What follows belongs to an exercise in optimizing a design on an open flow for small area, a short achievable clock period and few clock cycles per item; a production flow would make more cautious choices. At most, simulation tests tie the RTL to the original design; equivalence was not proved. Some runs may be left out. An edit can pass the tests and still lose a function that they never use. Function not checked in runs 2 to 5 and 7: the RTL went through the layout flow alone.

### Layout detail, run 1

The bar under the picture is 5 um long. Window x 329 to 349, y 329 to 349 um. Cells in grey, sequential cells in the stronger grey; small squares are vias.
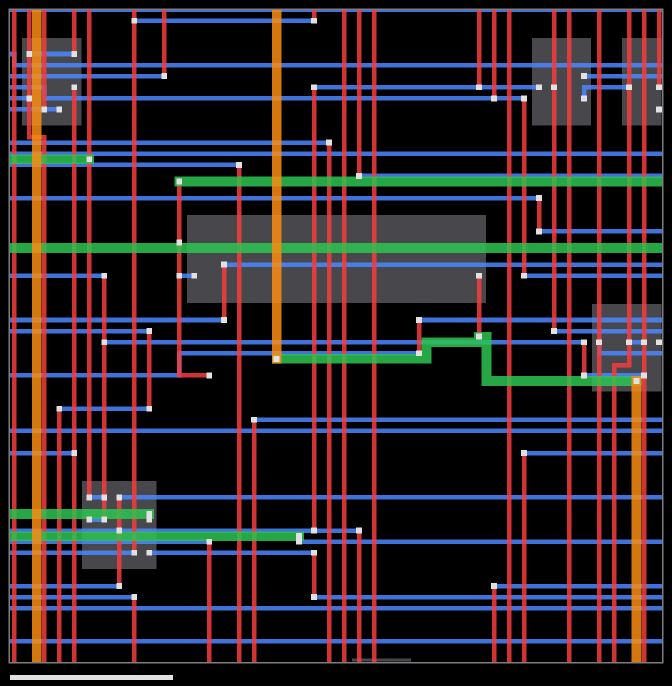
### Signal routing as the flow saved it, run 1

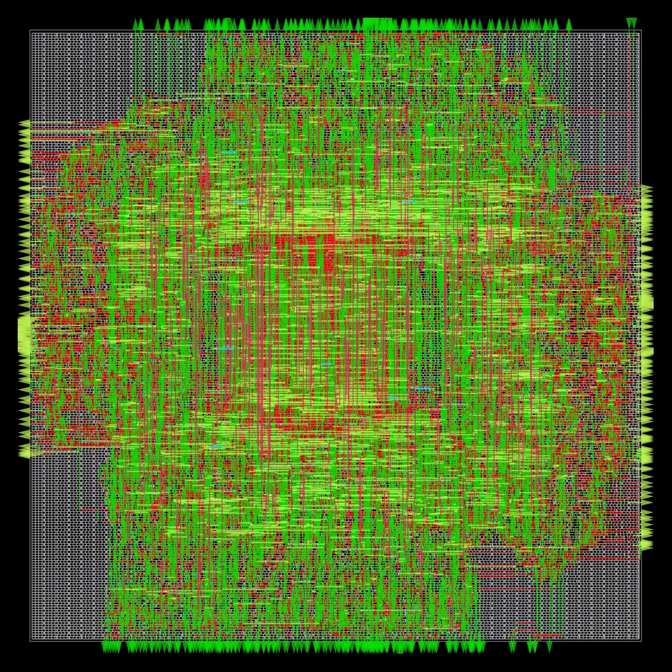
### Port wiring, run 1

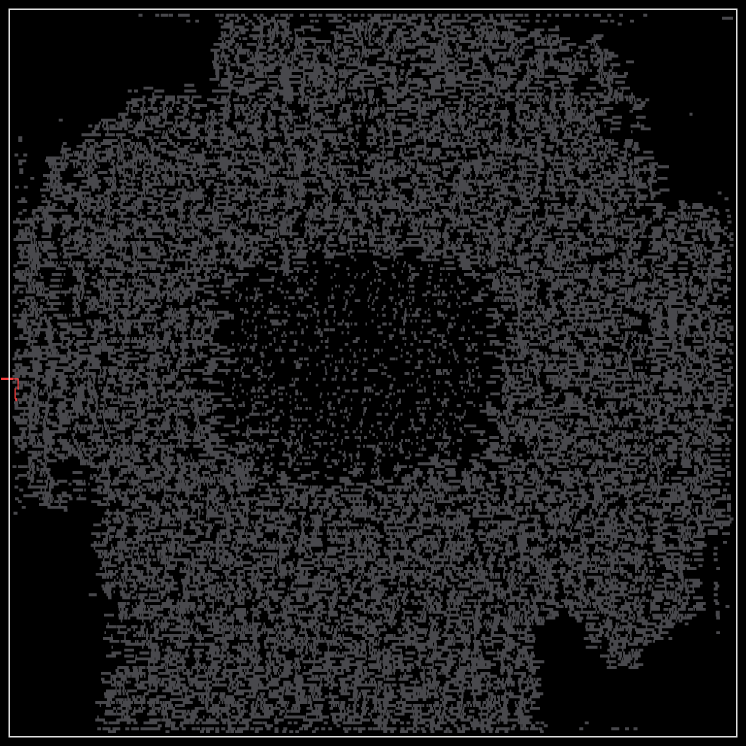
==> flow/design.v <==
module Delay_2(
	input  aclk,
	input  aresetn,
	input  iStart,
	output oStart
);
reg [1:0] Start_Delay;  
always @(posedge aclk or negedge aresetn) begin
    if(!aresetn) begin
        Start_Delay <= 0;
    end
    else begin
        Start_Delay[0] <= iStart;
        Start_Delay[1] <= Start_Delay[0];
    end
end
assign oStart = Start_Delay[1];
endmodule
module Delay_2_Data(
	input  aclk,
	input  aresetn,
	input  [31:0] iStart,
	output [31:0] oStart
);
reg [31:0] Start_Delay [1:0];  
always @(posedge aclk or negedge aresetn) begin
    if(!aresetn) begin
        Start_Delay[0] <= 0;
        Start_Delay[1] <= 0;
    end
    else begin
        Start_Delay[0] <= iStart;
        Start_Delay[1] <= Start_Delay[0];
    end
end
assign oStart = Start_Delay[1];
endmodule
module FSM(
S_AXIS_ACLK,S_AXIS_ARESETN,Din_Valid,Ti1,Ti2,To1,To2,Cal_Valid,Dout_Valid
    );
    input S_AXIS_ACLK;
    input S_AXIS_ARESETN;
    input Din_Valid,Ti1,Ti2;  
    output reg Cal_Valid,Dout_Valid,To1,To2;  
    parameter   S0=2'b00,  
                S1=2'b01,  
                S2=2'b11;  
    reg [2:0] cs;  
    reg [2:0] ns;  
    always @(posedge S_AXIS_ACLK or negedge S_AXIS_ARESETN) begin
        if(!S_AXIS_ARESETN)
            cs <= S0;
        else
            cs <= ns;
    end
    always @(cs or Din_Valid or Ti1 or Ti2) begin
        ns = S0;
        case(cs)
            S0: ns = Din_Valid? S1:S0;
            S1: ns = Ti1? S2:S1;
            S2: ns = Ti2? S0:S2;
       default: ns = S0;
        endcase
     end
     always @(cs) begin
        case(cs)
            S0: begin To1=0;To2=0;Cal_Valid=0;Dout_Valid=0; end
            S1: begin To1=1;To2=0;Cal_Valid=1;Dout_Valid=0; end
            S2: begin To1=0;To2=1;Cal_Valid=0;Dout_Valid=1; end
       default: begin To1=0;To2=0;Cal_Valid=0;Dout_Valid=0; end
        endcase
     end
endmodule
module Timer(
S_AXIS_ACLK,S_AXIS_ARESETN,Ti1,Ti2,To1,To2,Addr
);
    input  S_AXIS_ACLK;
    input  S_AXIS_ARESETN;
    input  Ti1,Ti2;
    output To1,To2;
    output [5:0] Addr;
    reg [7:0]  cnt1;
    reg [7:0]  cnt2;
    always @(posedge S_AXIS_ACLK or negedge S_AXIS_ARESETN) begin
        if(!S_AXIS_ARESETN)
            cnt1 <= 0;
        else begin
            if(Ti1)
                cnt1 <= cnt1 + 1'b1;
            else 
                cnt1 <= 0;
        end
    end
    always @(posedge S_AXIS_ACLK or negedge S_AXIS_ARESETN) begin
        if(!S_AXIS_ARESETN)
            cnt2 <= 0;
        else begin
            if(Ti2)
                cnt2 <= cnt2 + 1'b1;
            else 
                cnt2 <= 0;
        end
    end
    assign To1 = (cnt1 < 8'd63)? 0:1;
    assign To2 = 1;
    assign Addr = cnt1[5:0];
endmodule
module FSM_Timer(
S_AXIS_ACLK,S_AXIS_ARESETN,Din_Valid,Cal_Valid,Dout_Valid,Addr
    );
    input  S_AXIS_ACLK;
    input  S_AXIS_ARESETN;
    input  Din_Valid;
    output Cal_Valid;
    output Dout_Valid;
    output [5:0] Addr;
    wire Ti1,Ti2,To1,To2;
    FSM FSM(
    .S_AXIS_ACLK(S_AXIS_ACLK),
    .S_AXIS_ARESETN(S_AXIS_ARESETN),
    .Din_Valid(Din_Valid),
    .Ti1(Ti1),.Ti2(Ti2),.To1(To1),.To2(To2),
    .Cal_Valid(Cal_Valid),
    .Dout_Valid(Dout_Valid)
    );
    Timer Timer(
    .S_AXIS_ACLK(S_AXIS_ACLK),
    .S_AXIS_ARESETN(S_AXIS_ARESETN),
   .Ti1(To1),.Ti2(To2),.To1(Ti1),.To2(Ti2),
   .Addr(Addr)
   );
endmodule
module Mul_Accumulate(
    input clk,
    input rst_n,
    input Cal_Valid,
    input signed [7:0]  weight,
    input signed [31:0] data,
    output reg signed [31:0] Dout
);
    reg  [31:0] buffer ;
    always @(posedge clk or negedge rst_n) begin
        if(!rst_n) begin
            Dout <= 0;
            buffer <= 0;
        end
        else begin
            if(Cal_Valid)begin
                buffer <= weight * data;
                Dout   <= buffer + Dout;
            end
            else begin
                Dout   <= 0;
                buffer <= 0;
            end
        end
    end
endmodule
module Weight_ROM #(
    parameter N = 16
)(
    input              aclk,
    input              aresetn,
    input  [5:0]       addr,
    output reg [8*N-1:0] dout
);
    reg [8*N-1:0] rom [0:63];
    reg [5:0]     addr_r;
    initial $readmemb("weights.mem", rom);
    always @(posedge aclk or negedge aresetn) begin
        if (!aresetn) begin
            addr_r <= 0;
            dout   <= 0;
        end
        else begin
            addr_r <= addr;
            dout   <= rom[addr_r];
        end
    end
endmodule
module Full_Connect (
    input              aclk,
    input              aresetn,
    input              s_valid,
    input  [31:0]      s_data,
    output             s_ready,
    output             m_valid,
    output [16*32-1:0] m_data
);
    localparam N = 16;
    wire        Cal_Valid, Dout_Valid;
    wire [5:0]  Addr;
    wire [8*N-1:0] weights;
    wire [31:0] data_d2;
    wire        cal_d2;
    reg  [31:0] data_r;
    reg         cal_d3, cal_d4;
    assign s_ready = !Cal_Valid && !Dout_Valid;
    FSM_Timer FSM_Timer (
        .S_AXIS_ACLK(aclk),
        .S_AXIS_ARESETN(aresetn),
        .Din_Valid(s_valid),
        .Cal_Valid(Cal_Valid),
        .Dout_Valid(Dout_Valid),
        .Addr(Addr)
    );
    always @(posedge aclk or negedge aresetn) begin
        if (!aresetn) begin
            data_r <= 0;
            cal_d3 <= 0;
            cal_d4 <= 0;
        end
        else begin
            data_r <= s_data;
            cal_d3 <= cal_d2;
            cal_d4 <= cal_d3;
        end
    end
    Weight_ROM #(.N(N)) Weight_ROM (
        .aclk(aclk),
        .aresetn(aresetn),
        .addr(Addr),
        .dout(weights)
    );
    Delay_2 Delay_Valid (
        .aclk(aclk),
        .aresetn(aresetn),
        .iStart(Cal_Valid),
        .oStart(cal_d2)
    );
    Delay_2_Data Delay_Data (
        .aclk(aclk),
        .aresetn(aresetn),
        .iStart(data_r),
        .oStart(data_d2)
    );
    wire        mac_valid = cal_d2 | cal_d3;
    wire [31:0] mac_data  = cal_d2 ? data_d2 : 32'd0;
    genvar i;
    generate
        for (i = 0; i < N; i = i + 1) begin : neuron
            Mul_Accumulate Mul_Accumulate (
                .clk(aclk),
                .rst_n(aresetn),
                .Cal_Valid(mac_valid),
                .weight(weights[8*i+7:8*i]),
                .data(mac_data),
                .Dout(m_data[32*i+31:32*i])
            );
        end
    endgenerate
    assign m_valid = cal_d4 & !cal_d3;
endmodule
==> flow/weights.mem <==
00000000111111000000000011111011111110110000000000000000111111100000001011111111000000111111111111111101000000010000000100000000
00000001111111101111111111111111111111100000000011111101000000000000000011111111000000000000000011111101000000011111111000000001
11111110111110011111101111111111111111111111100111110101000000000001001000000101000010000000100011111010000000001111111000000000
11111101111111000000000000000010000000011111110011111100111111011111111111110110111111111111111111111000111111101111101011111010
00000001111111011111111011111100111111101111111000000000000000000000001000000000000000001111111011111101111111100000000000000000
00000000000000101111111100000000000000111111110011111110000000000000000100000010000000000000000000000011111111101111111000000000
00000001000000000000000000000000000000001111110111111101111111100000001011111011111101111111101011111110111111011111100100000000
11111111000000000000011000000100111110010000000000001001111111111111101100000111000011100000001011111101000001010000011100000000
00000001000000001101011010111111110100101110101111100110111111011111110000000100000110000001010100000011111101001111000011101100
00000000111111001111111000000000000000000000000111111110111111110000001011111110111111110000001000000000000000011111111100000001
00000001000000011110100111110111000010000000011011111100000000001111101111111111111110111110000111000110111000111110110100000000
11111100111111100000000100000011000000001111110100000001000001001111111000000100000000001111011111111010111111001111111111111100
11111101111111011111100111111111000000001111110111111001111011111111110100000001000001100000110100001000000001011111110111111100
11111111111101001110110111110010111101011110111111111001000000001111001011101110000101110010100000010010000100001111101100000000
11111101000000000000001100000100000000100000000000000011000000000000000000000100000000001111110011111010000000010000000000000000
11111110111111010000011011111100000000001111110011111111000000001111111100000011111111011101100110111101111000000000000000000010
00000000111010011100110011011011111110010000000000000111000000010000010000001010000011110001010000000110111010101110001011110111
00000110111100111101000110110000110110011011110111111000000010100000100000001011001100000011000000101100000100110000001000000011
00001000000001111100001011001111000000110010000000001001111111111111011011110000111011001100111010101110110010111111001011111111
11111011000001100001000000001101000000010000000000000001000001010000011100001010111110101110101111101010000000000000001111111111
00000010110001011101000000000000000000010000001000000000000010000000111000011000000010100000111000000110111100111101111011011110
00000101111111011110011011011111000001001110101011010100000000001111000011101010000100010001001100001111000000101111010100000001
11111110111111110001001000010101000011011111110011111111000000110000100000001000000010010000100111111000000010010000000000000101
11111111111100110000100011101011111101010000101011111111111111110000000011111010111011111011001010101110101110111111110011111111
11101101111001001101110111110100111111110000100000001111111101000000011000010000000100000000110111110001111001011101101111111111
00011110000101010000110000001111000011111110111000000110000101110000011100001010000101110001101100010101000100111111001011110011
00000001111111101110110011100110000010110001000011111100000000011111110011111001111101001011011111100010111101001111111000000001
11111101000101110011001100101111001000000001100100000110000001110000110100001011111011111101110111101001111111010000101000000110
11100101111001111111111000010000000001010000000100000100000000000000111000010101000011010000110100000101111100011110101011111000
00011000000010101111110000000001111111101110010011001010000000101101011011110111000000110000011100001011000001001111100100000010
00001011000000110001111100110001000110100000111000000101000001011111101011111011000001000000001100000100000101000000011000000110
00000001111110001111111111111000111111110001011111111101111110110000001111111111111010001010111010110110111100010000000011111011
11101101111101011111101011110010111111100000011011110110111011000000101100001010111110101110111100001000000010010000011100010110
00100100000100100000100100010001000011010001010000101010000011000000001000000100000010010000101000001001111110001110100011101111
00000100000000001111100100000000000011001111111011100111111111100000000000000000111111001101010011111010111101100000001011111110
11111110001001110100010100110110001010010000110000000010111101110000100000010100111110110000011000011000000111100000011100000110
11110010000000010000100100001000000001010000010100000110111100110000100000010000000010100000001111111010000000000000100100001110
00100100000001101111101111111110111111111111110000001000111110011101010011110011000001010000101100000011111101111110010111111010
11111000111101000000000000011100000101011111001000001011111111110000001100000010000010000001100100101001001100100000010000000100
00000000000000001110111011110100111100111111101011111000000000010000001011111001110100101101011111100101111111001111111000000001
00010101000101000000010111101101111010001110011111001100111101101111010011101000111001110000000000001001000001010001001000010100
00001111000010100000011000001101000011100000111000010011111101001110100011101101000000000000110100001000000001001111111111111100
00001000000001111111110111110110111110111111000011101011000000000000000011111110111011111111101011111100111100111110100000000001
11111001000000110010111100110010001001010000110011110101111101100000010000010011111001111100011011011011000001010000011100001101
00010010000101110000110100000110000001100000100011111100110111011110101111111000111101001111110000000110000100100000111000011111
11111000111110101111110000000011000000000000100100010111111110111111100000000010000010000000111000000011111010101100010111111101
11101011111001101110100100010010000000000000100011111000111101010000100100000111000100000001011011110001111101001111010100000010
00000001000100101110101011011011110100001101011011111011000000000000000011111010111011011111000111110101111110001111100111111111
00010001000011011111001011100110110111101101010011001000111110101110111111100101111110110000111000000011000100010001010000000001
11111101111111011111110000001000000001110000101011111111111100011111100011111011000000000000011100000011000001001111111111111001
00010001000100111111110011010101111000001111000100000110111111111111100111111010111111000000100111101000111001111101000000000000
11111100111110100000100100000101000000000000000011110110111110110000001100000000111110111110100111111110111111010000010100001010
00010000000011000000000100000110000001001111110111011110111001011110001111110010111101011111111100000101000011100001011000000110
11101000111101000000000000000000000010110001100000011111111110111111110000000110000010010000011000000000111010001100100011111101
11101011111011101111100100000011111111010000001111110011111111001111110000000011000010100000001011110011111000001111010100000010
11111101001001110000001111101001110010101110011000000000111111101111110111110101111110111110010011111000111100001111101111111101
00001000000101010000011011111011111100101110001111111000111101111111011111110011111111110000101000011011000110000000100000000010
11110000000000101111111100000011000010010000100000000001111111101111011111111001000001000000011000001001000011000000001011111010
00011000000111000000010011011110111011110000010000000101000000001111101111111010000011100000011011100000111000101111011000000000
11111011111110100000000111111110111111011111111111111101000000001111111000000011000000011111100011111010111111000000000111111111
00000010000011100000000100010100000010101111110100010001000010101111100011101111111101000000011100010100000101110000100100001011
11111110000000100000001011110111000000000001100100010000000000000000010100000101000100000001100011111000110000011110010000000000
00000000111110111111011111111011111110111111110111111100111111111111011111111100000001010000000011110100111011100000000000000000
00000000000101110000100011111111111001101111110000000000111111000000000011111111111101101101111111110110111001010000000011111011
==> flow/run.sh <==
#!/bin/bash
# synth_recipe.tcl (not shown) runs the flow's synth.tcl, then flattens the netlist and writes it again
# the make line also repeats each setting of config.mk as NAME=value (left out here)
make -C /OpenROAD-flow-scripts/flow DESIGN_CONFIG=/design/flow/config.mk WORK_HOME=/design/flow/orfs CLKGATE_MAP_FILE= SYNTH_SCRIPT=/design/flow/synth_recipe.tcl finish
==> flow/config.mk <==
export PLATFORM = sky130hd
export DESIGN_NAME = Full_Connect
export DESIGN_NICKNAME = Full_Connect
export VERILOG_FILES = /design/flow/design.v
export SDC_FILE = /design/flow/constraint.sdc
export NUM_CORES = 4
export LEC_CHECK = 0
export CAP_MARGIN = 20
export CORE_MARGIN = 2
export CORE_UTILIZATION = 40
export SLEW_MARGIN = 20
export SYNTH_MEMORY_MAX_BITS = 16384
==> flow/constraint.sdc <==
create_clock -name core_clock -period 8.0 [get_ports {aclk}]
set_input_delay 1.6000 -clock core_clock [delete_from_list [all_inputs] [get_ports {aclk}]]
set_output_delay 1.6000 -clock core_clock [all_outputs]
set_load 0.01 [all_outputs]
==> results list, run 1 <==
- After detailed routing, the total wire length is 649 mm.
* Library cell with the highest instance count after synthesis: sky130_fd_sc_hd__inv_1
* Clock skew: 0.0605 ns
- DR DRC count: 0
- Leaving out fill and tap cells, the most frequent cell in the layout is sky130_fd_sc_hd__inv_1.
- CTS tree: built
* Crit path cell chain: nand2_1, buf_4, nor2_1, fa_1, fa_1, fa_1, inv_1, fa_1, inv_1, ha_1, a2111oi_0, o21ai_0, a21oi_1, a21oi_1, a21o_1, a2111oi_0, a2111oi_0
- Counting both buffers and inverters, the worst setup path holds a total of 3.
* Slowest stage delay, CP: 1.01 ns
- Slew Limit Fails: 0
- Following the worst setup path forward leads to its endpoint at neuron[1].Mul_Accumulate.buffer[25].
* Endpoint of the worst-slack reg-to-reg timing path: neuron[1].Mul_Accumulate.buffer[25]
- Data arrives at the worst endpoint at 8.35 ns.
* Yosys top cell by area: sky130_fd_sc_hd__fa_1
* Seq/Total Area, Yosys: 0.173
- Clock tree synthesis inserted a total of 163 buffers.
- Of the total synthesized cell area, the portion taken by AND, OR, NAND and NOR gates is 0.182.
- Clock tree synthesis found a total of 1,257 sinks.
* Final Worst Setup Slack: 0.420 ns
- The flow ran to the end and the layout has no timing, DRC or antenna violations.
- Seq Cell Count: 1,257
- The layout has 1,015 buffers outside the clock class.
* Multi-input combinational area share: 0.659
- Worst setup path class: flop to flop
- The most numerous cell type found on the critical path is sky130_fd_sc_hd__fa_1.
- Post-synthesis cell count: 20,900
- Top Usage Layer GRT: met2
- Warning count from the yosys run: 8
- Counting flops with a built-in enable in the synthesized netlist gives 0.
- In this run the cell area measured after placement is 194,000 um^2.
- Non-CTS inverters: 3,662
- The share of synthesized area in the top cell type comes to 0.278.
- Once the clock tree was built, the setup fixing pass inserted 0 buffers.
- Total via count in the routed design: 149,000
* Worst Hold Path EP: Delay_Data.Start_Delay[1][15]
* Number of cells on the critical path: 17
* Metal3 WL: 49.7 mm
- Of the total standard cell area in the layout, the sequential portion is 0.158.
- For this run, global-route usage on met1 was measured as 0.375.
* Netlist Area Pre-Place: 182,000 um^2
- The fraction of final cell area spent on non-clock buffers in this run is 0.0487.
* Largest registers ranked by flip-flop count: neuron.Mul_Accumulate.Dout x512, neuron.Mul_Accumulate.buffer x512, Weight_ROM.dout x117
- Number of hold buffers added after CTS: 0
- Dividing the final minimum period by the clock period gives 0.948.
- Worst setup slack before clock tree synthesis: 0.652 ns
- Hold Startpoint: Delay_Data.Start_Delay[0][15]
- Cell at the root of the clock tree: sky130_fd_sc_hd__clkbuf_16
- Number of detailed-route iterations in the first pass: 6
* Global-route track usage on met3: 0.0492
- By count the netlist is led by sky130_fd_sc_hd__inv_1, sky130_fd_sc_hd__and3_1, sky130_fd_sc_hd__fa_1, sky130_fd_sc_hd__nor2_1, sky130_fd_sc_hd__ha_1.
- In the layout the commonest cells are sky130_fd_sc_hd__inv_1, sky130_fd_sc_hd__and3_1, sky130_fd_sc_hd__fa_1.
- After the flow finishes, the layout carries non-filler instances totaling 26,900.
- The floorplan step defined a die boundary enclosing 460,000 um^2.
- Net count of the mapped netlist: 25,000
- The routed design uses 296 mm of met2 wire.
- Standard cell with the maximum stage delay on the critical path: sky130_fd_sc_hd__dfrtp_4
- Die width: 678 um
* Residual antenna-violating net count after detailed routing: 0
- Of the total synthesized cell area, the portion taken by full adders, half adders and majority gates is 0.386.
- STA puts the critical path data required time at 8.77 ns.
- After synthesis the netlist holds a flip-flop and latch count of 1,257.
- In the final routed layout, each cell accounts on average for 24.1 um.
- Well tap count: 5,976
- The H-tree generated during clock tree synthesis spans 4 levels.
- The layout has 213 clock buffers.
* # setup viols final: 0
- Crit. End Element: flop
- At the pin with the least slew margin, the transition time is 1.29 ns.
- Share of the synthesized area in compound gates (AO/OA/AOI/OAI): 0.109
* Remaining max-slew budget at the tightest pin: 0.129
- Vias in the first global route: 153,000
- The most critical setup path has its startpoint at Delay_Valid.Start_Delay[1].
* Dominant combinational cell family by area after synthesis: adder cells
* Layout cell share with drive strength beyond 1: 0.0431
- The sequential cells in the finished layout cover a total of 31,600 um^2.
- Cell count after placement: 26,600
- After global routing the overflow that remains totals 0.
- Max Fanout on Critical Path: 53
- Among all cell classes, the greatest summed area belongs to multi-input gates.
- Growth of design area from synthesis to finish: 10.0%
- In this run the critical register-to-register path is launched from Delay_Valid.Start_Delay[1].
- For this block, the initial DRC count from the detailed router was 12,500.
* Max-capacitance violation count: 0
* Vias per cell: 5.55
- After synthesis, the mean cell area works out to 8.71 um^2.
- Cts repair resizes: 0
Testbench counts for the RTL of run 1, summed over its fixed seeds: cycles 25,368, items 384.
## Picture notes: 'Layout detail'
colour	layer
red	metal 2
orange	metal 4
green	metal 3
blue	metal 1
cells with their middle in the window	6
sequential cells in the window	0

## Picture notes: 'Signal routing as the flow saved it'
overall global routing resource usage: 0.280
uppermost routed layer: met5
met1 wire length: 273 mm

## Picture notes: 'Port wiring'
colour	port	bits	direction	edge	end cells	buffers	wire
red	s_ready	1	output	left	1	1	28.0 um
Port Buffers: 548
I/O pin total: 549

==> run 1: worst reg2reg max path, stage by stage, from the launching register on <==
cell and delay [ns]:
sky130_fd_sc_hd__dfrtp_4 1.01, sky130_fd_sc_hd__nand2_1 0.92, sky130_fd_sc_hd__buf_4 0.43, sky130_fd_sc_hd__nor2_1 0.44, sky130_fd_sc_hd__fa_1 0.59, sky130_fd_sc_hd__fa_1 0.50, sky130_fd_sc_hd__fa_1 0.50, sky130_fd_sc_hd__inv_1 0.05
sky130_fd_sc_hd__fa_1 0.48, sky130_fd_sc_hd__inv_1 0.05, sky130_fd_sc_hd__ha_1 0.23, sky130_fd_sc_hd__a2111oi_0 0.64, sky130_fd_sc_hd__o21ai_0 0.32, sky130_fd_sc_hd__a21oi_1 0.36, sky130_fd_sc_hd__a21oi_1 0.18, sky130_fd_sc_hd__a21o_1 0.23
sky130_fd_sc_hd__a2111oi_0 0.38, sky130_fd_sc_hd__a2111oi_0 0.12
### Sequential cells grouped by signal name, run 1

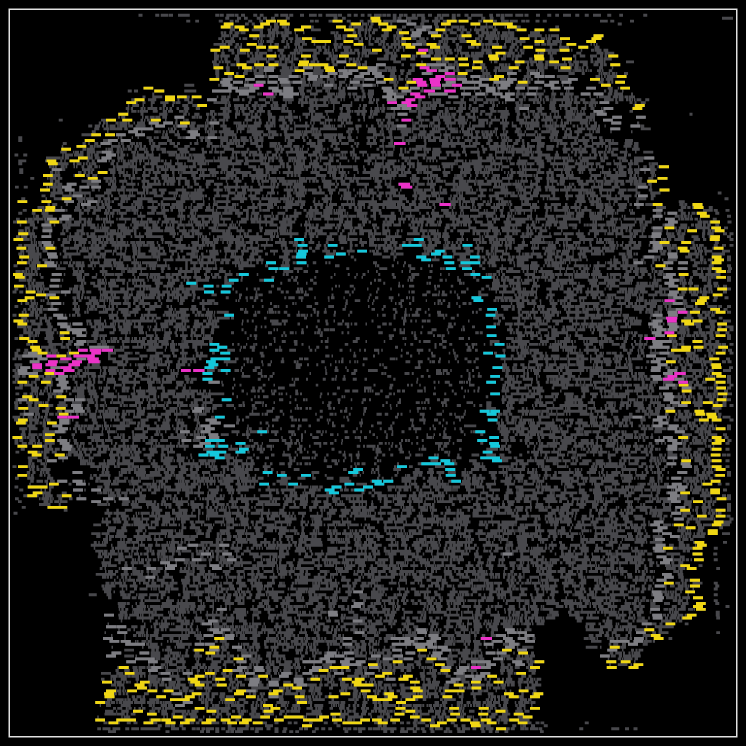

==> run 1 -> run 2 <==
==> flow/design.v (replaced) <==
module Mul_Accumulate(
    input             clk,
    input             first,
    input      [11:0] sel,
    input      [31:0] data,
    output reg [31:0] Dout
);
    wire [31:0] d2 = {data[30:0], 1'b0};
    wire [31:0] pp [0:3];
    wire [31:0] negs;
    genvar d;
    generate
        for (d = 0; d < 4; d = d + 1) begin : digit
            wire one = sel[3*d+0];
            wire two = sel[3*d+1];
            wire neg = sel[3*d+2];
            wire [31:0] m = ({32{one}} & data) | ({32{two}} & d2);
            assign pp[d] = (m ^ {32{neg}}) << (2*d);
        end
    endgenerate
    assign negs = {25'd0, sel[11], 1'b0, sel[8], 1'b0, sel[5], 1'b0, sel[2]};
    wire [31:0] acc = first ? 32'd0 : Dout;
    always @(posedge clk)
        Dout <= acc + pp[0] + pp[1] + pp[2] + pp[3] + negs;
endmodule
module Weight_ROM #(
    parameter N = 16
)(
    input  [5:0]        addr,
    output [12*N-1:0]   sel
);
    reg [8*N-1:0] rom [0:63];
    initial $readmemb("weights.mem", rom);
    wire [8*N-1:0] w = rom[addr];
    genvar n, d;
    generate
        for (n = 0; n < N; n = n + 1) begin : neuron
            wire [8:0] wb = {w[8*n+7:8*n], 1'b0};
            for (d = 0; d < 4; d = d + 1) begin : digit
                wire b0 = wb[2*d];
                wire b1 = wb[2*d+1];
                wire b2 = wb[2*d+2];
                assign sel[12*n+3*d+0] = b1 ^ b0;
                assign sel[12*n+3*d+1] = (b2 & ~b1 & ~b0) | (~b2 & b1 & b0);
                assign sel[12*n+3*d+2] = b2 & ~(b1 & b0);
            end
        end
    endgenerate
endmodule
module Full_Connect (
    input              aclk,
    input              aresetn,
    input              s_valid,
    input  [31:0]      s_data,
    output             s_ready,
    output             m_valid,
    output [16*32-1:0] m_data
);
    localparam N = 16;
    reg         busy;        
    reg  [5:0]  cnt;         
    reg         v1, l1;      
    reg         f1;          
    reg         l2;          
    reg  [31:0] x1;
    reg  [12*N-1:0] sel1;
    wire [12*N-1:0] sel;
    wire take = busy | s_valid;
    assign s_ready = !busy;
    always @(posedge aclk or negedge aresetn) begin
        if (!aresetn) begin
            busy <= 1'b0;
            cnt  <= 6'd0;
            v1   <= 1'b0;
            l1   <= 1'b0;
            l2   <= 1'b0;
        end
        else begin
            if (take) begin
                cnt  <= cnt + 6'd1;
                busy <= (cnt != 6'd63);
            end
            v1 <= take;
            l1 <= take & (cnt == 6'd63);
            l2 <= v1 & l1;
        end
    end
    Weight_ROM #(.N(N)) Weight_ROM (
        .addr(cnt),
        .sel(sel)
    );
    always @(posedge aclk) begin
        x1   <= s_data;
        sel1 <= sel;
        f1   <= (cnt == 6'd0);
    end
    genvar i;
    generate
        for (i = 0; i < N; i = i + 1) begin : neuron
            Mul_Accumulate Mul_Accumulate (
                .clk(aclk),
                .first(f1),
                .sel(sel1[12*i+11:12*i]),
                .data(x1),
                .Dout(m_data[32*i+31:32*i])
            );
        end
    endgenerate
    assign m_valid = l2;
endmodule
### Sequential cells grouped by signal name, run 2

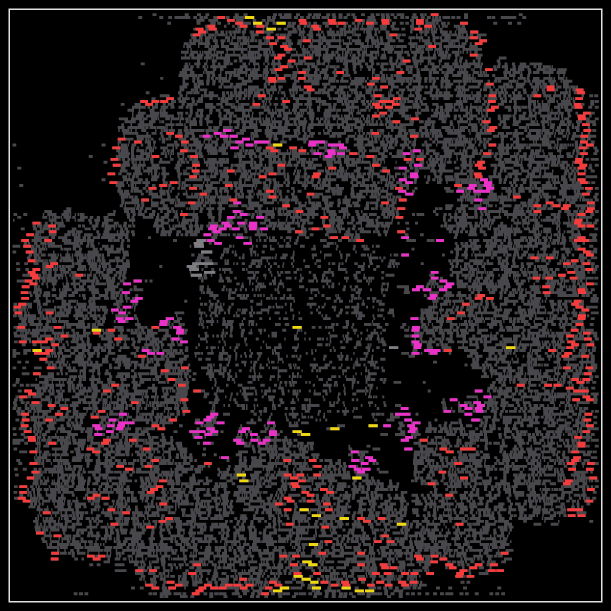
colour	netlist name	placed flops
magenta	sel1	180
red	neuron.Mul_Accumulate.Dout	512
yellow	x1	32
not coloured	11
utilization of the core after routing: 0.444
area used by sequential logic in the layout: 15,000 um^2
share of cell area taken by flip-flops and latches: 0.111

### Port wiring, run 2

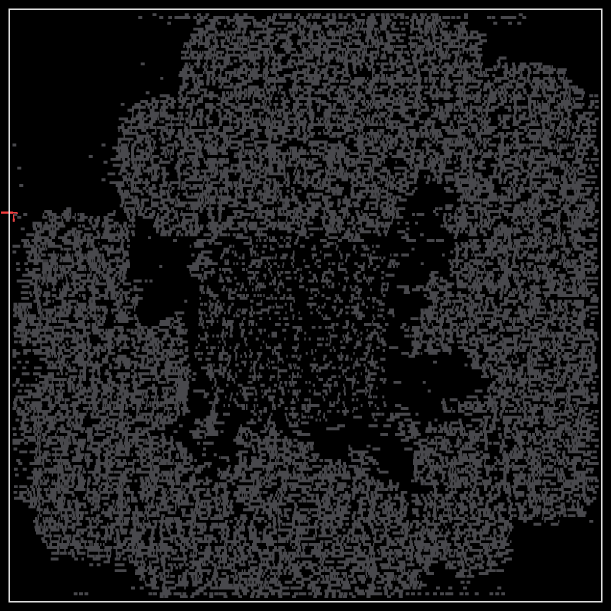
colour	port	bits	direction	edge	end cells	buffers	wire
red	s_ready	1	output	left	1	1	12.1 um

==> results list, run 2 <==
- Outcome: complete, no violations
* CTS H-tree depth: 3 (-1)
- The post-detailed-route count of antenna-violating nets is 0 (unchanged).
- The worst slew margin relative to its limit came to 0.180 (+0.0509).
- The number of inverters outside the clock class in the layout came to 2,137 (-42%).
* Mapped Avg Cell Area: 8.44 um^2 (-3.1%)
* Worst Hold Path EP: l2
- The endpoint identified for the worst register-to-register timing path is neuron[2].Mul_Accumulate.Dout[30].
* Uppermost routed layer: met5
* Total overflow reported by the global router: 0 (unchanged)
* Global-route track usage on met3: 0.0457 (-0.00349)
- # setup viols final: 0 (unchanged)
- Slowest stage delay, CP: 0.75 ns (-0.26 ns)
- Tightest Pin Transition: 1.23 ns (-0.0653 ns)
- Well tap count: 3,978 (-33%)
* Clock skew: 0.0416 ns (-0.0189 ns)
* Top library cells by usage in the layout, fill and taps aside: sky130_fd_sc_hd__inv_1, sky130_fd_sc_hd__xnor2_1, sky130_fd_sc_hd__a22oi_1
* Growth of design area from synthesis to finish: 10.6%
* Multi-input combinational area share: 0.702 (+0.0430)
* CTS tree: built
- The critical path ends at neuron[2].Mul_Accumulate.Dout[30].
- The arrival time reported for the critical path endpoint was 6.71 ns (-1.64 ns).
* Drt first-iter violations: 9,782 (-22%)
- The non-clock buffer share of cell area is 0.0632 (+0.0145).
- The share of synthesized area occupied by flip-flops and latches came to 0.122 (-0.0515).
- Top cell class by occupied area: multi-input gates
- The number of max-slew violations in the final report came to 0 (unchanged).
- In this run the critical register-to-register path is launched from x1[2].
* Library cell with the highest instance count after synthesis: sky130_fd_sc_hd__inv_1
- Most common library cells after synthesis: sky130_fd_sc_hd__inv_1, sky130_fd_sc_hd__xnor2_1, sky130_fd_sc_hd__a22oi_1, sky130_fd_sc_hd__fa_1, sky130_fd_sc_hd__ha_1
- Yosys top cell by area: sky130_fd_sc_hd__fa_1
* Number of sinks driven by the clock tree: 735 (-42%)
- Leaving out fill and tap cells, the most frequent cell in the layout is sky130_fd_sc_hd__inv_1.
* Dominant combinational cell family by area after synthesis: adder cells
- Synth Area in Adders: 0.317 (-0.0693)
- Max Fanout on Critical Path: 58 (+9.4%)
* Period utilisation layout: 0.753 (-0.195)
- The routed wire length was 455 mm (-30%).
- Number of buffers other than clock buffers in the final layout: 885 (-13%)
- In this design, the critical path's most frequently occurring cell is sky130_fd_sc_hd__fa_1.
- Max-capacitance violation count: 0 (unchanged)
* Die width: 555 um (-18%)
* Count of flip-flops with a built-in enable after synthesis: 0 (unchanged)
- Post-synthesis cell count: 14,400 (-31%)
* Number of buffers added for setup after CTS: 0 (unchanged)
* Standard cell with the maximum stage delay on the critical path: sky130_fd_sc_hd__dfxtp_4
- The met1 capacity usage during global routing was 0.393 (+0.0182).
- The required arrival time at the worst endpoint is 8.68 ns (-0.09 ns).
* Net count of the mapped netlist: 16,800 (-33%)
- The routed via count divided by cell count came to 5.68 (+2.3%).
- Routed WL per cell: 24.9 um (+2.9%)
- Synth top area share: 0.210 (-0.0681)
- The synthesis warning total is 3 (-5).
- Worst setup path class: flop to flop
- The number of buffers inserted by port buffering is 548 (unchanged).
* Netlist Area Pre-Place: 122,000 um^2 (-33%)
* Clock tree buffer count of the final layout: 134 (-37%)
- Crit path cell chain: buf_12, a22oi_1, xnor2_1, fa_1, fa_1, inv_1, fa_1, inv_1, ha_1, or3_1, a211oi_1, nor3_1, o21ai_1, a31oi_1, o41ai_2, o311ai_0
- The complex-gate fraction of the synthesized area is 0.188 (+0.0793).
* Seq Cell Count: 735 (-42%)
- The total die area is 308,000 um^2 (-33%).
* Number of hold buffers added after CTS: 0 (unchanged)
- Simple-gate area share of the yosys netlist: 0.0947 (-0.0871)
- The DRC violation count after routing is 0 (unchanged).
- The total via count after detailed routing is 104,000 (-30%).
### Signal routing as the flow saved it, run 2

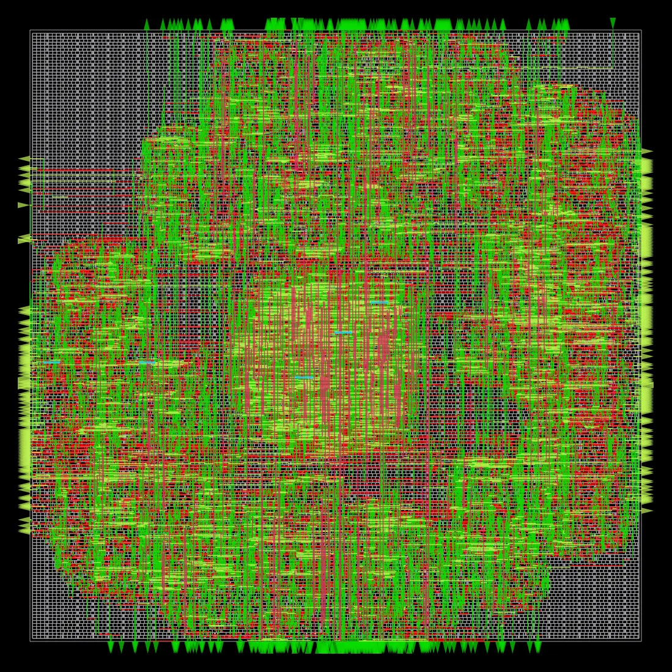
detailed route wirelength on metal2: 200 mm
met1 wire length: 194 mm
overall global routing resource usage: 0.289

run 2: cell types whose count changed after synthesis, moves of 408 or more:
cell,previous run,this run
sky130_fd_sc_hd__nor2_1,1613,486
sky130_fd_sc_hd__nand2_1,1232,678
sky130_fd_sc_hd__dfxtp_1,0,725
sky130_fd_sc_hd__ha_1,1576,1043
sky130_fd_sc_hd__xnor2_1,565,2021
sky130_fd_sc_hd__a21oi_1,1001,497
sky130_fd_sc_hd__a22oi_1,7,1551
sky130_fd_sc_hd__nor2b_1,81,539
sky130_fd_sc_hd__and3_1,2557,46
sky130_fd_sc_hd__inv_1,3661,2134
sky130_fd_sc_hd__dfrtp_1,1257,10
sky130_fd_sc_hd__clkbuf_1,1253,845
sky130_fd_sc_hd__fa_1,2522,1272
run 2: stage by stage:
step                       util  instances  area, um^2  worst slack, ns
after floorplan               -      14400      122000             2.68
after global placement    0.432      18100      131000             2.14
after detailed placement  0.432      18100      131000             2.10
after CTS                 0.444      18300      134000             2.07
after global routing      0.444      18300      134000             1.71
final                     0.444      18300      134000             1.98
### Layout detail, run 2

The bar under the picture is 5 um long. Window x 268 to 288, y 268 to 288 um. Cells in grey, sequential cells in the stronger grey; small squares are vias.
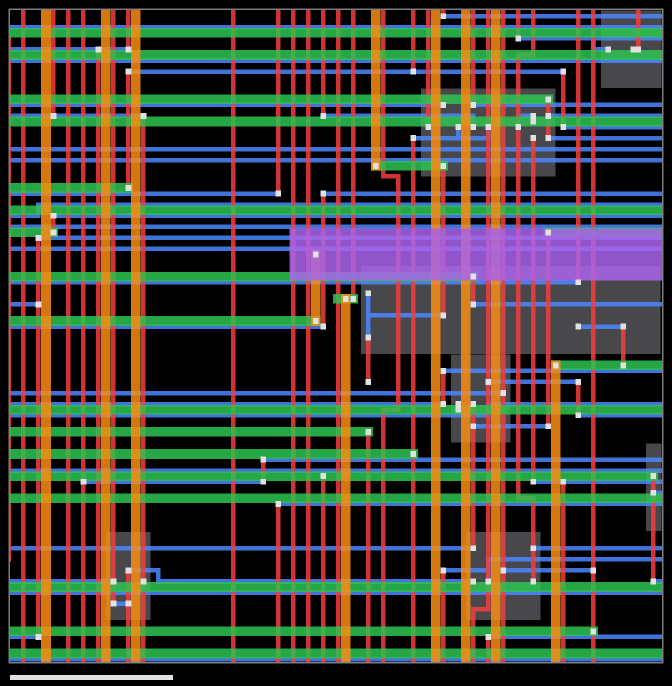

==> run 2 -> run 3 <==
--- a/flow/config.mk
+++ b/flow/config.mk
@@ -9,4 +9,5 @@
 export CORE_MARGIN = 2
 export CORE_UTILIZATION = 40
+export SETUP_SLACK_MARGIN = 4.5
 export SLEW_MARGIN = 20
 export SYNTH_MEMORY_MAX_BITS = 16384
### Layout detail, run 3

The bar under the picture is 5 um long. Window x 268 to 288, y 268 to 288 um. Cells in grey, sequential cells in the stronger grey; small squares are vias.
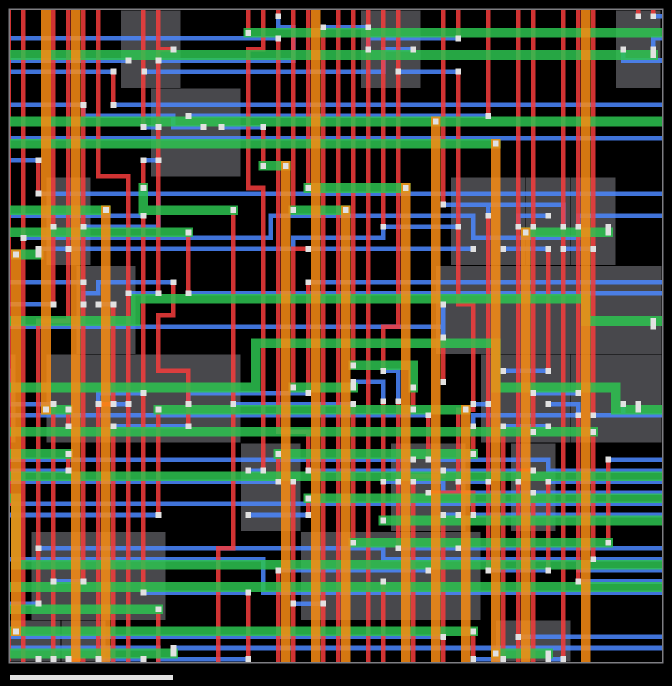
colour	layer
green	metal 3
blue	metal 1
orange	metal 4
red	metal 2
cells with their middle in the window	18
most frequent	nand2_1 (3), a21oi_1 (3)
sequential cells in the window	0

### Port wiring, run 3

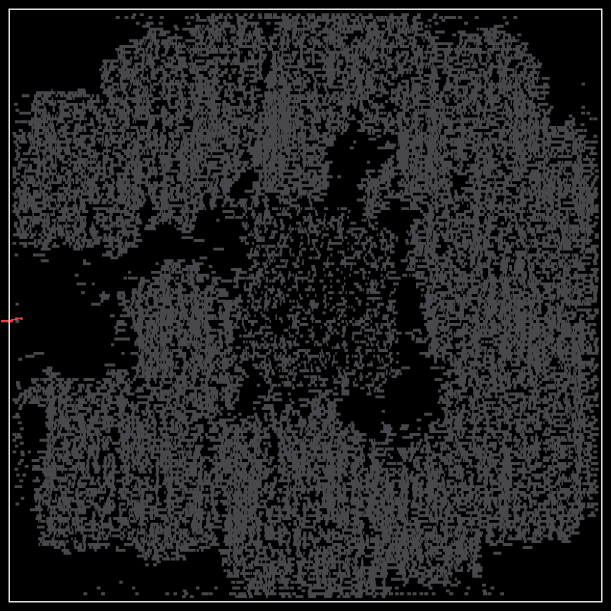
colour	port	bits	direction	edge	end cells	buffers	wire
red	s_ready	1	output	left	1	1	14.9 um

### Signal routing as the flow saved it, run 3

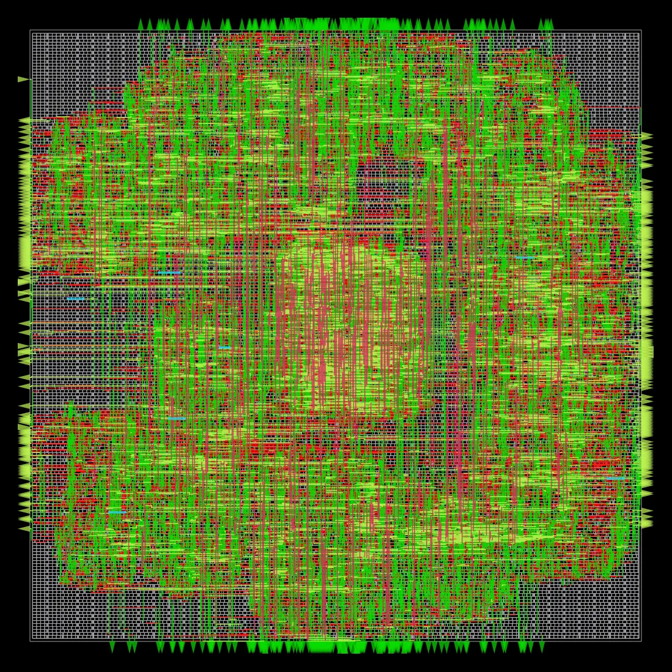
Routed WL per cell: 27.6 um
wirelength, routed: 529 mm
detailed route wirelength on metal2: 230 mm

==> results list, run 3 <==
- The area share of the leading cell type in the synthesized netlist was 0.210 (unchanged).
- The largest total area in the synthesized netlist belongs to sky130_fd_sc_hd__fa_1.
- Among all cell classes, the greatest summed area belongs to multi-input gates.
- The number of buffers inserted by port buffering came to 548 (unchanged).
- The delay of the slowest critical-path stage is 0.49 ns (-0.26 ns).
* Netlist Area Pre-Place: 122,000 um^2 (unchanged)
- The hold-fix buffer count after cts came to 0 (unchanged).
- The total via count after detailed routing came to 111,000 (+7.4%).
- The non-clock buffer share of cell area came to 0.125 (+0.0615).
- The final cell area excluding filler cells was 157,000 um^2 (+17%).
* Warning count from the yosys run: 3 (unchanged)
- Most common library cells after synthesis: sky130_fd_sc_hd__inv_1, sky130_fd_sc_hd__xnor2_1, sky130_fd_sc_hd__a22oi_1, sky130_fd_sc_hd__fa_1, sky130_fd_sc_hd__ha_1
- CTS tree: built
- The TritonCTS sink count was 735 (unchanged).
* Worst setup path class: flop to flop
- The top cell types in the final layout, fill and taps aside, are sky130_fd_sc_hd__inv_1, sky130_fd_sc_hd__xnor2_1, sky130_fd_sc_hd__a22oi_1.
- Remaining max-slew budget at the tightest pin: 0.142 (-0.0375)
* Endpoint of the worst-slack reg-to-reg timing path: neuron[10].Mul_Accumulate.Dout[28]
- Final Worst Setup Slack: 2.90 ns (+0.921 ns)
* Worst path required time: 8.83 ns (+0.15 ns)
- Post-synthesis cell count: 14,400 (unchanged)
* Growth of design area from synthesis to finish: 29.2%
- The setup clock skew after layout was 0.0323 ns (-0.00929 ns).
- Vias per cell: 5.82 (+2.5%)
- CTS H-tree depth: 3 (unchanged)
- The initial detailed-routing violation count is 11,400 (+16%).
- # setup viols final: 0 (unchanged)
* Total overflow reported by the global router: 0 (unchanged)
- Number of buffers added for setup after CTS: 518 (+518)
- The storage element area came to 15,300 um^2 (+2.5%).
- The synthesized net count came to 16,800 (unchanged).
- Clock tree buffer count of the final layout: 155 (+16%)
* Multi-input combinational area share: 0.671 (-0.0313)
* Crit path cell chain: buf_12, buf_16, a22oi_2, xnor2_2, fa_1, fa_1, inv_1, fa_1, inv_2, ha_4, o211a_1, a211oi_2, a211oi_2, o311a_1, nor4_4, o31ai_4, o41a_1, a21boi_2, xnor2_1
- Die ar.: 308,000 um^2 (unchanged)
* Max-capacitance violation count: 0 (unchanged)
- Share of cell area taken by flip-flops and latches: 0.0976 (-0.0137)
* Mapped Avg Cell Area: 8.44 um^2 (unchanged)
- The non-clock buffer total of the final layout is 1,745 (+97%).
- The number of max-slew violations in the final report was 0 (unchanged).
- Count of flip-flops with a built-in enable after synthesis: 0 (unchanged)
- The total placed cells including tap cells came to 18,100 (+0.094%).
- Outcome: complete, no violations
- The arrival time reported for the critical path endpoint came to 5.93 ns (-0.78 ns).
- Library cell with the highest instance count after synthesis: sky130_fd_sc_hd__inv_1
- The end-of-flow core utilization is 0.519 (+0.0751).
- The most critical setup path has its endpoint at neuron[10].Mul_Accumulate.Dout[28].
- The instance area at placement is 135,000 um^2 (+3.3%).
* Period utilisation layout: 0.638 (-0.115)
- Non-filler instance count after layout: 19,200 (+4.7%)
==> run 3: changes by cell type in the layout (fill, tap and decap cells not counted), sizes merged, moves of 7 or more <==
cell,before,now
clkdlybuf4s15,0,7
clkbuf,134,173
inv,2147,2136
clkinv,29,22
bufinv,5,14
buf,337,1174
dlygate4sd2,0,107
clkinvlp,16,7
clkdlybuf4s50,548,429
==> run 3: logic make-up after synthesis <==
group                    Yosys count  synth area share
buffers and inverters           3315             0.103
AO/OA/AOI/OAI                   3281             0.188
AND/OR/NAND/NOR                 2346            0.0947
XOR/XNOR                        2325             0.168
adder cells (fa/ha/maj)         2315             0.317
flip-flops                       735             0.122
multiplexers                      82           0.00804
other                              1         0.0000309
==> run 3: routing by layer <==
metal  up-vias  track usage  share of wire
li1      49000            -              -
met1     55400        0.419           0.40
met2      5756        0.494           0.43
met3      1294       0.0682          0.096
met4        14        0.184          0.073
met5         -            0        0.00018
==> run 3: worst min path at each step <==
stage / from / to / slack, ns / cells past startpoint
detailed placement: l1 / l2 / 0.45 / 1
floorplan: l1 / l2 / 0.43 / 1
finish: l1 / l2 / 0.48 / 1
global route: l1 / l2 / 0.48 / 1
global placement: l1 / l2 / 0.45 / 1
CTS: l1 / l2 / 0.47 / 1
### Sequential cells grouped by signal name, run 3

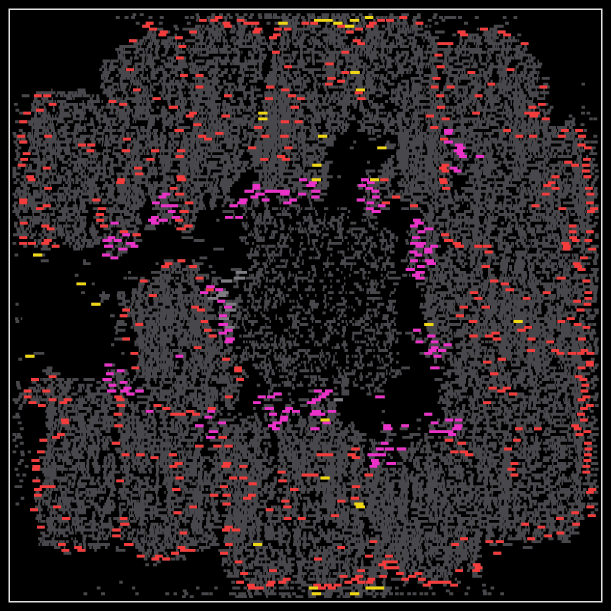

## Run 4: files that changed since run 3, shown whole
removed: flow/weights.mem
==> flow/design.v <==
module Mul_Accumulate (
    input             clk,
    input             first,       
    input      [31:0] init,        
    input      [11:0] sel,
    input      [31:0] data,
    output reg [31:0] Dout
);
    wire [31:0] p0, p1, p2, p3;
    wire [32:0] dx = {data, 1'b0};
    wire [3:0]  one = {sel[9], sel[6], sel[3], sel[0]};
    wire [3:0]  two = {sel[10], sel[7], sel[4], sel[1]};
    wire [3:0]  neg = {sel[11], sel[8], sel[5], sel[2]};
    genvar j;
    generate
        for (j = 0; j < 32; j = j + 1) begin : pp
            assign p0[j] = ((one[0] & dx[j+1]) | (two[0] & dx[j])) ^ neg[0];
            assign p1[j] = ((one[1] & dx[j+1]) | (two[1] & dx[j])) ^ neg[1];
            assign p2[j] = ((one[2] & dx[j+1]) | (two[2] & dx[j])) ^ neg[2];
            assign p3[j] = ((one[3] & dx[j+1]) | (two[3] & dx[j])) ^ neg[3];
        end
    endgenerate
    wire s1 = p0[6] ^ p1[4];
    wire c2 = p0[6] & p1[4];
    wire s3 = p0[7] ^ p1[5] ^ p2[3];
    wire c4 = (p0[7] & p1[5]) | (p0[7] & p2[3]) | (p1[5] & p2[3]);
    wire s5 = p0[8] ^ p1[6] ^ p2[4];
    wire c6 = (p0[8] & p1[6]) | (p0[8] & p2[4]) | (p1[6] & p2[4]);
    wire s7 = p0[9] ^ p1[7] ^ p2[5];
    wire c8 = (p0[9] & p1[7]) | (p0[9] & p2[5]) | (p1[7] & p2[5]);
    wire s9 = p0[10] ^ p1[8] ^ p2[6];
    wire c10 = (p0[10] & p1[8]) | (p0[10] & p2[6]) | (p1[8] & p2[6]);
    wire s11 = p0[11] ^ p1[9] ^ p2[7];
    wire c12 = (p0[11] & p1[9]) | (p0[11] & p2[7]) | (p1[9] & p2[7]);
    wire s13 = p0[12] ^ p1[10] ^ p2[8];
    wire c14 = (p0[12] & p1[10]) | (p0[12] & p2[8]) | (p1[10] & p2[8]);
    wire s15 = p0[13] ^ p1[11] ^ p2[9];
    wire c16 = (p0[13] & p1[11]) | (p0[13] & p2[9]) | (p1[11] & p2[9]);
    wire s17 = p0[14] ^ p1[12] ^ p2[10];
    wire c18 = (p0[14] & p1[12]) | (p0[14] & p2[10]) | (p1[12] & p2[10]);
    wire s19 = p0[15] ^ p1[13] ^ p2[11];
    wire c20 = (p0[15] & p1[13]) | (p0[15] & p2[11]) | (p1[13] & p2[11]);
    wire s21 = p0[16] ^ p1[14] ^ p2[12];
    wire c22 = (p0[16] & p1[14]) | (p0[16] & p2[12]) | (p1[14] & p2[12]);
    wire s23 = p0[17] ^ p1[15] ^ p2[13];
    wire c24 = (p0[17] & p1[15]) | (p0[17] & p2[13]) | (p1[15] & p2[13]);
    wire s25 = p0[18] ^ p1[16] ^ p2[14];
    wire c26 = (p0[18] & p1[16]) | (p0[18] & p2[14]) | (p1[16] & p2[14]);
    wire s27 = p0[19] ^ p1[17] ^ p2[15];
    wire c28 = (p0[19] & p1[17]) | (p0[19] & p2[15]) | (p1[17] & p2[15]);
    wire s29 = p0[20] ^ p1[18] ^ p2[16];
    wire c30 = (p0[20] & p1[18]) | (p0[20] & p2[16]) | (p1[18] & p2[16]);
    wire s31 = p0[21] ^ p1[19] ^ p2[17];
    wire c32 = (p0[21] & p1[19]) | (p0[21] & p2[17]) | (p1[19] & p2[17]);
    wire s33 = p0[22] ^ p1[20] ^ p2[18];
    wire c34 = (p0[22] & p1[20]) | (p0[22] & p2[18]) | (p1[20] & p2[18]);
    wire s35 = p0[23] ^ p1[21] ^ p2[19];
    wire c36 = (p0[23] & p1[21]) | (p0[23] & p2[19]) | (p1[21] & p2[19]);
    wire s37 = p0[24] ^ p1[22] ^ p2[20];
    wire c38 = (p0[24] & p1[22]) | (p0[24] & p2[20]) | (p1[22] & p2[20]);
    wire s39 = p0[25] ^ p1[23] ^ p2[21];
    wire c40 = (p0[25] & p1[23]) | (p0[25] & p2[21]) | (p1[23] & p2[21]);
    wire s41 = p0[26] ^ p1[24] ^ p2[22];
    wire c42 = (p0[26] & p1[24]) | (p0[26] & p2[22]) | (p1[24] & p2[22]);
    wire s43 = p0[27] ^ p1[25] ^ p2[23];
    wire c44 = (p0[27] & p1[25]) | (p0[27] & p2[23]) | (p1[25] & p2[23]);
    wire s45 = p0[28] ^ p1[26] ^ p2[24];
    wire c46 = (p0[28] & p1[26]) | (p0[28] & p2[24]) | (p1[26] & p2[24]);
    wire s47 = p0[29] ^ p1[27] ^ p2[25];
    wire c48 = (p0[29] & p1[27]) | (p0[29] & p2[25]) | (p1[27] & p2[25]);
    wire s49 = p0[30] ^ p1[28] ^ p2[26];
    wire c50 = (p0[30] & p1[28]) | (p0[30] & p2[26]) | (p1[28] & p2[26]);
    wire s51 = p0[31] ^ p1[29] ^ p2[27];
    wire c52 = (p0[31] & p1[29]) | (p0[31] & p2[27]) | (p1[29] & p2[27]);
    wire s53 = p0[4] ^ p1[2];
    wire c54 = p0[4] & p1[2];
    wire s55 = p0[5] ^ p1[3] ^ p2[1];
    wire c56 = (p0[5] & p1[3]) | (p0[5] & p2[1]) | (p1[3] & p2[1]);
    wire s57 = p2[2] ^ p3[0] ^ s1;
    wire c58 = (p2[2] & p3[0]) | (p2[2] & s1) | (p3[0] & s1);
    wire s59 = p3[1] ^ c2 ^ s3;
    wire c60 = (p3[1] & c2) | (p3[1] & s3) | (c2 & s3);
    wire s61 = p3[2] ^ c4 ^ s5;
    wire c62 = (p3[2] & c4) | (p3[2] & s5) | (c4 & s5);
    wire s63 = p3[3] ^ c6 ^ s7;
    wire c64 = (p3[3] & c6) | (p3[3] & s7) | (c6 & s7);
    wire s65 = p3[4] ^ c8 ^ s9;
    wire c66 = (p3[4] & c8) | (p3[4] & s9) | (c8 & s9);
    wire s67 = p3[5] ^ c10 ^ s11;
    wire c68 = (p3[5] & c10) | (p3[5] & s11) | (c10 & s11);
    wire s69 = p3[6] ^ c12 ^ s13;
    wire c70 = (p3[6] & c12) | (p3[6] & s13) | (c12 & s13);
    wire s71 = p3[7] ^ c14 ^ s15;
    wire c72 = (p3[7] & c14) | (p3[7] & s15) | (c14 & s15);
    wire s73 = p3[8] ^ c16 ^ s17;
    wire c74 = (p3[8] & c16) | (p3[8] & s17) | (c16 & s17);
    wire s75 = p3[9] ^ c18 ^ s19;
    wire c76 = (p3[9] & c18) | (p3[9] & s19) | (c18 & s19);
    wire s77 = p3[10] ^ c20 ^ s21;
    wire c78 = (p3[10] & c20) | (p3[10] & s21) | (c20 & s21);
    wire s79 = p3[11] ^ c22 ^ s23;
    wire c80 = (p3[11] & c22) | (p3[11] & s23) | (c22 & s23);
    wire s81 = p3[12] ^ c24 ^ s25;
    wire c82 = (p3[12] & c24) | (p3[12] & s25) | (c24 & s25);
    wire s83 = p3[13] ^ c26 ^ s27;
    wire c84 = (p3[13] & c26) | (p3[13] & s27) | (c26 & s27);
    wire s85 = p3[14] ^ c28 ^ s29;
    wire c86 = (p3[14] & c28) | (p3[14] & s29) | (c28 & s29);
    wire s87 = p3[15] ^ c30 ^ s31;
    wire c88 = (p3[15] & c30) | (p3[15] & s31) | (c30 & s31);
    wire s89 = p3[16] ^ c32 ^ s33;
    wire c90 = (p3[16] & c32) | (p3[16] & s33) | (c32 & s33);
    wire s91 = p3[17] ^ c34 ^ s35;
    wire c92 = (p3[17] & c34) | (p3[17] & s35) | (c34 & s35);
    wire s93 = p3[18] ^ c36 ^ s37;
    wire c94 = (p3[18] & c36) | (p3[18] & s37) | (c36 & s37);
    wire s95 = p3[19] ^ c38 ^ s39;
    wire c96 = (p3[19] & c38) | (p3[19] & s39) | (c38 & s39);
    wire s97 = p3[20] ^ c40 ^ s41;
    wire c98 = (p3[20] & c40) | (p3[20] & s41) | (c40 & s41);
    wire s99 = p3[21] ^ c42 ^ s43;
    wire c100 = (p3[21] & c42) | (p3[21] & s43) | (c42 & s43);
    wire s101 = p3[22] ^ c44 ^ s45;
    wire c102 = (p3[22] & c44) | (p3[22] & s45) | (c44 & s45);
    wire s103 = p3[23] ^ c46 ^ s47;
    wire c104 = (p3[23] & c46) | (p3[23] & s47) | (c46 & s47);
    wire s105 = p3[24] ^ c48 ^ s49;
    wire c106 = (p3[24] & c48) | (p3[24] & s49) | (c48 & s49);
    wire s107 = p3[25] ^ c50 ^ s51;
    wire c108 = (p3[25] & c50) | (p3[25] & s51) | (c50 & s51);
    reg  [31:0] S, C;
    always @(posedge clk) begin
        S      <= {c106 , c104 , c102 , c100 , c98 , c96 , c94 , c92 , c90 , c88 , c86 , c84 , c82 , c80 , c78 , c76 , c74 , c72 , c70 , c68 , c66 , c64 , c62 , c60 , c58 , c56 , c54 , p2[0] , p0[3] , p0[2] , p0[1] , p0[0]};
        C      <= {s107 , s105 , s103 , s101 , s99 , s97 , s95 , s93 , s91 , s89 , s87 , s85 , s83 , s81 , s79 , s77 , s75 , s73 , s71 , s69 , s67 , s65 , s63 , s61 , s59 , s57 , s55 , s53 , p1[1] , p1[0] , 1'b0 , 1'b0};
        Dout   <= (first ? init : Dout) + S + C;
    end
endmodule
module Weight_ROM #(
    parameter N = 16
)(
    input      [5:0]      addr,
    output reg [12*N-1:0] sel,
    output     [32*N-1:0] init
);
    always @(*) begin
        case (addr)
            6'd0: sel = 192'h00002800002d02d00000000600e00500d005029001001000;
            6'd1: sel = 192'h001006005005006000029000000005000000029001006001;
            6'd2: sel = 192'h00603102d00500503114900004e00907007002e000006000;
            6'd3: sel = 192'h02902800000e00102802802900515600500503000602e02e;
            6'd4: sel = 192'h00102900602800600600000000e000000006029006000000;
            6'd5: sel = 192'h00000e00500000d02800600000100e00000000d006006000;
            6'd6: sel = 192'h00100000000000002902900600e02d15502e006029031000;
            6'd7: sel = 192'h00500001600803100007100502d01504600e029009015000;
            6'd8: sel = 192'h001000a56a05a4e16d1960290280080b004900d148140168;
            6'd9: sel = 192'h00002800600000000100600500e00600500e000001005001;
            6'd10: sel = 192'h00100117115507001602800002d00502d181a1618d169000;
            6'd11: sel = 192'h02800600100d00002900100800600800015502e028005028;
            6'd12: sel = 192'h029029031005000029031145029001016069070009029028;
            6'd13: sel = 192'h00514816914e14914503100014e14605537004e04002d000;
            6'd14: sel = 192'h02900000d00800e00000d00000000800002802e001000000;
            6'd15: sel = 192'h00602901602800002800500000500d029ab1a2918000000e;
            6'd16: sel = 192'h000171a68aad03100001500100806e04504801616e18e155;
            6'd17: sel = 192'h01614da41b40ab1a2903006e07006d34034036804d00e00d;
            6'd18: sel = 192'h070015a0ea4500d380071005156140168a46b46a6d14e005;
            6'd19: sel = 192'h02d01604006900100000100901506e02e16d16e00000d005;
            6'd20: sel = 192'h00ea09a4000000100e0000700460b006e04601614da86a86;
            6'd21: sel = 192'h009029196a8500816ea4800014016e04104d04500e149001;
            6'd22: sel = 192'h00600504e04906902800500d070070071071030071000009;
            6'd23: sel = 192'h00514d07016d14906e00500500002e145b4eb46a2d028005;
            6'd24: sel = 192'h169188aa9148005070045148016040040069141189aad005;
            6'd25: sel = 192'h08604906804504514601605501506e0550ad04904d14e14d;
            6'd26: sel = 192'h00100616819606d040028001028031148b5518e148006001;
            6'd27: sel = 192'h02905534d3453800b101601506906d145aa917102906e016;
            6'd28: sel = 192'h18919500604000900100800004604906906900914116e030;
            6'd29: sel = 192'h0b006e028001006188a6e00ea5615500d01506d00803100e;
            6'd30: sel = 192'h06d00d0853410ae04600900902e02d00800d008048016016;
            6'd31: sel = 192'h00103000503000505502902d00d005170b46b5614100002d;
            6'd32: sel = 192'h16914902e14e00601615616806d06e02e145070071015056;
            6'd33: sel = 192'h38804e07104106904836e06800e00807106e071030170145;
            6'd34: sel = 192'h008000031000068006195006000000028a4802e15600e006;
            6'd35: sel = 192'h00639520935637106800e15507004802d0160b0086015016;
            6'd36: sel = 192'h14e00107107000900901614d07004006e00d02e000071046;
            6'd37: sel = 192'h38801602d006005028070031a4814d00906d00d15518902e;
            6'd38: sel = 192'h0301480000a804914e06d00500d00e0700b137134e008008;
            6'd39: sel = 192'h00000014614814d02e03000100e031a4ea55189028006001;
            6'd40: sel = 192'h049048009169170195a6815614817019500007100904e048;
            6'd41: sel = 192'h04506e01606904604604d148170169000069070008005028;
            6'd42: sel = 192'h07001502915602d14016d00000000614502e02814d170001;
            6'd43: sel = 192'h03100d34534e38906814915600804d195a16aad009015069;
            6'd44: sel = 192'h04e055069016016070028aa916d03014802801604e046085;
            6'd45: sel = 192'h03002e02800d00007105502d03000e07004600d16ea09029;
            6'd46: sel = 192'h16d19617104e00007003014907101504005614114814900e;
            6'd47: sel = 192'h00104e16eaada40a5602d00000002e169141149030031005;
            6'd48: sel = 192'h04106914e196a86a48a7002e14518902d04600d041048001;
            6'd49: sel = 192'h02902902807001506e00514103002d00001500d008005031;
            6'd50: sel = 192'h04104d028a4918014101600503102e028071170195a40000;
            6'd51: sel = 192'h02802e07100900000015602d00d00002d17100602900906e;
            6'd52: sel = 192'h040068001016008029a8618918d14e149005009046056016;
            6'd53: sel = 192'h17014800000006d0b008502d028016071016000170a70029;
            6'd54: sel = 192'h16d14603100d02900d14d02802800d06e00e14d18014900e;
            6'd55: sel = 192'h02939500d171a6e19600000602914902d18803014002d029;
            6'd56: sel = 192'h07004901602d14e18d03015515514d00506e0ad0b007000e;
            6'd57: sel = 192'h14000e00500d07107000100615503100801607106800e02e;
            6'd58: sel = 192'h0b00a8008a8614500800900002d02e04601618018e156000;
            6'd59: sel = 192'h02d02e00100602900502900000600d00103002e028001005;
            6'd60: sel = 192'h00e04600104806e02904106e03014514801504805507106d;
            6'd61: sel = 192'h00600e00e1550000b10400000090090400b0030a01188000;
            6'd62: sel = 192'h00002d15502d02d029028005155028009000148146000000;
            6'd63: sel = 192'h000055070005196028000028000005156a8515618900002d;
            default: sel = 192'h0;
        endcase
    end
    assign init[31:0] = 32'h000000e3;
    assign init[63:32] = 32'h00000288;
    assign init[95:64] = 32'h0000027b;
    assign init[127:96] = 32'h0000032a;
    assign init[159:128] = 32'h000003c1;
    assign init[191:160] = 32'h000001ad;
    assign init[223:192] = 32'h00000152;
    assign init[255:224] = 32'h000001ad;
    assign init[287:256] = 32'h0000015d;
    assign init[319:288] = 32'h00000250;
    assign init[351:320] = 32'h0000020a;
    assign init[383:352] = 32'h0000025d;
    assign init[415:384] = 32'h00000373;
    assign init[447:416] = 32'h000002b0;
    assign init[479:448] = 32'h00000181;
    assign init[511:480] = 32'h00000114;
endmodule
module Full_Connect (
    input              aclk,
    input              aresetn,
    input              s_valid,
    input  [31:0]      s_data,
    output             s_ready,
    output             m_valid,
    output [16*32-1:0] m_data
);
    localparam N = 16;
    reg         busy;        
    reg  [5:0]  cnt;         
    reg         l1, l2, l3;  
    reg         f1, f2;      
    reg  [31:0] x1;
    reg  [12*N-1:0] sel1;
    wire [12*N-1:0] sel;
    wire [32*N-1:0] init;
    wire take = busy | s_valid;
    assign s_ready = !busy;
    always @(posedge aclk or negedge aresetn) begin
        if (!aresetn) begin
            busy <= 1'b0;
            cnt  <= 6'd0;
            l1   <= 1'b0;
            l2   <= 1'b0;
            l3   <= 1'b0;
        end
        else begin
            if (take) begin
                cnt  <= cnt + 6'd1;
                busy <= (cnt != 6'd63);
            end
            l1 <= take & (cnt == 6'd63);
            l2 <= l1;
            l3 <= l2;
        end
    end
    Weight_ROM #(.N(N)) Weight_ROM (
        .addr(cnt),
        .sel(sel),
        .init(init)
    );
    always @(posedge aclk) begin
        x1   <= s_data;
        sel1 <= sel;
        f1   <= (cnt == 6'd0);
        f2   <= f1;
    end
    genvar i;
    generate
        for (i = 0; i < N; i = i + 1) begin : neuron
            Mul_Accumulate Mul_Accumulate (
                .clk(aclk),
                .first(f2),
                .init(init[32*i+31:32*i]),
                .sel(sel1[12*i+11:12*i]),
                .data(x1),
                .Dout(m_data[32*i+31:32*i])
            );
        end
    endgenerate
    assign m_valid = l3;
endmodule
==> flow/config.mk <==
export PLATFORM = sky130hd
export DESIGN_NAME = Full_Connect
export DESIGN_NICKNAME = Full_Connect
export VERILOG_FILES = /design/flow/design.v
export SDC_FILE = /design/flow/constraint.sdc
export NUM_CORES = 4
export LEC_CHECK = 0
export CAP_MARGIN = 20
export CORE_MARGIN = 2
export CORE_UTILIZATION = 40
export SLEW_MARGIN = 20
export SYNTH_MEMORY_MAX_BITS = 16384
### Sequential cells grouped by signal name, run 4

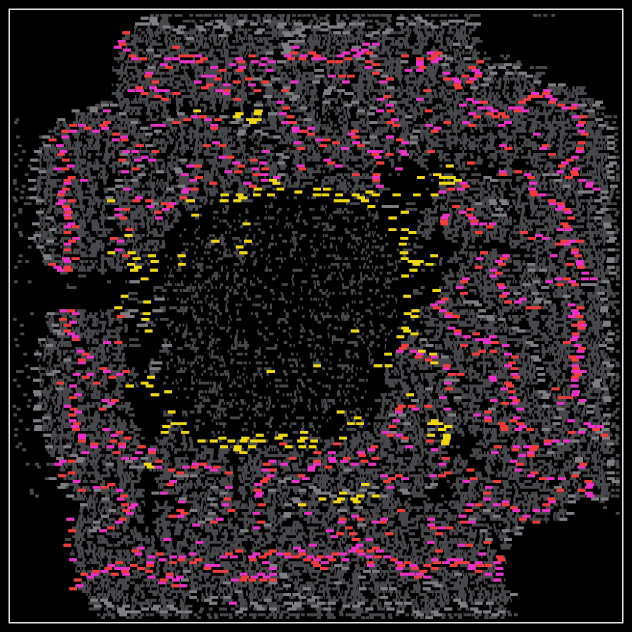
colour	netlist name	placed flops
magenta	neuron.Mul_Accumulate.S	512
red	neuron.Mul_Accumulate.C	480
yellow	sel1	168
not coloured	556
utilization of the core after routing: 0.453
area used by sequential logic in the layout: 34,600 um^2
share of cell area taken by flip-flops and latches: 0.236

### Layout detail, run 4

The bar under the picture is 5 um long. Window x 277 to 297, y 277 to 297 um. Cells in grey, sequential cells in the stronger grey; small squares are vias.
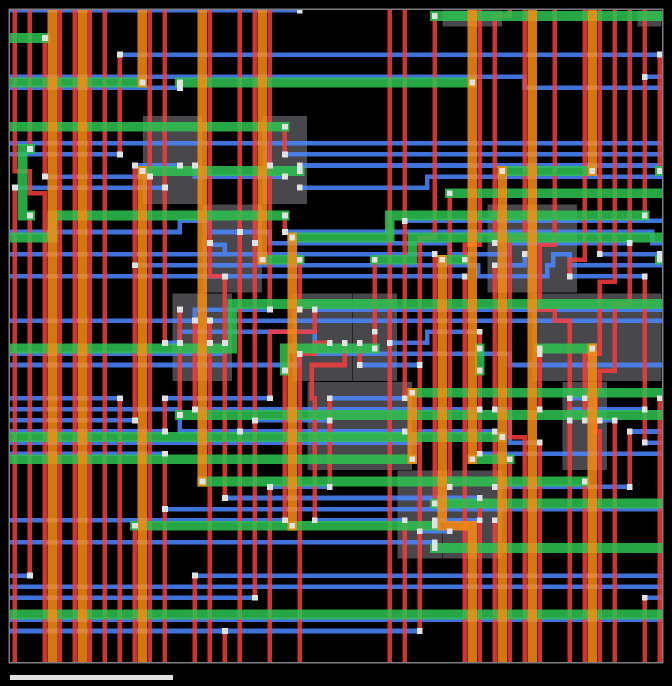
colour	layer
green	metal 3
blue	metal 1
red	metal 2
orange	metal 4
most frequent	a21oi_1 (3)
sequential cells in the window	0
cells with their middle in the window	11

==> results list, run 4 <==
* Top cell class by occupied area: multi-input gates
- Layout buffering overhead excluding clock cells: 0.0532 (-0.0715)
- Xor and xnor area share after synthesis: 0.152 (-0.0160)
- The final non-filler cell total was 18,300 (-4.5%).
- Multi-input combinational area share: 0.594 (-0.0765)
* Cts repair resizes: 0
* Worst setup path class: flop to flop
- The required arrival time at the worst endpoint is 8.79 ns (-0.04 ns).
* # setup viols final: 0 (unchanged)
- The final cell area excluding filler cells is 147,000 um^2 (-6.5%).
- Slowest stage delay, CP: 0.81 ns (+0.32 ns)
- Drt first-iter violations: 9,320 (-18%)
- The routed via count divided by cell count is 5.62 (-3.4%).
- Mapped Avg Cell Area: 9.38 um^2 (+11%)
- The portion of the clock cycle consumed by the worst path in the final layout was 0.638 (about the same).
- Outcome: complete, no violations
- The number of synthesized flops with an enable pin came to 0 (unchanged).
- Number of buffers other than clock buffers in the final layout: 843 (-52%)
- In the synthesized netlist, the cells that appear most often are sky130_fd_sc_hd__dfxtp_1, sky130_fd_sc_hd__a22oi_1, sky130_fd_sc_hd__xor2_1, sky130_fd_sc_hd__fa_1, sky130_fd_sc_hd__inv_1.
- CTS H-tree depth: 4 (+1)
* Clock skew: 0.0804 ns (+0.0481 ns)
- The synthesis warning total came to 3 (unchanged).
- Crit path cell chain: buf_4, or2_2, ha_1, ha_1, inv_1, fa_1, nor2b_1, o2111ai_1, a31oi_1, o21ai_0, a21oi_1, o21ai_0, o41ai_1, a21bo_2, a21oi_1, xnor2_1
- Simple-gate area share of the yosys netlist: 0.0892 (-0.00549)
- Netlist Area Pre-Place: 130,000 um^2 (+7.3%)
- Fill cells in the final layout number 31,100.
- The total placed cells including tap cells is 17,900 (-1.1%).
- Growth of design area from synthesis to finish: 12.6%
- Inserted Clock Buffers: 210
* Clock tree buffer count of the final layout: 269 (+74%)
- Library cell with the highest instance count after synthesis: sky130_fd_sc_hd__dfxtp_1
* Total overflow reported by the global router: 0 (unchanged)
- Post-synthesis cell count: 13,900 (-3.5%)
* Number of buffers added for setup after CTS: 0 (-100%)
* Yosys top cell by area: sky130_fd_sc_hd__dfxtp_1
* Remaining max-slew budget at the tightest pin: 0.116 (-0.0263)
* Port Buffers: 548 (unchanged)
- Floorplan die height: 575 um
* Number of hold buffers added after CTS: 0 (unchanged)
- The complex-gate fraction of the synthesized area came to 0.175 (-0.0134).
* Total via count in the routed design: 103,000 (-7.7%)
- Clock tree buffer depth: 4
- The TritonCTS sink count was 1,716 (+130%).
* Final Worst Setup Slack: 2.90 ns (+0.00201 ns)
- Die ar.: 330,000 um^2 (+7.2%)
- Wirelength, routed: 484 mm (-8.5%)
* Data arrival time at the worst-slack endpoint: 5.89 ns (-0.04 ns)
* Synth Area in Adders: 0.250 (-0.0672)
- After synthesis, the largest family of logic cells by area is adder cells.
* Synth top area share: 0.262 (+0.0524)
* Slew Limit Fails: 0 (unchanged)
- CTS tree: built
### Port wiring, run 4

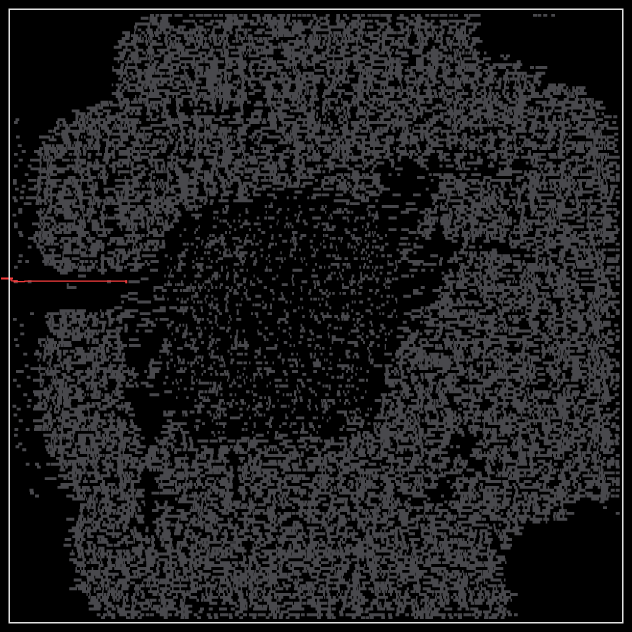
colour	port	bits	direction	edge	end cells	buffers	wire
red	s_ready	1	output	left	1	1	115 um

## run 4: logic make-up (layout without fill, tap and decap cells)
group | Yosys count | in the layout
flip-flops | 1716 | 1716
adder cells (fa/ha/maj) | 1849 | 1849
AND/OR/NAND/NOR | 2381 | 2381
multiplexers | 21 | 21
buffers and inverters | 2357 | 2418
other | 0 | 16
AO/OA/AOI/OAI | 3323 | 3323
XOR/XNOR | 2256 | 2256
## run 4: per-layer routing
layer,part of all wire,global-route usage,wire length [um]
met2,0.45,0.446,217000
met1,0.43,0.384,206000
met3,0.075,0.0527,36100
met5,0.00028,0,137
met4,0.052,0.137,25400
## run 4: worst paths after layout
check / endpoint / slack, ns / cells after the start / from
max: neuron[7].Mul_Accumulate.Dout[29] / 2.90 / 16 / f2
min: f2 / 0.32 / 0 / f1
max reg2reg: neuron[7].Mul_Accumulate.Dout[29] / 2.90 / 16 / f2
min reg2reg: f2 / 0.32 / 0 / f1
max in group asynchronous: cnt[5] / 6.58 / 1 / aresetn
min in group asynchronous: cnt[4] / 1.00 / 1 / aresetn
### Signal routing as the flow saved it, run 4

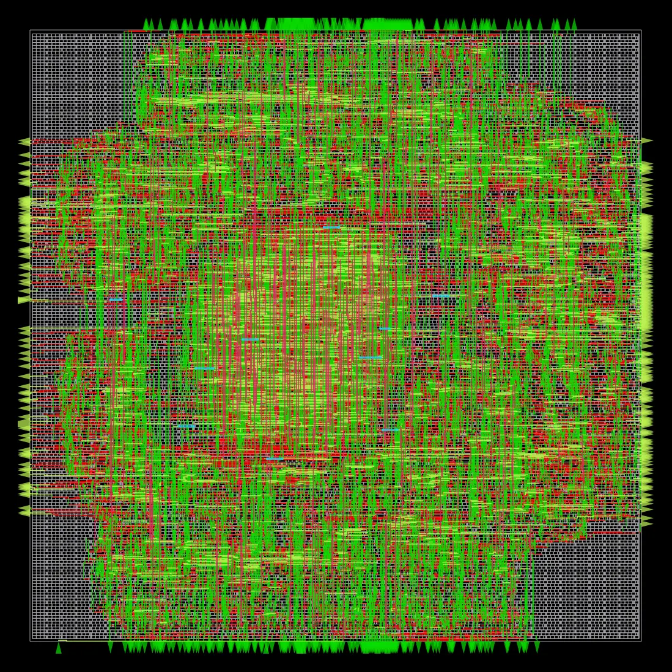

==> run 4 -> run 5 <==
--- a/flow/config.mk
+++ b/flow/config.mk
@@ -9,4 +9,5 @@
 export CORE_MARGIN = 2
 export CORE_UTILIZATION = 40
+export SETUP_SLACK_MARGIN = 4.8
 export SLEW_MARGIN = 20
 export SYNTH_MEMORY_MAX_BITS = 16384
### Signal routing as the flow saved it, run 5

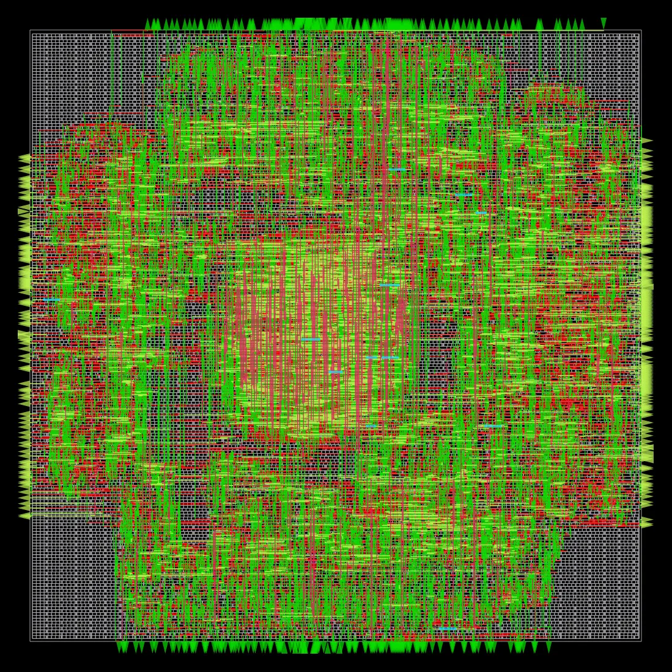
total via count in the routed design: 107,000
overall global routing resource usage: 0.293
met1 wire length: 211 mm

### Layout detail, run 5

The bar under the picture is 5 um long. Window x 277 to 297, y 277 to 297 um. Cells in grey, sequential cells in the stronger grey; small squares are vias.
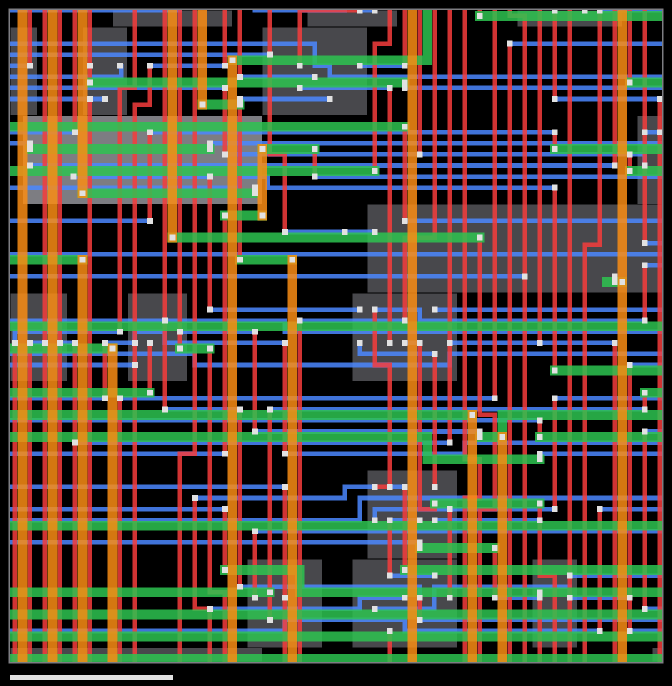
colour	layer
green	metal 3
red	metal 2
orange	metal 4
blue	metal 1
cells with their middle in the window	12
most frequent	nand2_1 (3)
sequential cells in the window	1
netlist names of flops here include	sel1 (1)

### Port wiring, run 5

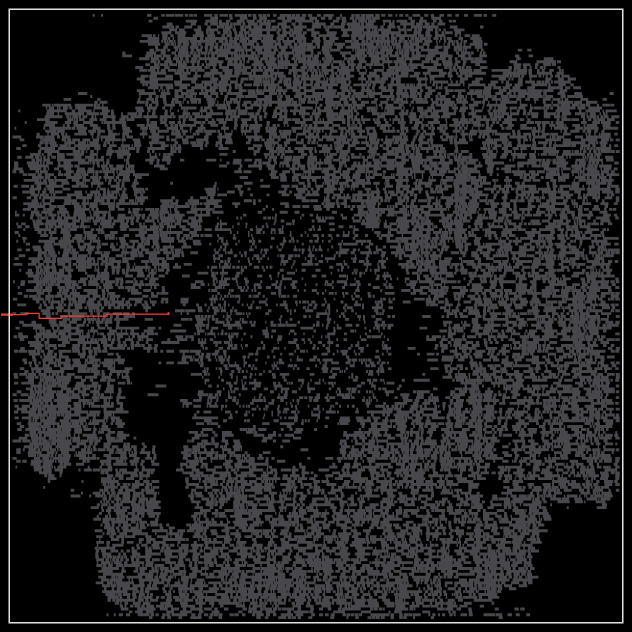
colour	port	bits	direction	edge	end cells	buffers	wire
red	s_ready	1	output	left	1	1	159 um

==> results list, run 5 <==
- The flow ran to the end and the layout has no timing, DRC or antenna violations.
- The number of CTS-inserted buffers was 209 (-0.48%).
- Post-synthesis cell count: 13,900 (unchanged)
- The routed via count divided by cell count was 5.69 (+1.2%).
- Yosys top cell by area: sky130_fd_sc_hd__dfxtp_1
- The maximum clock path buffer count was 4 (unchanged).
* Warning count from the yosys run: 3 (unchanged)
* RD Place Congestion: 1.08
- Non-filler instance count after layout: 18,800 (+2.5%)
* GR met2 Demand/Resource: 0.445 (-0.00109)
* Launch point of the worst reg-to-reg path: f2
- The met1 capacity usage during global routing is 0.397 (+0.0127).
* Slew Limit Fails: 0 (unchanged)
- Slowest stage delay, CP: 0.57 ns (-0.24 ns)
- The worst-case register-to-register setup slack came to 3.98 ns (+1.08 ns).
- For this run, the register share of the synthesized area comes to 0.264.
* Crit. End Element: flop
* I/O pin total: 549
- # setup viols final: 0 (unchanged)
- Cell count after placement: 17,900 (-0.16%)
* Die width: 575 um
- Total count of hold-check failures in the final report: 0
* Final instance area: 159,000 um^2 (+8.3%)
* Critical path startpoint category: flop
- The placed instances occupy a cell area of 140,000 um^2.
* Total overflow reported by the global router: 0 (unchanged)
* Detailed placer's ending HPWL: 325 mm
- The total die area is 330,000 um^2 (unchanged).
- Buf+Inv Stages, Crit Path: 3
* Worst path required time: 8.83 ns (+0.04 ns)
- Remaining max-slew budget at the tightest pin: 0.188 (+0.0714)
- The met3 demand-to-capacity share in global routing came to 0.0622 (+0.00952).
- Max-capacitance violation count: 0
* Number of standard-cell rows in the floorplan: 209
* Top delay family on crit path: compound AO/OA/AOI/OAI gates
- The routed design could run at a clock period as short as 4.02 ns.
- Of all nets on the critical path, the largest fanout is 5.
- Dividing the detail-routed wire length by the instance count gives 26.9 um.
- Net count of the mapped netlist: 15,800
* Largest net degree at the start of global routing: 84
- In the final layout, the registers with the most flip-flops are neuron.Mul_Accumulate.Dout x512, neuron.Mul_Accumulate.S x512, neuron.Mul_Accumulate.C x480.
- Mapped Avg Cell Area: 9.38 um^2 (unchanged)
* Aggregate negative setup slack: 0 ns
- Synthesis inferred 1,716 register bits.
- Unrepaired setup endpoints after global routing: true
* Total Nets Final: 16,100
- The TritonCTS sink count came to 1,716 (unchanged).
- Hold Startpoint: f1
* Post-Route Hold Slack: 0.331 ns
- The region available for standard cell placement spans 324,000 um^2.
- The end-of-flow core utilization is 0.490 (+0.0375).
- The setup clock skew after layout came to 0.0567 ns (-0.0237 ns).
- The netlist area before placement was 130,000 um^2 (unchanged).
* Initial Util: 0.402
* Standard cell with the maximum stage delay on the critical path: sky130_fd_sc_hd__fa_2
* Timing endpoint of the critical path: neuron[7].Mul_Accumulate.Dout[24]
- Vias in the first global route: 108,000
- Crit path cell chain: buf_12, buf_16, or2_4, fa_2, ha_4, a211o_4, a2111oi_4, o2111ai_2, a221o_1, nand2_2, nor3_4, o2111ai_4, buf_6, nand2b_4, a21oi_4, xnor2_1
- Layout cell share with drive strength beyond 1: 0.193
* Number of cells on the critical path: 16 (unchanged)
- After clock tree synthesis, the clock-pin slew on the worst setup and hold paths is 0.07 ns.
* Cell at the root of the clock tree: sky130_fd_sc_hd__clkbuf_16
- Final Worst Setup Slack: 3.98 ns (+1.08 ns)
* Worst setup path class: flop to flop
* Port Buffers: 548 (unchanged)
- Launch point of the worst path: f2
* Number of detailed-route iterations in the first pass: 6
* Most common library cells after synthesis: sky130_fd_sc_hd__dfxtp_1, sky130_fd_sc_hd__a22oi_1, sky130_fd_sc_hd__xor2_1, sky130_fd_sc_hd__fa_1, sky130_fd_sc_hd__inv_1
- Antenna violations before repair: 31
* Wirelength, routed: 504 mm (+4.1%)
* Drt first-iter violations: 10,500 (+12%)
- The count of cells along the worst register-to-register path came to 16 (unchanged).
- The count of nets left with antenna violations once routing finished came out at 0.
- Static timing analysis puts the maximum clock frequency at 249 MHz.
- Top library cells by usage in the layout, fill and taps aside: sky130_fd_sc_hd__dfxtp_1, sky130_fd_sc_hd__a22oi_1, sky130_fd_sc_hd__xor2_1
- Total area of multi-input combinational cells: 93,800 um^2
- From synthesis to final layout, the design area changed by 21.9%.
* Number of hold buffers added after CTS: 0 (unchanged)
- The number of synthesized flops with an enable pin was 0 (unchanged).
* Wire length of the first global-routing pass: 733 mm
- The global routing stage identified its most utilized layer as met2.
- At the pin with the least slew margin, the transition time is 1.22 ns.
- Endpoint of the worst-slack reg-to-reg timing path: neuron[7].Mul_Accumulate.Dout[24]
- The area share of the leading cell type in the synthesized netlist came to 0.262 (unchanged).
- Unique masters post-synth: 98
- Worst Hold Path Cells: 0 (unchanged)
- The portion of the clock cycle consumed by the worst path in the final layout was 0.503 (-0.135).
- Main area contributors after synthesis: sky130_fd_sc_hd__dfxtp_1, sky130_fd_sc_hd__fa_1, sky130_fd_sc_hd__xor2_1
* Worst-skew pair later-pin latency: 0.93 ns
- Worst setup slack before clock tree synthesis: 3.13 ns
- In the synthesized netlist the async set-or-reset flop fraction comes to 0.00583.
- The number of inserted filler cells in the final layout was 29,800 (-4.2%).
- sky130_fd_sc_hd__dfxtp_1 is the most common cell in the netlist.
- For hold timing, the worst endpoint is f2.
- The floorplan die height was 575 um (unchanged).
- Commonest non-fill, non-tap cell in the layout: sky130_fd_sc_hd__dfxtp_1
* CTS H-tree depth: 4 (unchanged)
- Area used by sequential logic in the layout: 35,000 um^2 (+1.0%)
* Prevailing post-synth register cell: sky130_fd_sc_hd__dfxtp_1
* Data arrival time at the worst-slack endpoint: 4.85 ns (-1.04 ns)
* CTS tree: built
* DR DRC count: 0
* Path type of the worst min-delay path: flop to flop
-- run 5: final cells by class --
class	instances	share of cell area
multi-input cells	9830	0.590
clock inverters	108	0.00905
inverters	1186	0.0282
clock buffers	279	0.0375
flip-flops and latches	1716	0.220
well taps	4325	0.0341
diodes	16	0.000252
repair buffers	1307	0.0810
-- run 5: cell families after synthesis --
family          synth area share
fa+ha+maj                  0.250
compound gates             0.175
flops                      0.264
buf+inv                   0.0679
xor+xnor                   0.152
mux                      0.00262
simple gates              0.0892
-- run 5: what timing repair did --
| item | in CTS | in global routing |
|---|---|---|
| gates cloned | 26 | 9 |
| gates resized for setup | 2305 | 673 |
| endpoints found under the setup margin | 1156 | 507 |
| pin swaps | 363 | 439 |
| buffers inserted | 276 | 181 |
-- run 5: metal layers --
| metal | vias to the layer above | routed length, um |
|---|---|---|
| met5 | - | 149 |
| met1 | 53500 | 211000 |
| met2 | 4965 | 222000 |
| met3 | 1142 | 43400 |
| li1 | 47200 | - |
| met4 | 24 | 27500 |
### Sequential cells grouped by signal name, run 5

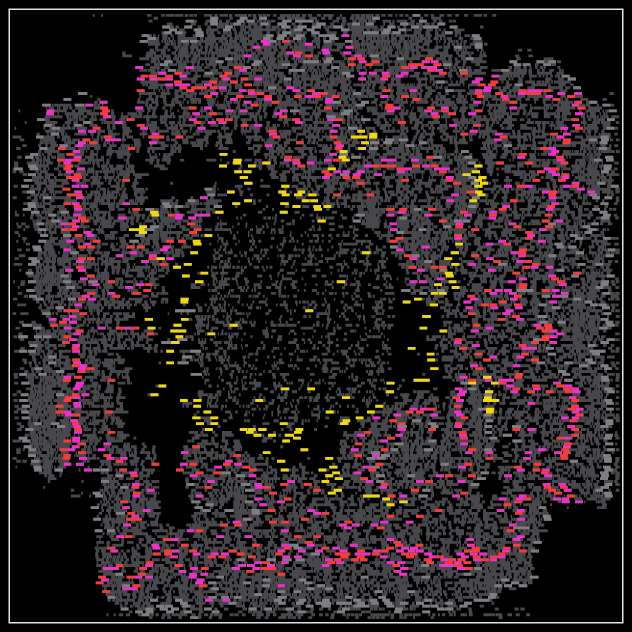

--- run 6: outline of the changes from run 5 ---
flow/design.v: 294 -> 415 lines; modules unchanged: 1
  Mul_Accumulate: edited, 137 -> 259 lines
  Full_Connect: edited, 64 -> 63 lines
==> module Full_Connect as of run 6 <==
module Full_Connect (
    input              aclk,
    input              aresetn,
    input              s_valid,
    input  [31:0]      s_data,
    output             s_ready,
    output             m_valid,
    output [16*32-1:0] m_data
);
    localparam N = 16;
    reg         busy;        
    reg  [5:0]  cnt;         
    reg         l1, l2, l3;  
    reg         f1;          
    reg  [31:0] x1;
    reg  [12*N-1:0] sel1;
    wire [12*N-1:0] sel;
    wire [32*N-1:0] init;
    wire take = busy | s_valid;
    assign s_ready = !busy;
    always @(posedge aclk or negedge aresetn) begin
        if (!aresetn) begin
            busy <= 1'b0;
            cnt  <= 6'd0;
            l1   <= 1'b0;
            l2   <= 1'b0;
            l3   <= 1'b0;
        end
        else begin
            if (take) begin
                cnt  <= cnt + 6'd1;
                busy <= (cnt != 6'd63);
            end
            l1 <= take & (cnt == 6'd63);
            l2 <= l1;
            l3 <= l2;
        end
    end
    Weight_ROM #(.N(N)) Weight_ROM (
        .addr(cnt),
        .sel(sel),
        .init(init)
    );
    always @(posedge aclk) begin
        x1   <= s_data;
        sel1 <= sel;
        f1   <= (cnt == 6'd0);
    end
    genvar i;
    generate
        for (i = 0; i < N; i = i + 1) begin : neuron
            Mul_Accumulate Mul_Accumulate (
                .clk(aclk),
                .first(f1),
                .init(init[32*i+31:32*i]),
                .sel(sel1[12*i+11:12*i]),
                .data(x1),
                .Dout(m_data[32*i+31:32*i])
            );
        end
    endgenerate
    assign m_valid = l3;
endmodule
--- a/flow/config.mk
+++ b/flow/config.mk
@@ -9,5 +9,5 @@
 export CORE_MARGIN = 2
 export CORE_UTILIZATION = 40
-export SETUP_SLACK_MARGIN = 4.8
+export SETUP_SLACK_MARGIN = 5.0
 export SLEW_MARGIN = 20
 export SYNTH_MEMORY_MAX_BITS = 16384
### Sequential cells grouped by signal name, run 6

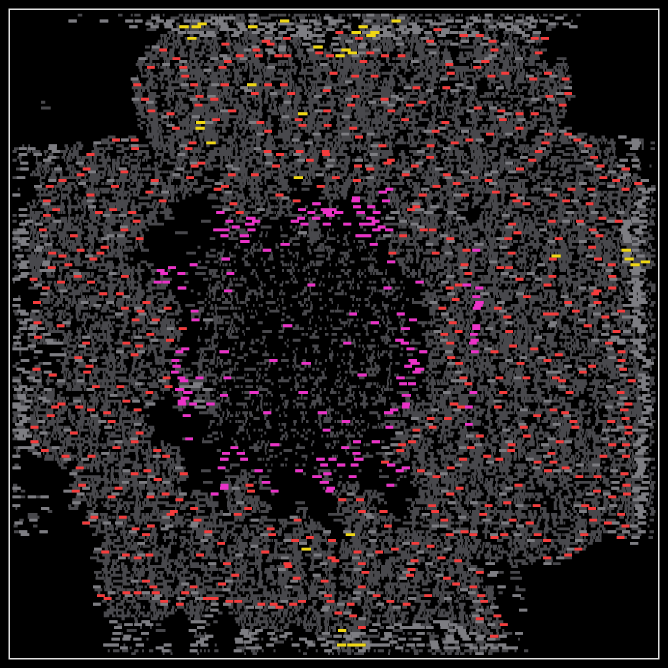
colour	netlist name	placed flops	where
magenta	sel1	168	middle
red	neuron.Mul_Accumulate.C	512	widely spread
yellow	x1	32	widely spread
area used by sequential logic in the layout: 35,700 um^2
share of cell area taken by flip-flops and latches: 0.206
utilization of the core after routing: 0.480

### Layout detail, run 6

The bar under the picture is 5 um long. Window x 294 to 314, y 294 to 314 um. Cells in grey, sequential cells in the stronger grey; small squares are vias.
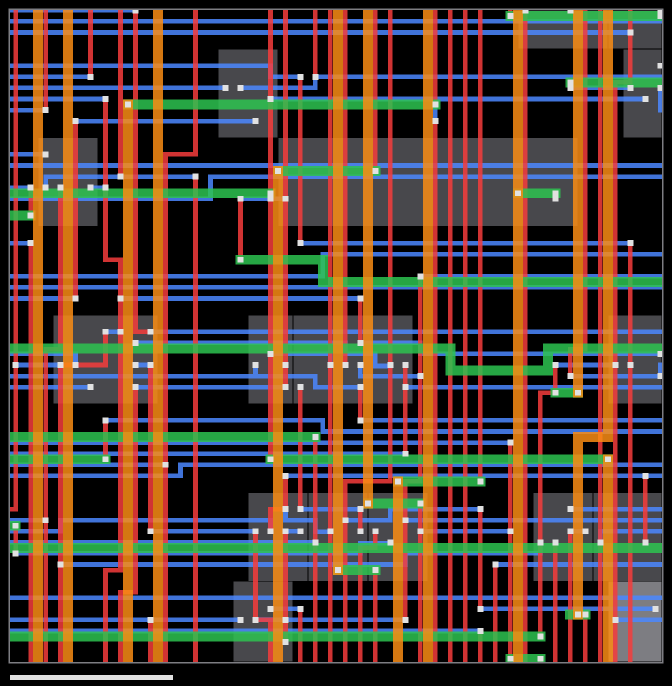
colour	layer
red	metal 2
orange	metal 4
blue	metal 1
green	metal 3
sequential cells in the window	0
most frequent	o21ai_0 (5), nand2_1 (2)
cells with their middle in the window	14

### Signal routing as the flow saved it, run 6

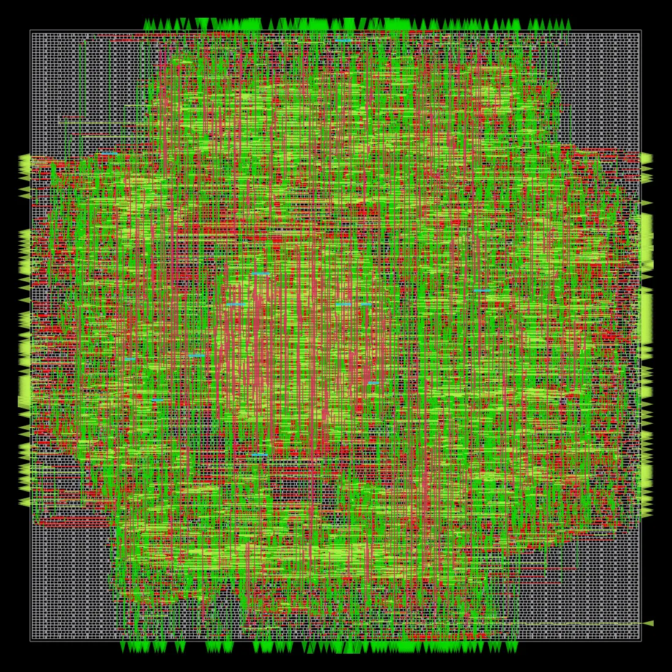
Routed WL per cell: 29.8 um
wirelength, routed: 614 mm
met1 wire length: 241 mm
detailed route wirelength on metal2: 267 mm

==> results list, run 6 <==
* Outcome: complete, no violations
- Setup repair after global routing could not meet its margin everywhere.
* Standard cell with the maximum stage delay on the critical path: sky130_fd_sc_hd__dfrtp_1
- Post-synthesis cell count: 15,400 (+11%)
- The TritonCTS sink count is 1,747 (+1.8%).
- The area growth from synthesis to layout is 19.3%.
* Prevailing post-synth register cell: sky130_fd_sc_hd__dfxtp_1
- By count the netlist is led by sky130_fd_sc_hd__dfxtp_1, sky130_fd_sc_hd__fa_1, sky130_fd_sc_hd__xnor2_1, sky130_fd_sc_hd__inv_1, sky130_fd_sc_hd__a22oi_1.
* Die width: 607 um (+5.6%)
* Max-capacitance violation count: 0 (unchanged)
* Cts repair resizes: 2,952 (+28%)
- Port Buffers: 548 (unchanged)
* Core outline area: 362,000 um^2 (+12%)
* Vias per cell: 5.81 (+2.1%)
- Cell count after placement: 19,800 (+11%)
- Total via count in the routed design: 120,000 (+12%)
- The clock slew seen by the registers of the worst setup and hold paths is 0.06 ns (about the same).
- # setup viols final: 0 (unchanged)
- Net count of the mapped netlist: 17,700 (+12%)
- Largest net degree at the start of global routing: 139 (+65%)
* DR DRC count: 0 (unchanged)
* CTS H-tree depth: 4 (unchanged)
- The final non-filler cell total was 20,600 (+9.8%).
- Crit path cell chain: inv_2, buf_6
- The number of max-slew violations in the final report is 0 (unchanged).
- The final cell area excluding filler cells is 174,000 um^2 (+9.3%).
- Residual antenna-violating net count after detailed routing: 0 (unchanged)
- The number of synthesized flops with an enable pin came to 0 (unchanged).
- Number of hold buffers added after CTS: 0 (unchanged)
* Max Fanout on Critical Path: 2 (-3)
* Library cell with the highest instance count after synthesis: sky130_fd_sc_hd__dfxtp_1
* Top library cells by usage in the layout, fill and taps aside: sky130_fd_sc_hd__fa_1, sky130_fd_sc_hd__xnor2_1, sky130_fd_sc_hd__inv_1
- Worst-skew pair later-pin latency: 0.99 ns (+0.06 ns)
- Inserted Clock Buffers: 223 (+6.7%)
- The required arrival time at the worst endpoint is 6.40 ns (-2.43 ns).
* Synth top area share: 0.239 (-0.0231)
- The synthesis warning total is 3 (unchanged).
- The delay of the slowest critical-path stage came to 0.41 ns (-0.16 ns).
* Overall global routing resource usage: 0.306 (+0.0130)
- The share of synthesized area occupied by flip-flops and latches was 0.241 (-0.0233).
- Leaving out fill and tap cells, the most frequent cell in the layout is sky130_fd_sc_hd__fa_1.
- Hold Startpoint: l2
- The initial detailed-routing violation count is 13,000 (+24%).
- The met3 layer wire length in the routed design came to 62.1 mm (+43%).
- Final Worst Setup Slack: 4.72 ns (+0.746 ns)
- The met1 capacity usage during global routing was 0.404 (+0.00724).
- The maximum frequency from static timing analysis was 305 MHz (+23%).
* Worst setup slack before clock tree synthesis: 3.68 ns (+0.551 ns)
- Largest registers ranked by flip-flop count: neuron.Mul_Accumulate.C x512, neuron.Mul_Accumulate.Dout x512, neuron.Mul_Accumulate.S x512
* Number of standard-cell rows in the floorplan: 221 (+5.7%)
- The worst setup path is of the flop to output port kind.
- The portion of the clock cycle consumed by the worst path in the final layout was 0.410 (-0.0933).
- The area used by multi-input combinational logic is 104,000 um^2 (+11%).
* Floorplan die height: 607 um (+5.6%)
- The count of endpoints failing hold in the final timing report came to 0 (unchanged).
- Critical path startpoint category: flop
* Uppermost routed layer: met5
- The total die area was 369,000 um^2 (+12%).
* Tightest Pin Transition: 1.19 ns (-0.0318 ns)
- The count of buffers added by post-CTS timing repair for setup is 186 (-33%).
- The starting utilization of the core area is 0.402 (about the same).
- Sorting the synthesized cells by area gives the leading types as sky130_fd_sc_hd__dfxtp_1, sky130_fd_sc_hd__fa_1, sky130_fd_sc_hd__xnor2_1.
* Mapped Avg Cell Area: 9.47 um^2 (+0.96%)
- The post-synthesis async set-or-reset flop share is 0.00572 (-0.000103).
- Antenna violations before repair: 52 (+68%)
* CTS tree: built
* Top Usage Layer GRT: met2
- CTS placed an instance of sky130_fd_sc_hd__clkbuf_16 at the clock tree root.
- The met3 demand-to-capacity share in global routing was 0.0624 (+0.000199).
- Crit. End Element: output port
- Yosys top cell by area: sky130_fd_sc_hd__dfxtp_1
- The worst register-to-register path begins at cnt[2].
- The count of cell types in the netlist is 90 (-8.2%).
* Top delay family on crit path: flip-flops
- Filler instances: 33,800 (+14%)
- The count of pins on the block boundary came to 549 (unchanged).
* Launch point of the worst path: busy
- The buffers plus inverters on the worst setup path came to 2 (-1).
- Layout cell share with drive strength beyond 1: 0.167 (-0.0252)
- The first-pass GRT wire length came to 841 mm (+15%).
Testbench counts for the RTL of run 6, summed over its fixed seeds: cycles 24,600, items 384.
==> run 6: cell families after synthesis <==
kind of cell    count (synthesis)  synth area share
buf+inv                      2755            0.0710
mux                            25           0.00245
flops                        1747             0.241
fa+ha+maj                    2329             0.289
xor+xnor                     2271             0.137
simple gates                 2798            0.0991
compound gates               3454             0.161
==> run 6: worst paths after layout <==
| kind | end | slack, ns | depth (start not counted) |
|---|---|---|---|
| max | s_ready | 4.72 | 2 |
| min | l3 | 0.35 | 0 |
| max reg2reg | sel1[100] | 4.86 | 8 |
| min reg2reg | l3 | 0.35 | 0 |
| max in group asynchronous | cnt[4] | 6.24 | 1 |
| min in group asynchronous | l1 | 1.12 | 1 |
==> run 6: area by class of cell <==
| type | instances | share of cell area |
|---|---|---|
| tap | 4794 | 0.0345 |
| timing repair buffer | 1223 | 0.0840 |
| clock buffer | 283 | 0.0350 |
| inverter | 1521 | 0.0329 |
| clock inverter | 133 | 0.0104 |
| multi-input combinational | 10900 | 0.597 |
| antenna | 29 | 0.000418 |
| sequential | 1747 | 0.206 |
### Port wiring, run 6

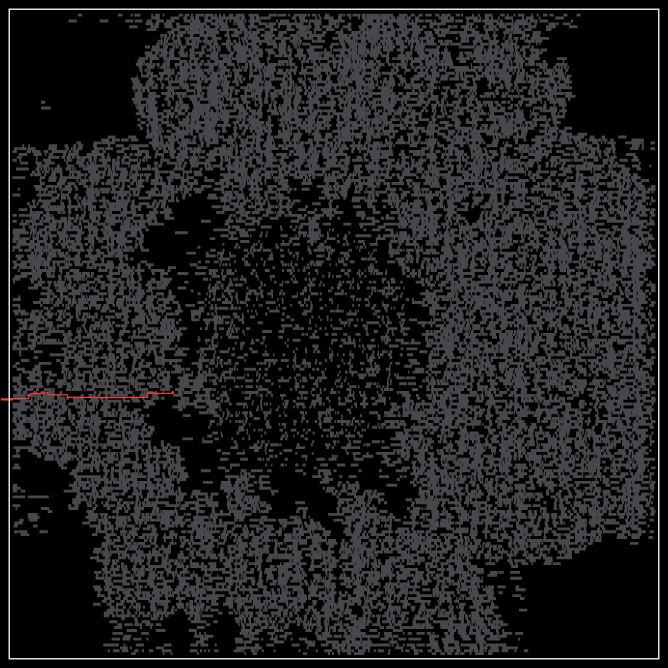

## Run 7: large edit since run 6, in outline
flow/design.v: 415 -> 4273 lines; modules unchanged: 0
  Mul_Accumulate: edited, 259 -> 31 lines
  Mul_Accumulate_0: new, 216 lines
  Mul_Accumulate_1: new, 268 lines
  Mul_Accumulate_2: new, 268 lines
  Mul_Accumulate_3: new, 268 lines
  Mul_Accumulate_4: new, 268 lines
  Mul_Accumulate_5: new, 262 lines
  Mul_Accumulate_6: new, 216 lines
  Mul_Accumulate_7: new, 268 lines
  Mul_Accumulate_8: new, 216 lines
  Mul_Accumulate_9: new, 268 lines
  Mul_Accumulate_10: new, 268 lines
  Mul_Accumulate_11: new, 268 lines
  Mul_Accumulate_12: new, 268 lines
  Mul_Accumulate_13: new, 268 lines
  Mul_Accumulate_14: new, 268 lines
  Mul_Accumulate_15: new, 216 lines
  Weight_ROM: edited, 93 -> 93 lines
  Full_Connect: edited, 63 -> 75 lines
==> module Weight_ROM as of run 7 <==
module Weight_ROM #(
    parameter N = 16
)(
    input      [5:0]      addr,
    output reg [12*N-1:0] sel,
    output     [32*N-1:0] init
);
    always @(*) begin
        case (addr)
            6'd0: sel = 192'h00002800002d02d00000000600200500d005029001001000;
            6'd1: sel = 192'h001006005005006000029000000005000000029001006001;
            6'd2: sel = 192'h00603102d005005031149000042009010010032000006000;
            6'd3: sel = 192'h029028000002001028028029005036005005030006032032;
            6'd4: sel = 192'h001029006028006006000000002000000006029006000000;
            6'd5: sel = 192'h00000200500000d02800600000100200000000d006006000;
            6'd6: sel = 192'h00100000000000002902900600202d035032006029031000;
            6'd7: sel = 192'h00500000a00803100001100502d015046002029009015000;
            6'd8: sel = 192'h0010001b6a05a4216d18a02902800805004900d148140168;
            6'd9: sel = 192'h000028006000000001006005002006005002000001005001;
            6'd10: sel = 192'h00100119103501000a02800002d00502d181a0a18d169000;
            6'd11: sel = 192'h02800600100d000029001008006008000035032028005028;
            6'd12: sel = 192'h02902903100500002903114502900100a069010009029028;
            6'd13: sel = 192'h00514816914214914503100014214605509004204002d000;
            6'd14: sel = 192'h02900000d00800200000d000000008000028032001000000;
            6'd15: sel = 192'h00602900a02800002800500000500d0291b1a29180000002;
            6'd16: sel = 192'h000191a681ad03100001500100801204504800a192182035;
            6'd17: sel = 192'h00a14da41b401b1a2903001201006d34034036804d00200d;
            6'd18: sel = 192'h010015a02a4500d080011005036140168a46b46a6d142005;
            6'd19: sel = 192'h02d00a04006900100000100901501203216d19200000d005;
            6'd20: sel = 192'h002a09a4000000100200001004605001204600a14d186186;
            6'd21: sel = 192'h00902918a185008192a4800014019204104d045002149001;
            6'd22: sel = 192'h00600504204906902800500d010010011011030011000009;
            6'd23: sel = 192'h00514d01016d149012005005000032145b42b46a2d028005;
            6'd24: sel = 192'h1691881a914800501004514800a0400400691411891ad005;
            6'd25: sel = 192'h08604906804504514600a0550150120550ad04904d14214d;
            6'd26: sel = 192'h00100616818a06d040028001028031148a35182148006001;
            6'd27: sel = 192'h02905534d34508005100a01506906d1451a919102901200a;
            6'd28: sel = 192'h189195006040009001008000046049069069009141192030;
            6'd29: sel = 192'h050012028001006188a120021b603500d01506d008031002;
            6'd30: sel = 192'h06d00d08534105204600900903202d00800d00804800a00a;
            6'd31: sel = 192'h00103000503000505502902d00d005170b46a3614100002d;
            6'd32: sel = 192'h16914903214200600a03616806d01203214501001101504a;
            6'd33: sel = 192'h088042011041069048092068002008011012011030190145;
            6'd34: sel = 192'h008000031000068006195006000000028a48032036002006;
            6'd35: sel = 192'h00609520923609106800203501004802d00a05008601500a;
            6'd36: sel = 192'h14200101101000900900a14d01004001200d032000011046;
            6'd37: sel = 192'h08800a02d006005028010031a4814d00906d00d035189032;
            6'd38: sel = 192'h0301480000a804914206d00500d002010051091342008008;
            6'd39: sel = 192'h00000014614814d032030001002031a421b5189028006001;
            6'd40: sel = 192'h049048009169190195a68036148190175000011009042048;
            6'd41: sel = 192'h04501200a06904604604d148190169000069010008005028;
            6'd42: sel = 192'h01001502903602d14016d00000000614503202814d190001;
            6'd43: sel = 192'h03100d34534208906814903600804d175a0a1ad009015069;
            6'd44: sel = 192'h04205506900a00a0100281a916d03014802800a042046085;
            6'd45: sel = 192'h03003202800d00001105502d03000201004600d192a09029;
            6'd46: sel = 192'h16d18a19104200001003014901101504004a141148149002;
            6'd47: sel = 192'h0010421921ada401b602d000000032169141149030031005;
            6'd48: sel = 192'h04106914218a186a48a1003214518902d04600d041048001;
            6'd49: sel = 192'h02902902801001501200514103002d00001500d008005031;
            6'd50: sel = 192'h04104d028a4918014100a005031032028011190195a40000;
            6'd51: sel = 192'h02803201100900000003602d00d00002d191006029009012;
            6'd52: sel = 192'h04006800100a00802918618918d14214900500904604a00a;
            6'd53: sel = 192'h19014800000006d05008502d02800a01100a000190a10029;
            6'd54: sel = 192'h16d14603100d02900d14d02802800d01200214d180149002;
            6'd55: sel = 192'h02909500d191a1218a00000602914902d18803014002d029;
            6'd56: sel = 192'h01004900a02d14218d03003503514d0050120ad050010002;
            6'd57: sel = 192'h14000200500d01101000100603503100800a011068002032;
            6'd58: sel = 192'h0500a800818614500800900002d03204600a180182036000;
            6'd59: sel = 192'h02d03200100602900502900000600d001030032028001005;
            6'd60: sel = 192'h00204600104801202904101203014514801504805501106d;
            6'd61: sel = 192'h006002002035000051040000009009040050030a01188000;
            6'd62: sel = 192'h00002d03502d02d029028005035028009000148146000000;
            6'd63: sel = 192'h00005501000518a02800002800000503618503618900002d;
            default: sel = 192'h0;
        endcase
    end
    assign init[31:0] = 32'h00000095;
    assign init[63:32] = 32'h000001f0;
    assign init[95:64] = 32'h00000245;
    assign init[127:96] = 32'h00000299;
    assign init[159:128] = 32'h000002ab;
    assign init[191:160] = 32'h0000016e;
    assign init[223:192] = 32'h0000010c;
    assign init[255:224] = 32'h0000012f;
    assign init[287:256] = 32'h000000ed;
    assign init[319:288] = 32'h000001d8;
    assign init[351:320] = 32'h00000199;
    assign init[383:352] = 32'h000001a9;
    assign init[415:384] = 32'h0000026e;
    assign init[447:416] = 32'h0000021d;
    assign init[479:448] = 32'h00000148;
    assign init[511:480] = 32'h000000d7;
endmodule
--- a/flow/config.mk
+++ b/flow/config.mk
@@ -9,5 +9,5 @@
 export CORE_MARGIN = 2
 export CORE_UTILIZATION = 40
-export SETUP_SLACK_MARGIN = 5.0
+export SETUP_SLACK_MARGIN = 4.8
 export SLEW_MARGIN = 20
 export SYNTH_MEMORY_MAX_BITS = 16384
### Port wiring, run 7

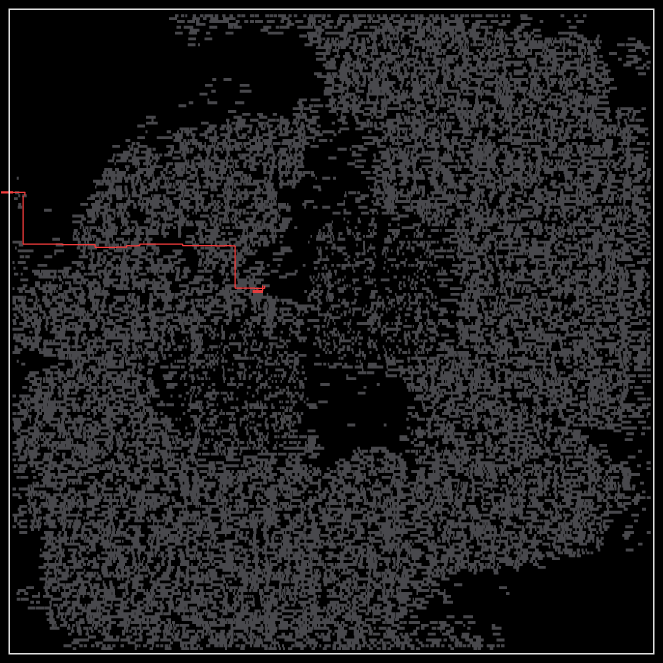
colour	port	bits	direction	edge	end cells	buffers	wire
red	s_ready	1	output	left	1	2	345 um

### Sequential cells grouped by signal name, run 7

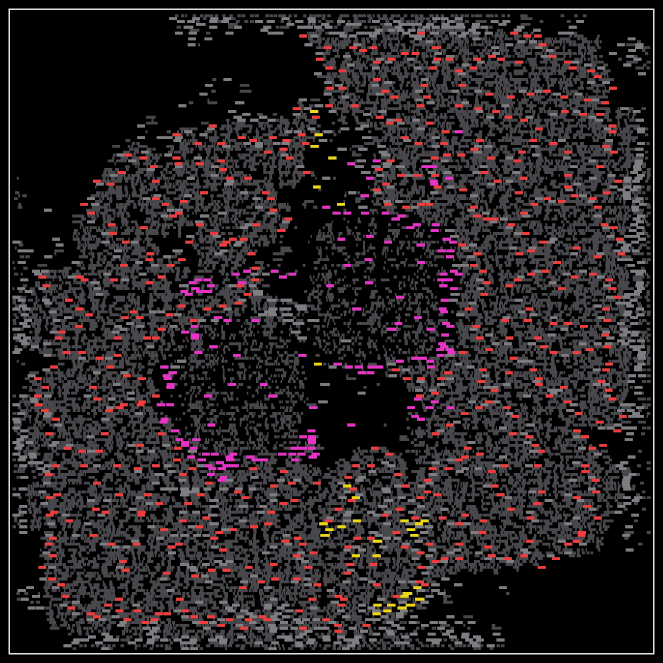
colour	netlist name	placed flops	where
magenta	sel1	161	middle
yellow	x1	32	a vertical strip down the middle
red	neuron.Mul_Accumulate.genblk1.u.C	512	widely spread
not coloured	1,074
area used by sequential logic in the layout: 36,200 um^2
share of cell area taken by flip-flops and latches: 0.222
utilization of the core after routing: 0.457

==> results list, run 7 <==
- The required arrival time at the worst endpoint is 6.40 ns (about the same).
- The delay of the slowest critical-path stage was 0.54 ns (+0.13 ns).
- The number of max-cap violations was 0 (unchanged).
- Die ar.: 363,000 um^2 (-1.6%)
* CTS H-tree depth: 4 (unchanged)
* N_diodes: 9 (-69%)
- For hold timing, the worst endpoint is l3.
- Timing endpoint of the critical path: s_ready
* Routed WL per cell: 24.6 um (-17%)
- Number of hold buffers added after CTS: 0 (unchanged)
* Overall global routing resource usage: 0.267 (-0.0385)
- Number of buffers other than clock buffers in the final layout: 866 (-29%)
* Initial Util: 0.402 (about the same)
- The worst setup path is launched from a flop.
- Most common library cells after synthesis: sky130_fd_sc_hd__dfxtp_1, sky130_fd_sc_hd__fa_1, sky130_fd_sc_hd__inv_1, sky130_fd_sc_hd__xnor2_1, sky130_fd_sc_hd__nand2b_1
* Seq Cell Count: 1,779 (+1.8%)
- The area share of the leading cell type in the synthesized netlist came to 0.246 (+0.00744).
* Total area of multi-input combinational cells: 98,600 um^2 (-4.9%)
- The number of synthesized flops with an enable pin was 0 (unchanged).
* Proportion of register bits with asynchronous set or reset after synthesis: 0.00956 (+0.00383)
- Metal3 WL: 36.0 mm (-42%)
- Worst setup path class: flop to output port
* Top Usage Layer GRT: met2
- Cell at the root of the clock tree: sky130_fd_sc_hd__clkbuf_16
* Residual antenna-violating net count after detailed routing: 0 (unchanged)
- The total routed wire length on the met1 layer came to 207 mm (-14%).
* Number of sinks driven by the clock tree: 1,779 (+1.8%)
- The number of inverters outside the clock class in the layout is 1,544 (+1.5%).
- The buffers plus inverters on the worst setup path came to 2 (unchanged).
- Summed over all instances, the cell type with the most area after synthesis is sky130_fd_sc_hd__dfxtp_1.
* Antenna violations before repair: 31 (-40%)
- Traced cell by cell, the critical path runs through buf_12, buf_6.
* Net count of the mapped netlist: 17,500 (-1.5%)
- The number of placement rows was 219 (-0.90%).
- The tap cell count was 4,751 (-0.90%).
* Unrepaired setup endpoints after global routing: true
* Standard cell with the maximum stage delay on the critical path: sky130_fd_sc_hd__dfstp_2
- In the final layout, the registers with the most flip-flops are neuron.Mul_Accumulate.genblk1.u.C x512, neuron.Mul_Accumulate.genblk1.u.Dout x512, neuron.Mul_Accumulate.genblk1.u.S x512.
* Seq/Total Area, Yosys: 0.249 (+0.00875)
- The number of buffers inserted by port buffering is 548 (unchanged).
- Simple-gate area share of the yosys netlist: 0.106 (+0.00735)
- The routed via count divided by cell count was 5.56 (-4.3%).
- The slew of the pin with the lowest slew margin was 1.22 ns (+0.0375 ns).
* Inserted Clock Buffers: 225 (+0.90%)
- In this run the critical register-to-register path is launched from cnt[0].
- The worst hold path begins at l2.
- The non-clock buffer share of cell area was 0.0486 (-0.0354).
- The met1 capacity usage during global routing was 0.354 (-0.0496).
* Max Fanout on Critical Path: 2 (unchanged)
- From synthesis to final layout, the design area changed by 13.6%.
- Highest clock frequency the design can meet: 305 MHz (about the same)
- Leaving out fill and tap cells, the most frequent cell in the layout is sky130_fd_sc_hd__fa_1.
- The first-pass GRT wire length was 746 mm (-11%).
- The count of pins on the block boundary is 549 (unchanged).
- Number of multi-input logic gates: 10,700 (-1.6%)
- The met2 wire length was 228 mm (-15%).
- The routed wire length came to 494 mm (-19%).
- The number of cells produced by synthesis was 15,200 (-1.2%).
* Xor and xnor area share after synthesis: 0.133 (-0.00408)
* Mapped Avg Cell Area: 9.42 um^2 (-0.45%)
- The met3 demand-to-capacity share in global routing is 0.0456 (-0.0167).
* Top cell class by occupied area: multi-input gates
* Die width: 602 um (-0.81%)
- Total count of hold-check failures in the final report: 0 (unchanged)
* # setup viols final: 0 (unchanged)
* Slew Limit Fails: 0 (unchanged)
- Drt first-iter violations: 9,329 (-28%)
- The floorplan die height is 602 um (-0.81%).
- The count of cell types in the netlist came to 99 (+10%).
- The number of clock-tree buffers in the layout was 301 (+6.4%).
- Launch point of the worst path: ready
- The share of the final layout cell area in multi-input gates came to 0.606 (+0.00911).
- The worst-case register-to-register setup slack came to 4.76 ns (-0.10 ns).
- The portion of the clock cycle consumed by the worst path in the final layout was 0.409 (about the same).
- Largest net degree at the start of global routing: 203 (+46%)
- Library cell with the highest instance count after synthesis: sky130_fd_sc_hd__dfxtp_1
- Outcome: complete, no violations
- Layout cell share with drive strength beyond 1: 0.0939 (-0.0734)
- Mux cell area share after synthesis: 0.00174 (-0.000711)
* Share of the synthesized area in compound gates (AO/OA/AOI/OAI): 0.156 (-0.00488)
- The number of logic stages on the critical path including buffering was 2 (unchanged).
- The worst setup path is captured at an output port.
* Warning count from the yosys run: 18 (+15)
- Core outline area: 356,000 um^2 (-1.7%)
* Filler instances: 34,300 (+1.5%)
- Yosys attributes the largest share of cell area to sky130_fd_sc_hd__dfxtp_1, sky130_fd_sc_hd__fa_1, sky130_fd_sc_hd__xnor2_1.
### Layout detail, run 7

The bar under the picture is 5 um long. Window x 291 to 311, y 291 to 311 um. Cells in grey, sequential cells in the stronger grey; small squares are vias.
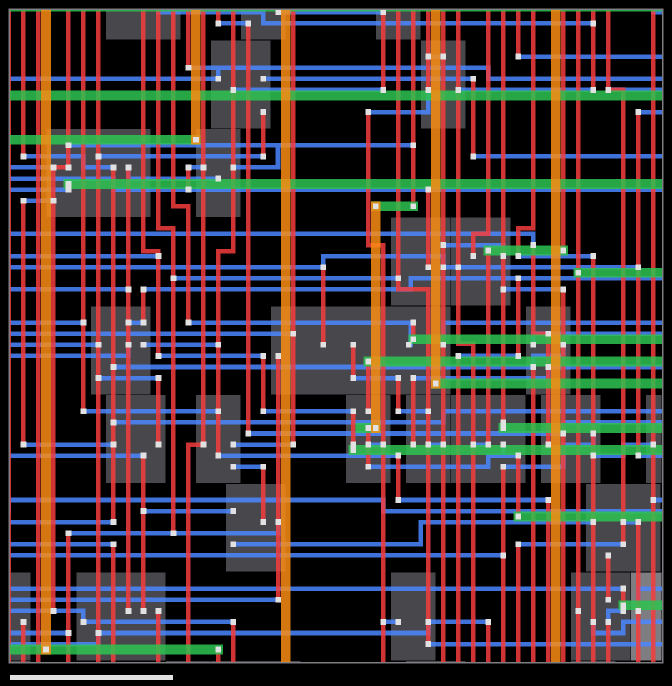
colour	layer
green	metal 3
blue	metal 1
red	metal 2
orange	metal 4
cells with their middle in the window	20
most frequent	nand2_1 (5), o21ai_0 (4), a21oi_1 (3)
sequential cells in the window	0

## run 7: repair_timing
action / in CTS / in global routing
setup buffers: 47 / 55
gates resized for setup: 1292 / 233
pin swaps: 43 / 84
cloned: 5 / 3
endpoints found under the setup margin: 1185 / 531
## run 7: per-stage QoR
| stage | utilization | std cells | cell area [um^2] | hold WS (ns) |
|---|---|---|---|---|
| 3_3_place_gp | 0.427 | 19500 | 152000 | 0.389 |
| 3_5_place_dp | 0.427 | 19500 | 152000 | 0.382 |
| 5_1_grt | 0.457 | 20100 | 163000 | 0.420 |
| 2_1_floorplan | - | 15200 | 143000 | 0.331 |
| 4_1_cts | 0.452 | 20000 | 161000 | 0.414 |
| 6_report | 0.457 | 20100 | 163000 | 0.395 |

## static timing again, ports no longer ideal
The flow's constraints put no driver on any port. The routed layouts listed below were extracted and timed again, unchanged, in two steps. Step 1 sets driving cells, clkbuf_16 on the clock port and buf_2 on the other inputs (assumed; they add their load-dependent delay and slew). Step 2 also shifts input and output timing later by t, the mid clock arrival at the registers, as if the neighbouring blocks saw the same clock. a / b / c = no drivers / after step 1 / after step 2; a / b = the first two.
run	shift t [ns]	slack for setup (ns)	slew at the worst register clock pin (ns)	worst slew at a driven data input, ns
run 1	1.034	0.420 / 0.420 / 0.420	0.07 / 0.07	0.08
run 2	0.966	1.976 / 1.976 / 1.976	0.07 / 0.07	0.16
run 3	0.980	2.897 / 2.897 / 2.897	0.07 / 0.07	0.16
run 4	1.023	2.899 / 2.899 / 2.899	0.07 / 0.07	0.08
run 5	1.010	3.977 / 3.977 / 3.977	0.07 / 0.07	0.07
run 6	1.067	4.723 / 4.601 / 4.649	0.08 / 0.08	0.14
run 7	1.028	4.726 / 4.617 / 4.760	0.07 / 0.07	0.31
After both steps setup and hold are still met in every run listed. For run 6, which loses most, drivers alone change the setup slack by -0.122 ns; drivers and shift together by -0.074 ns.
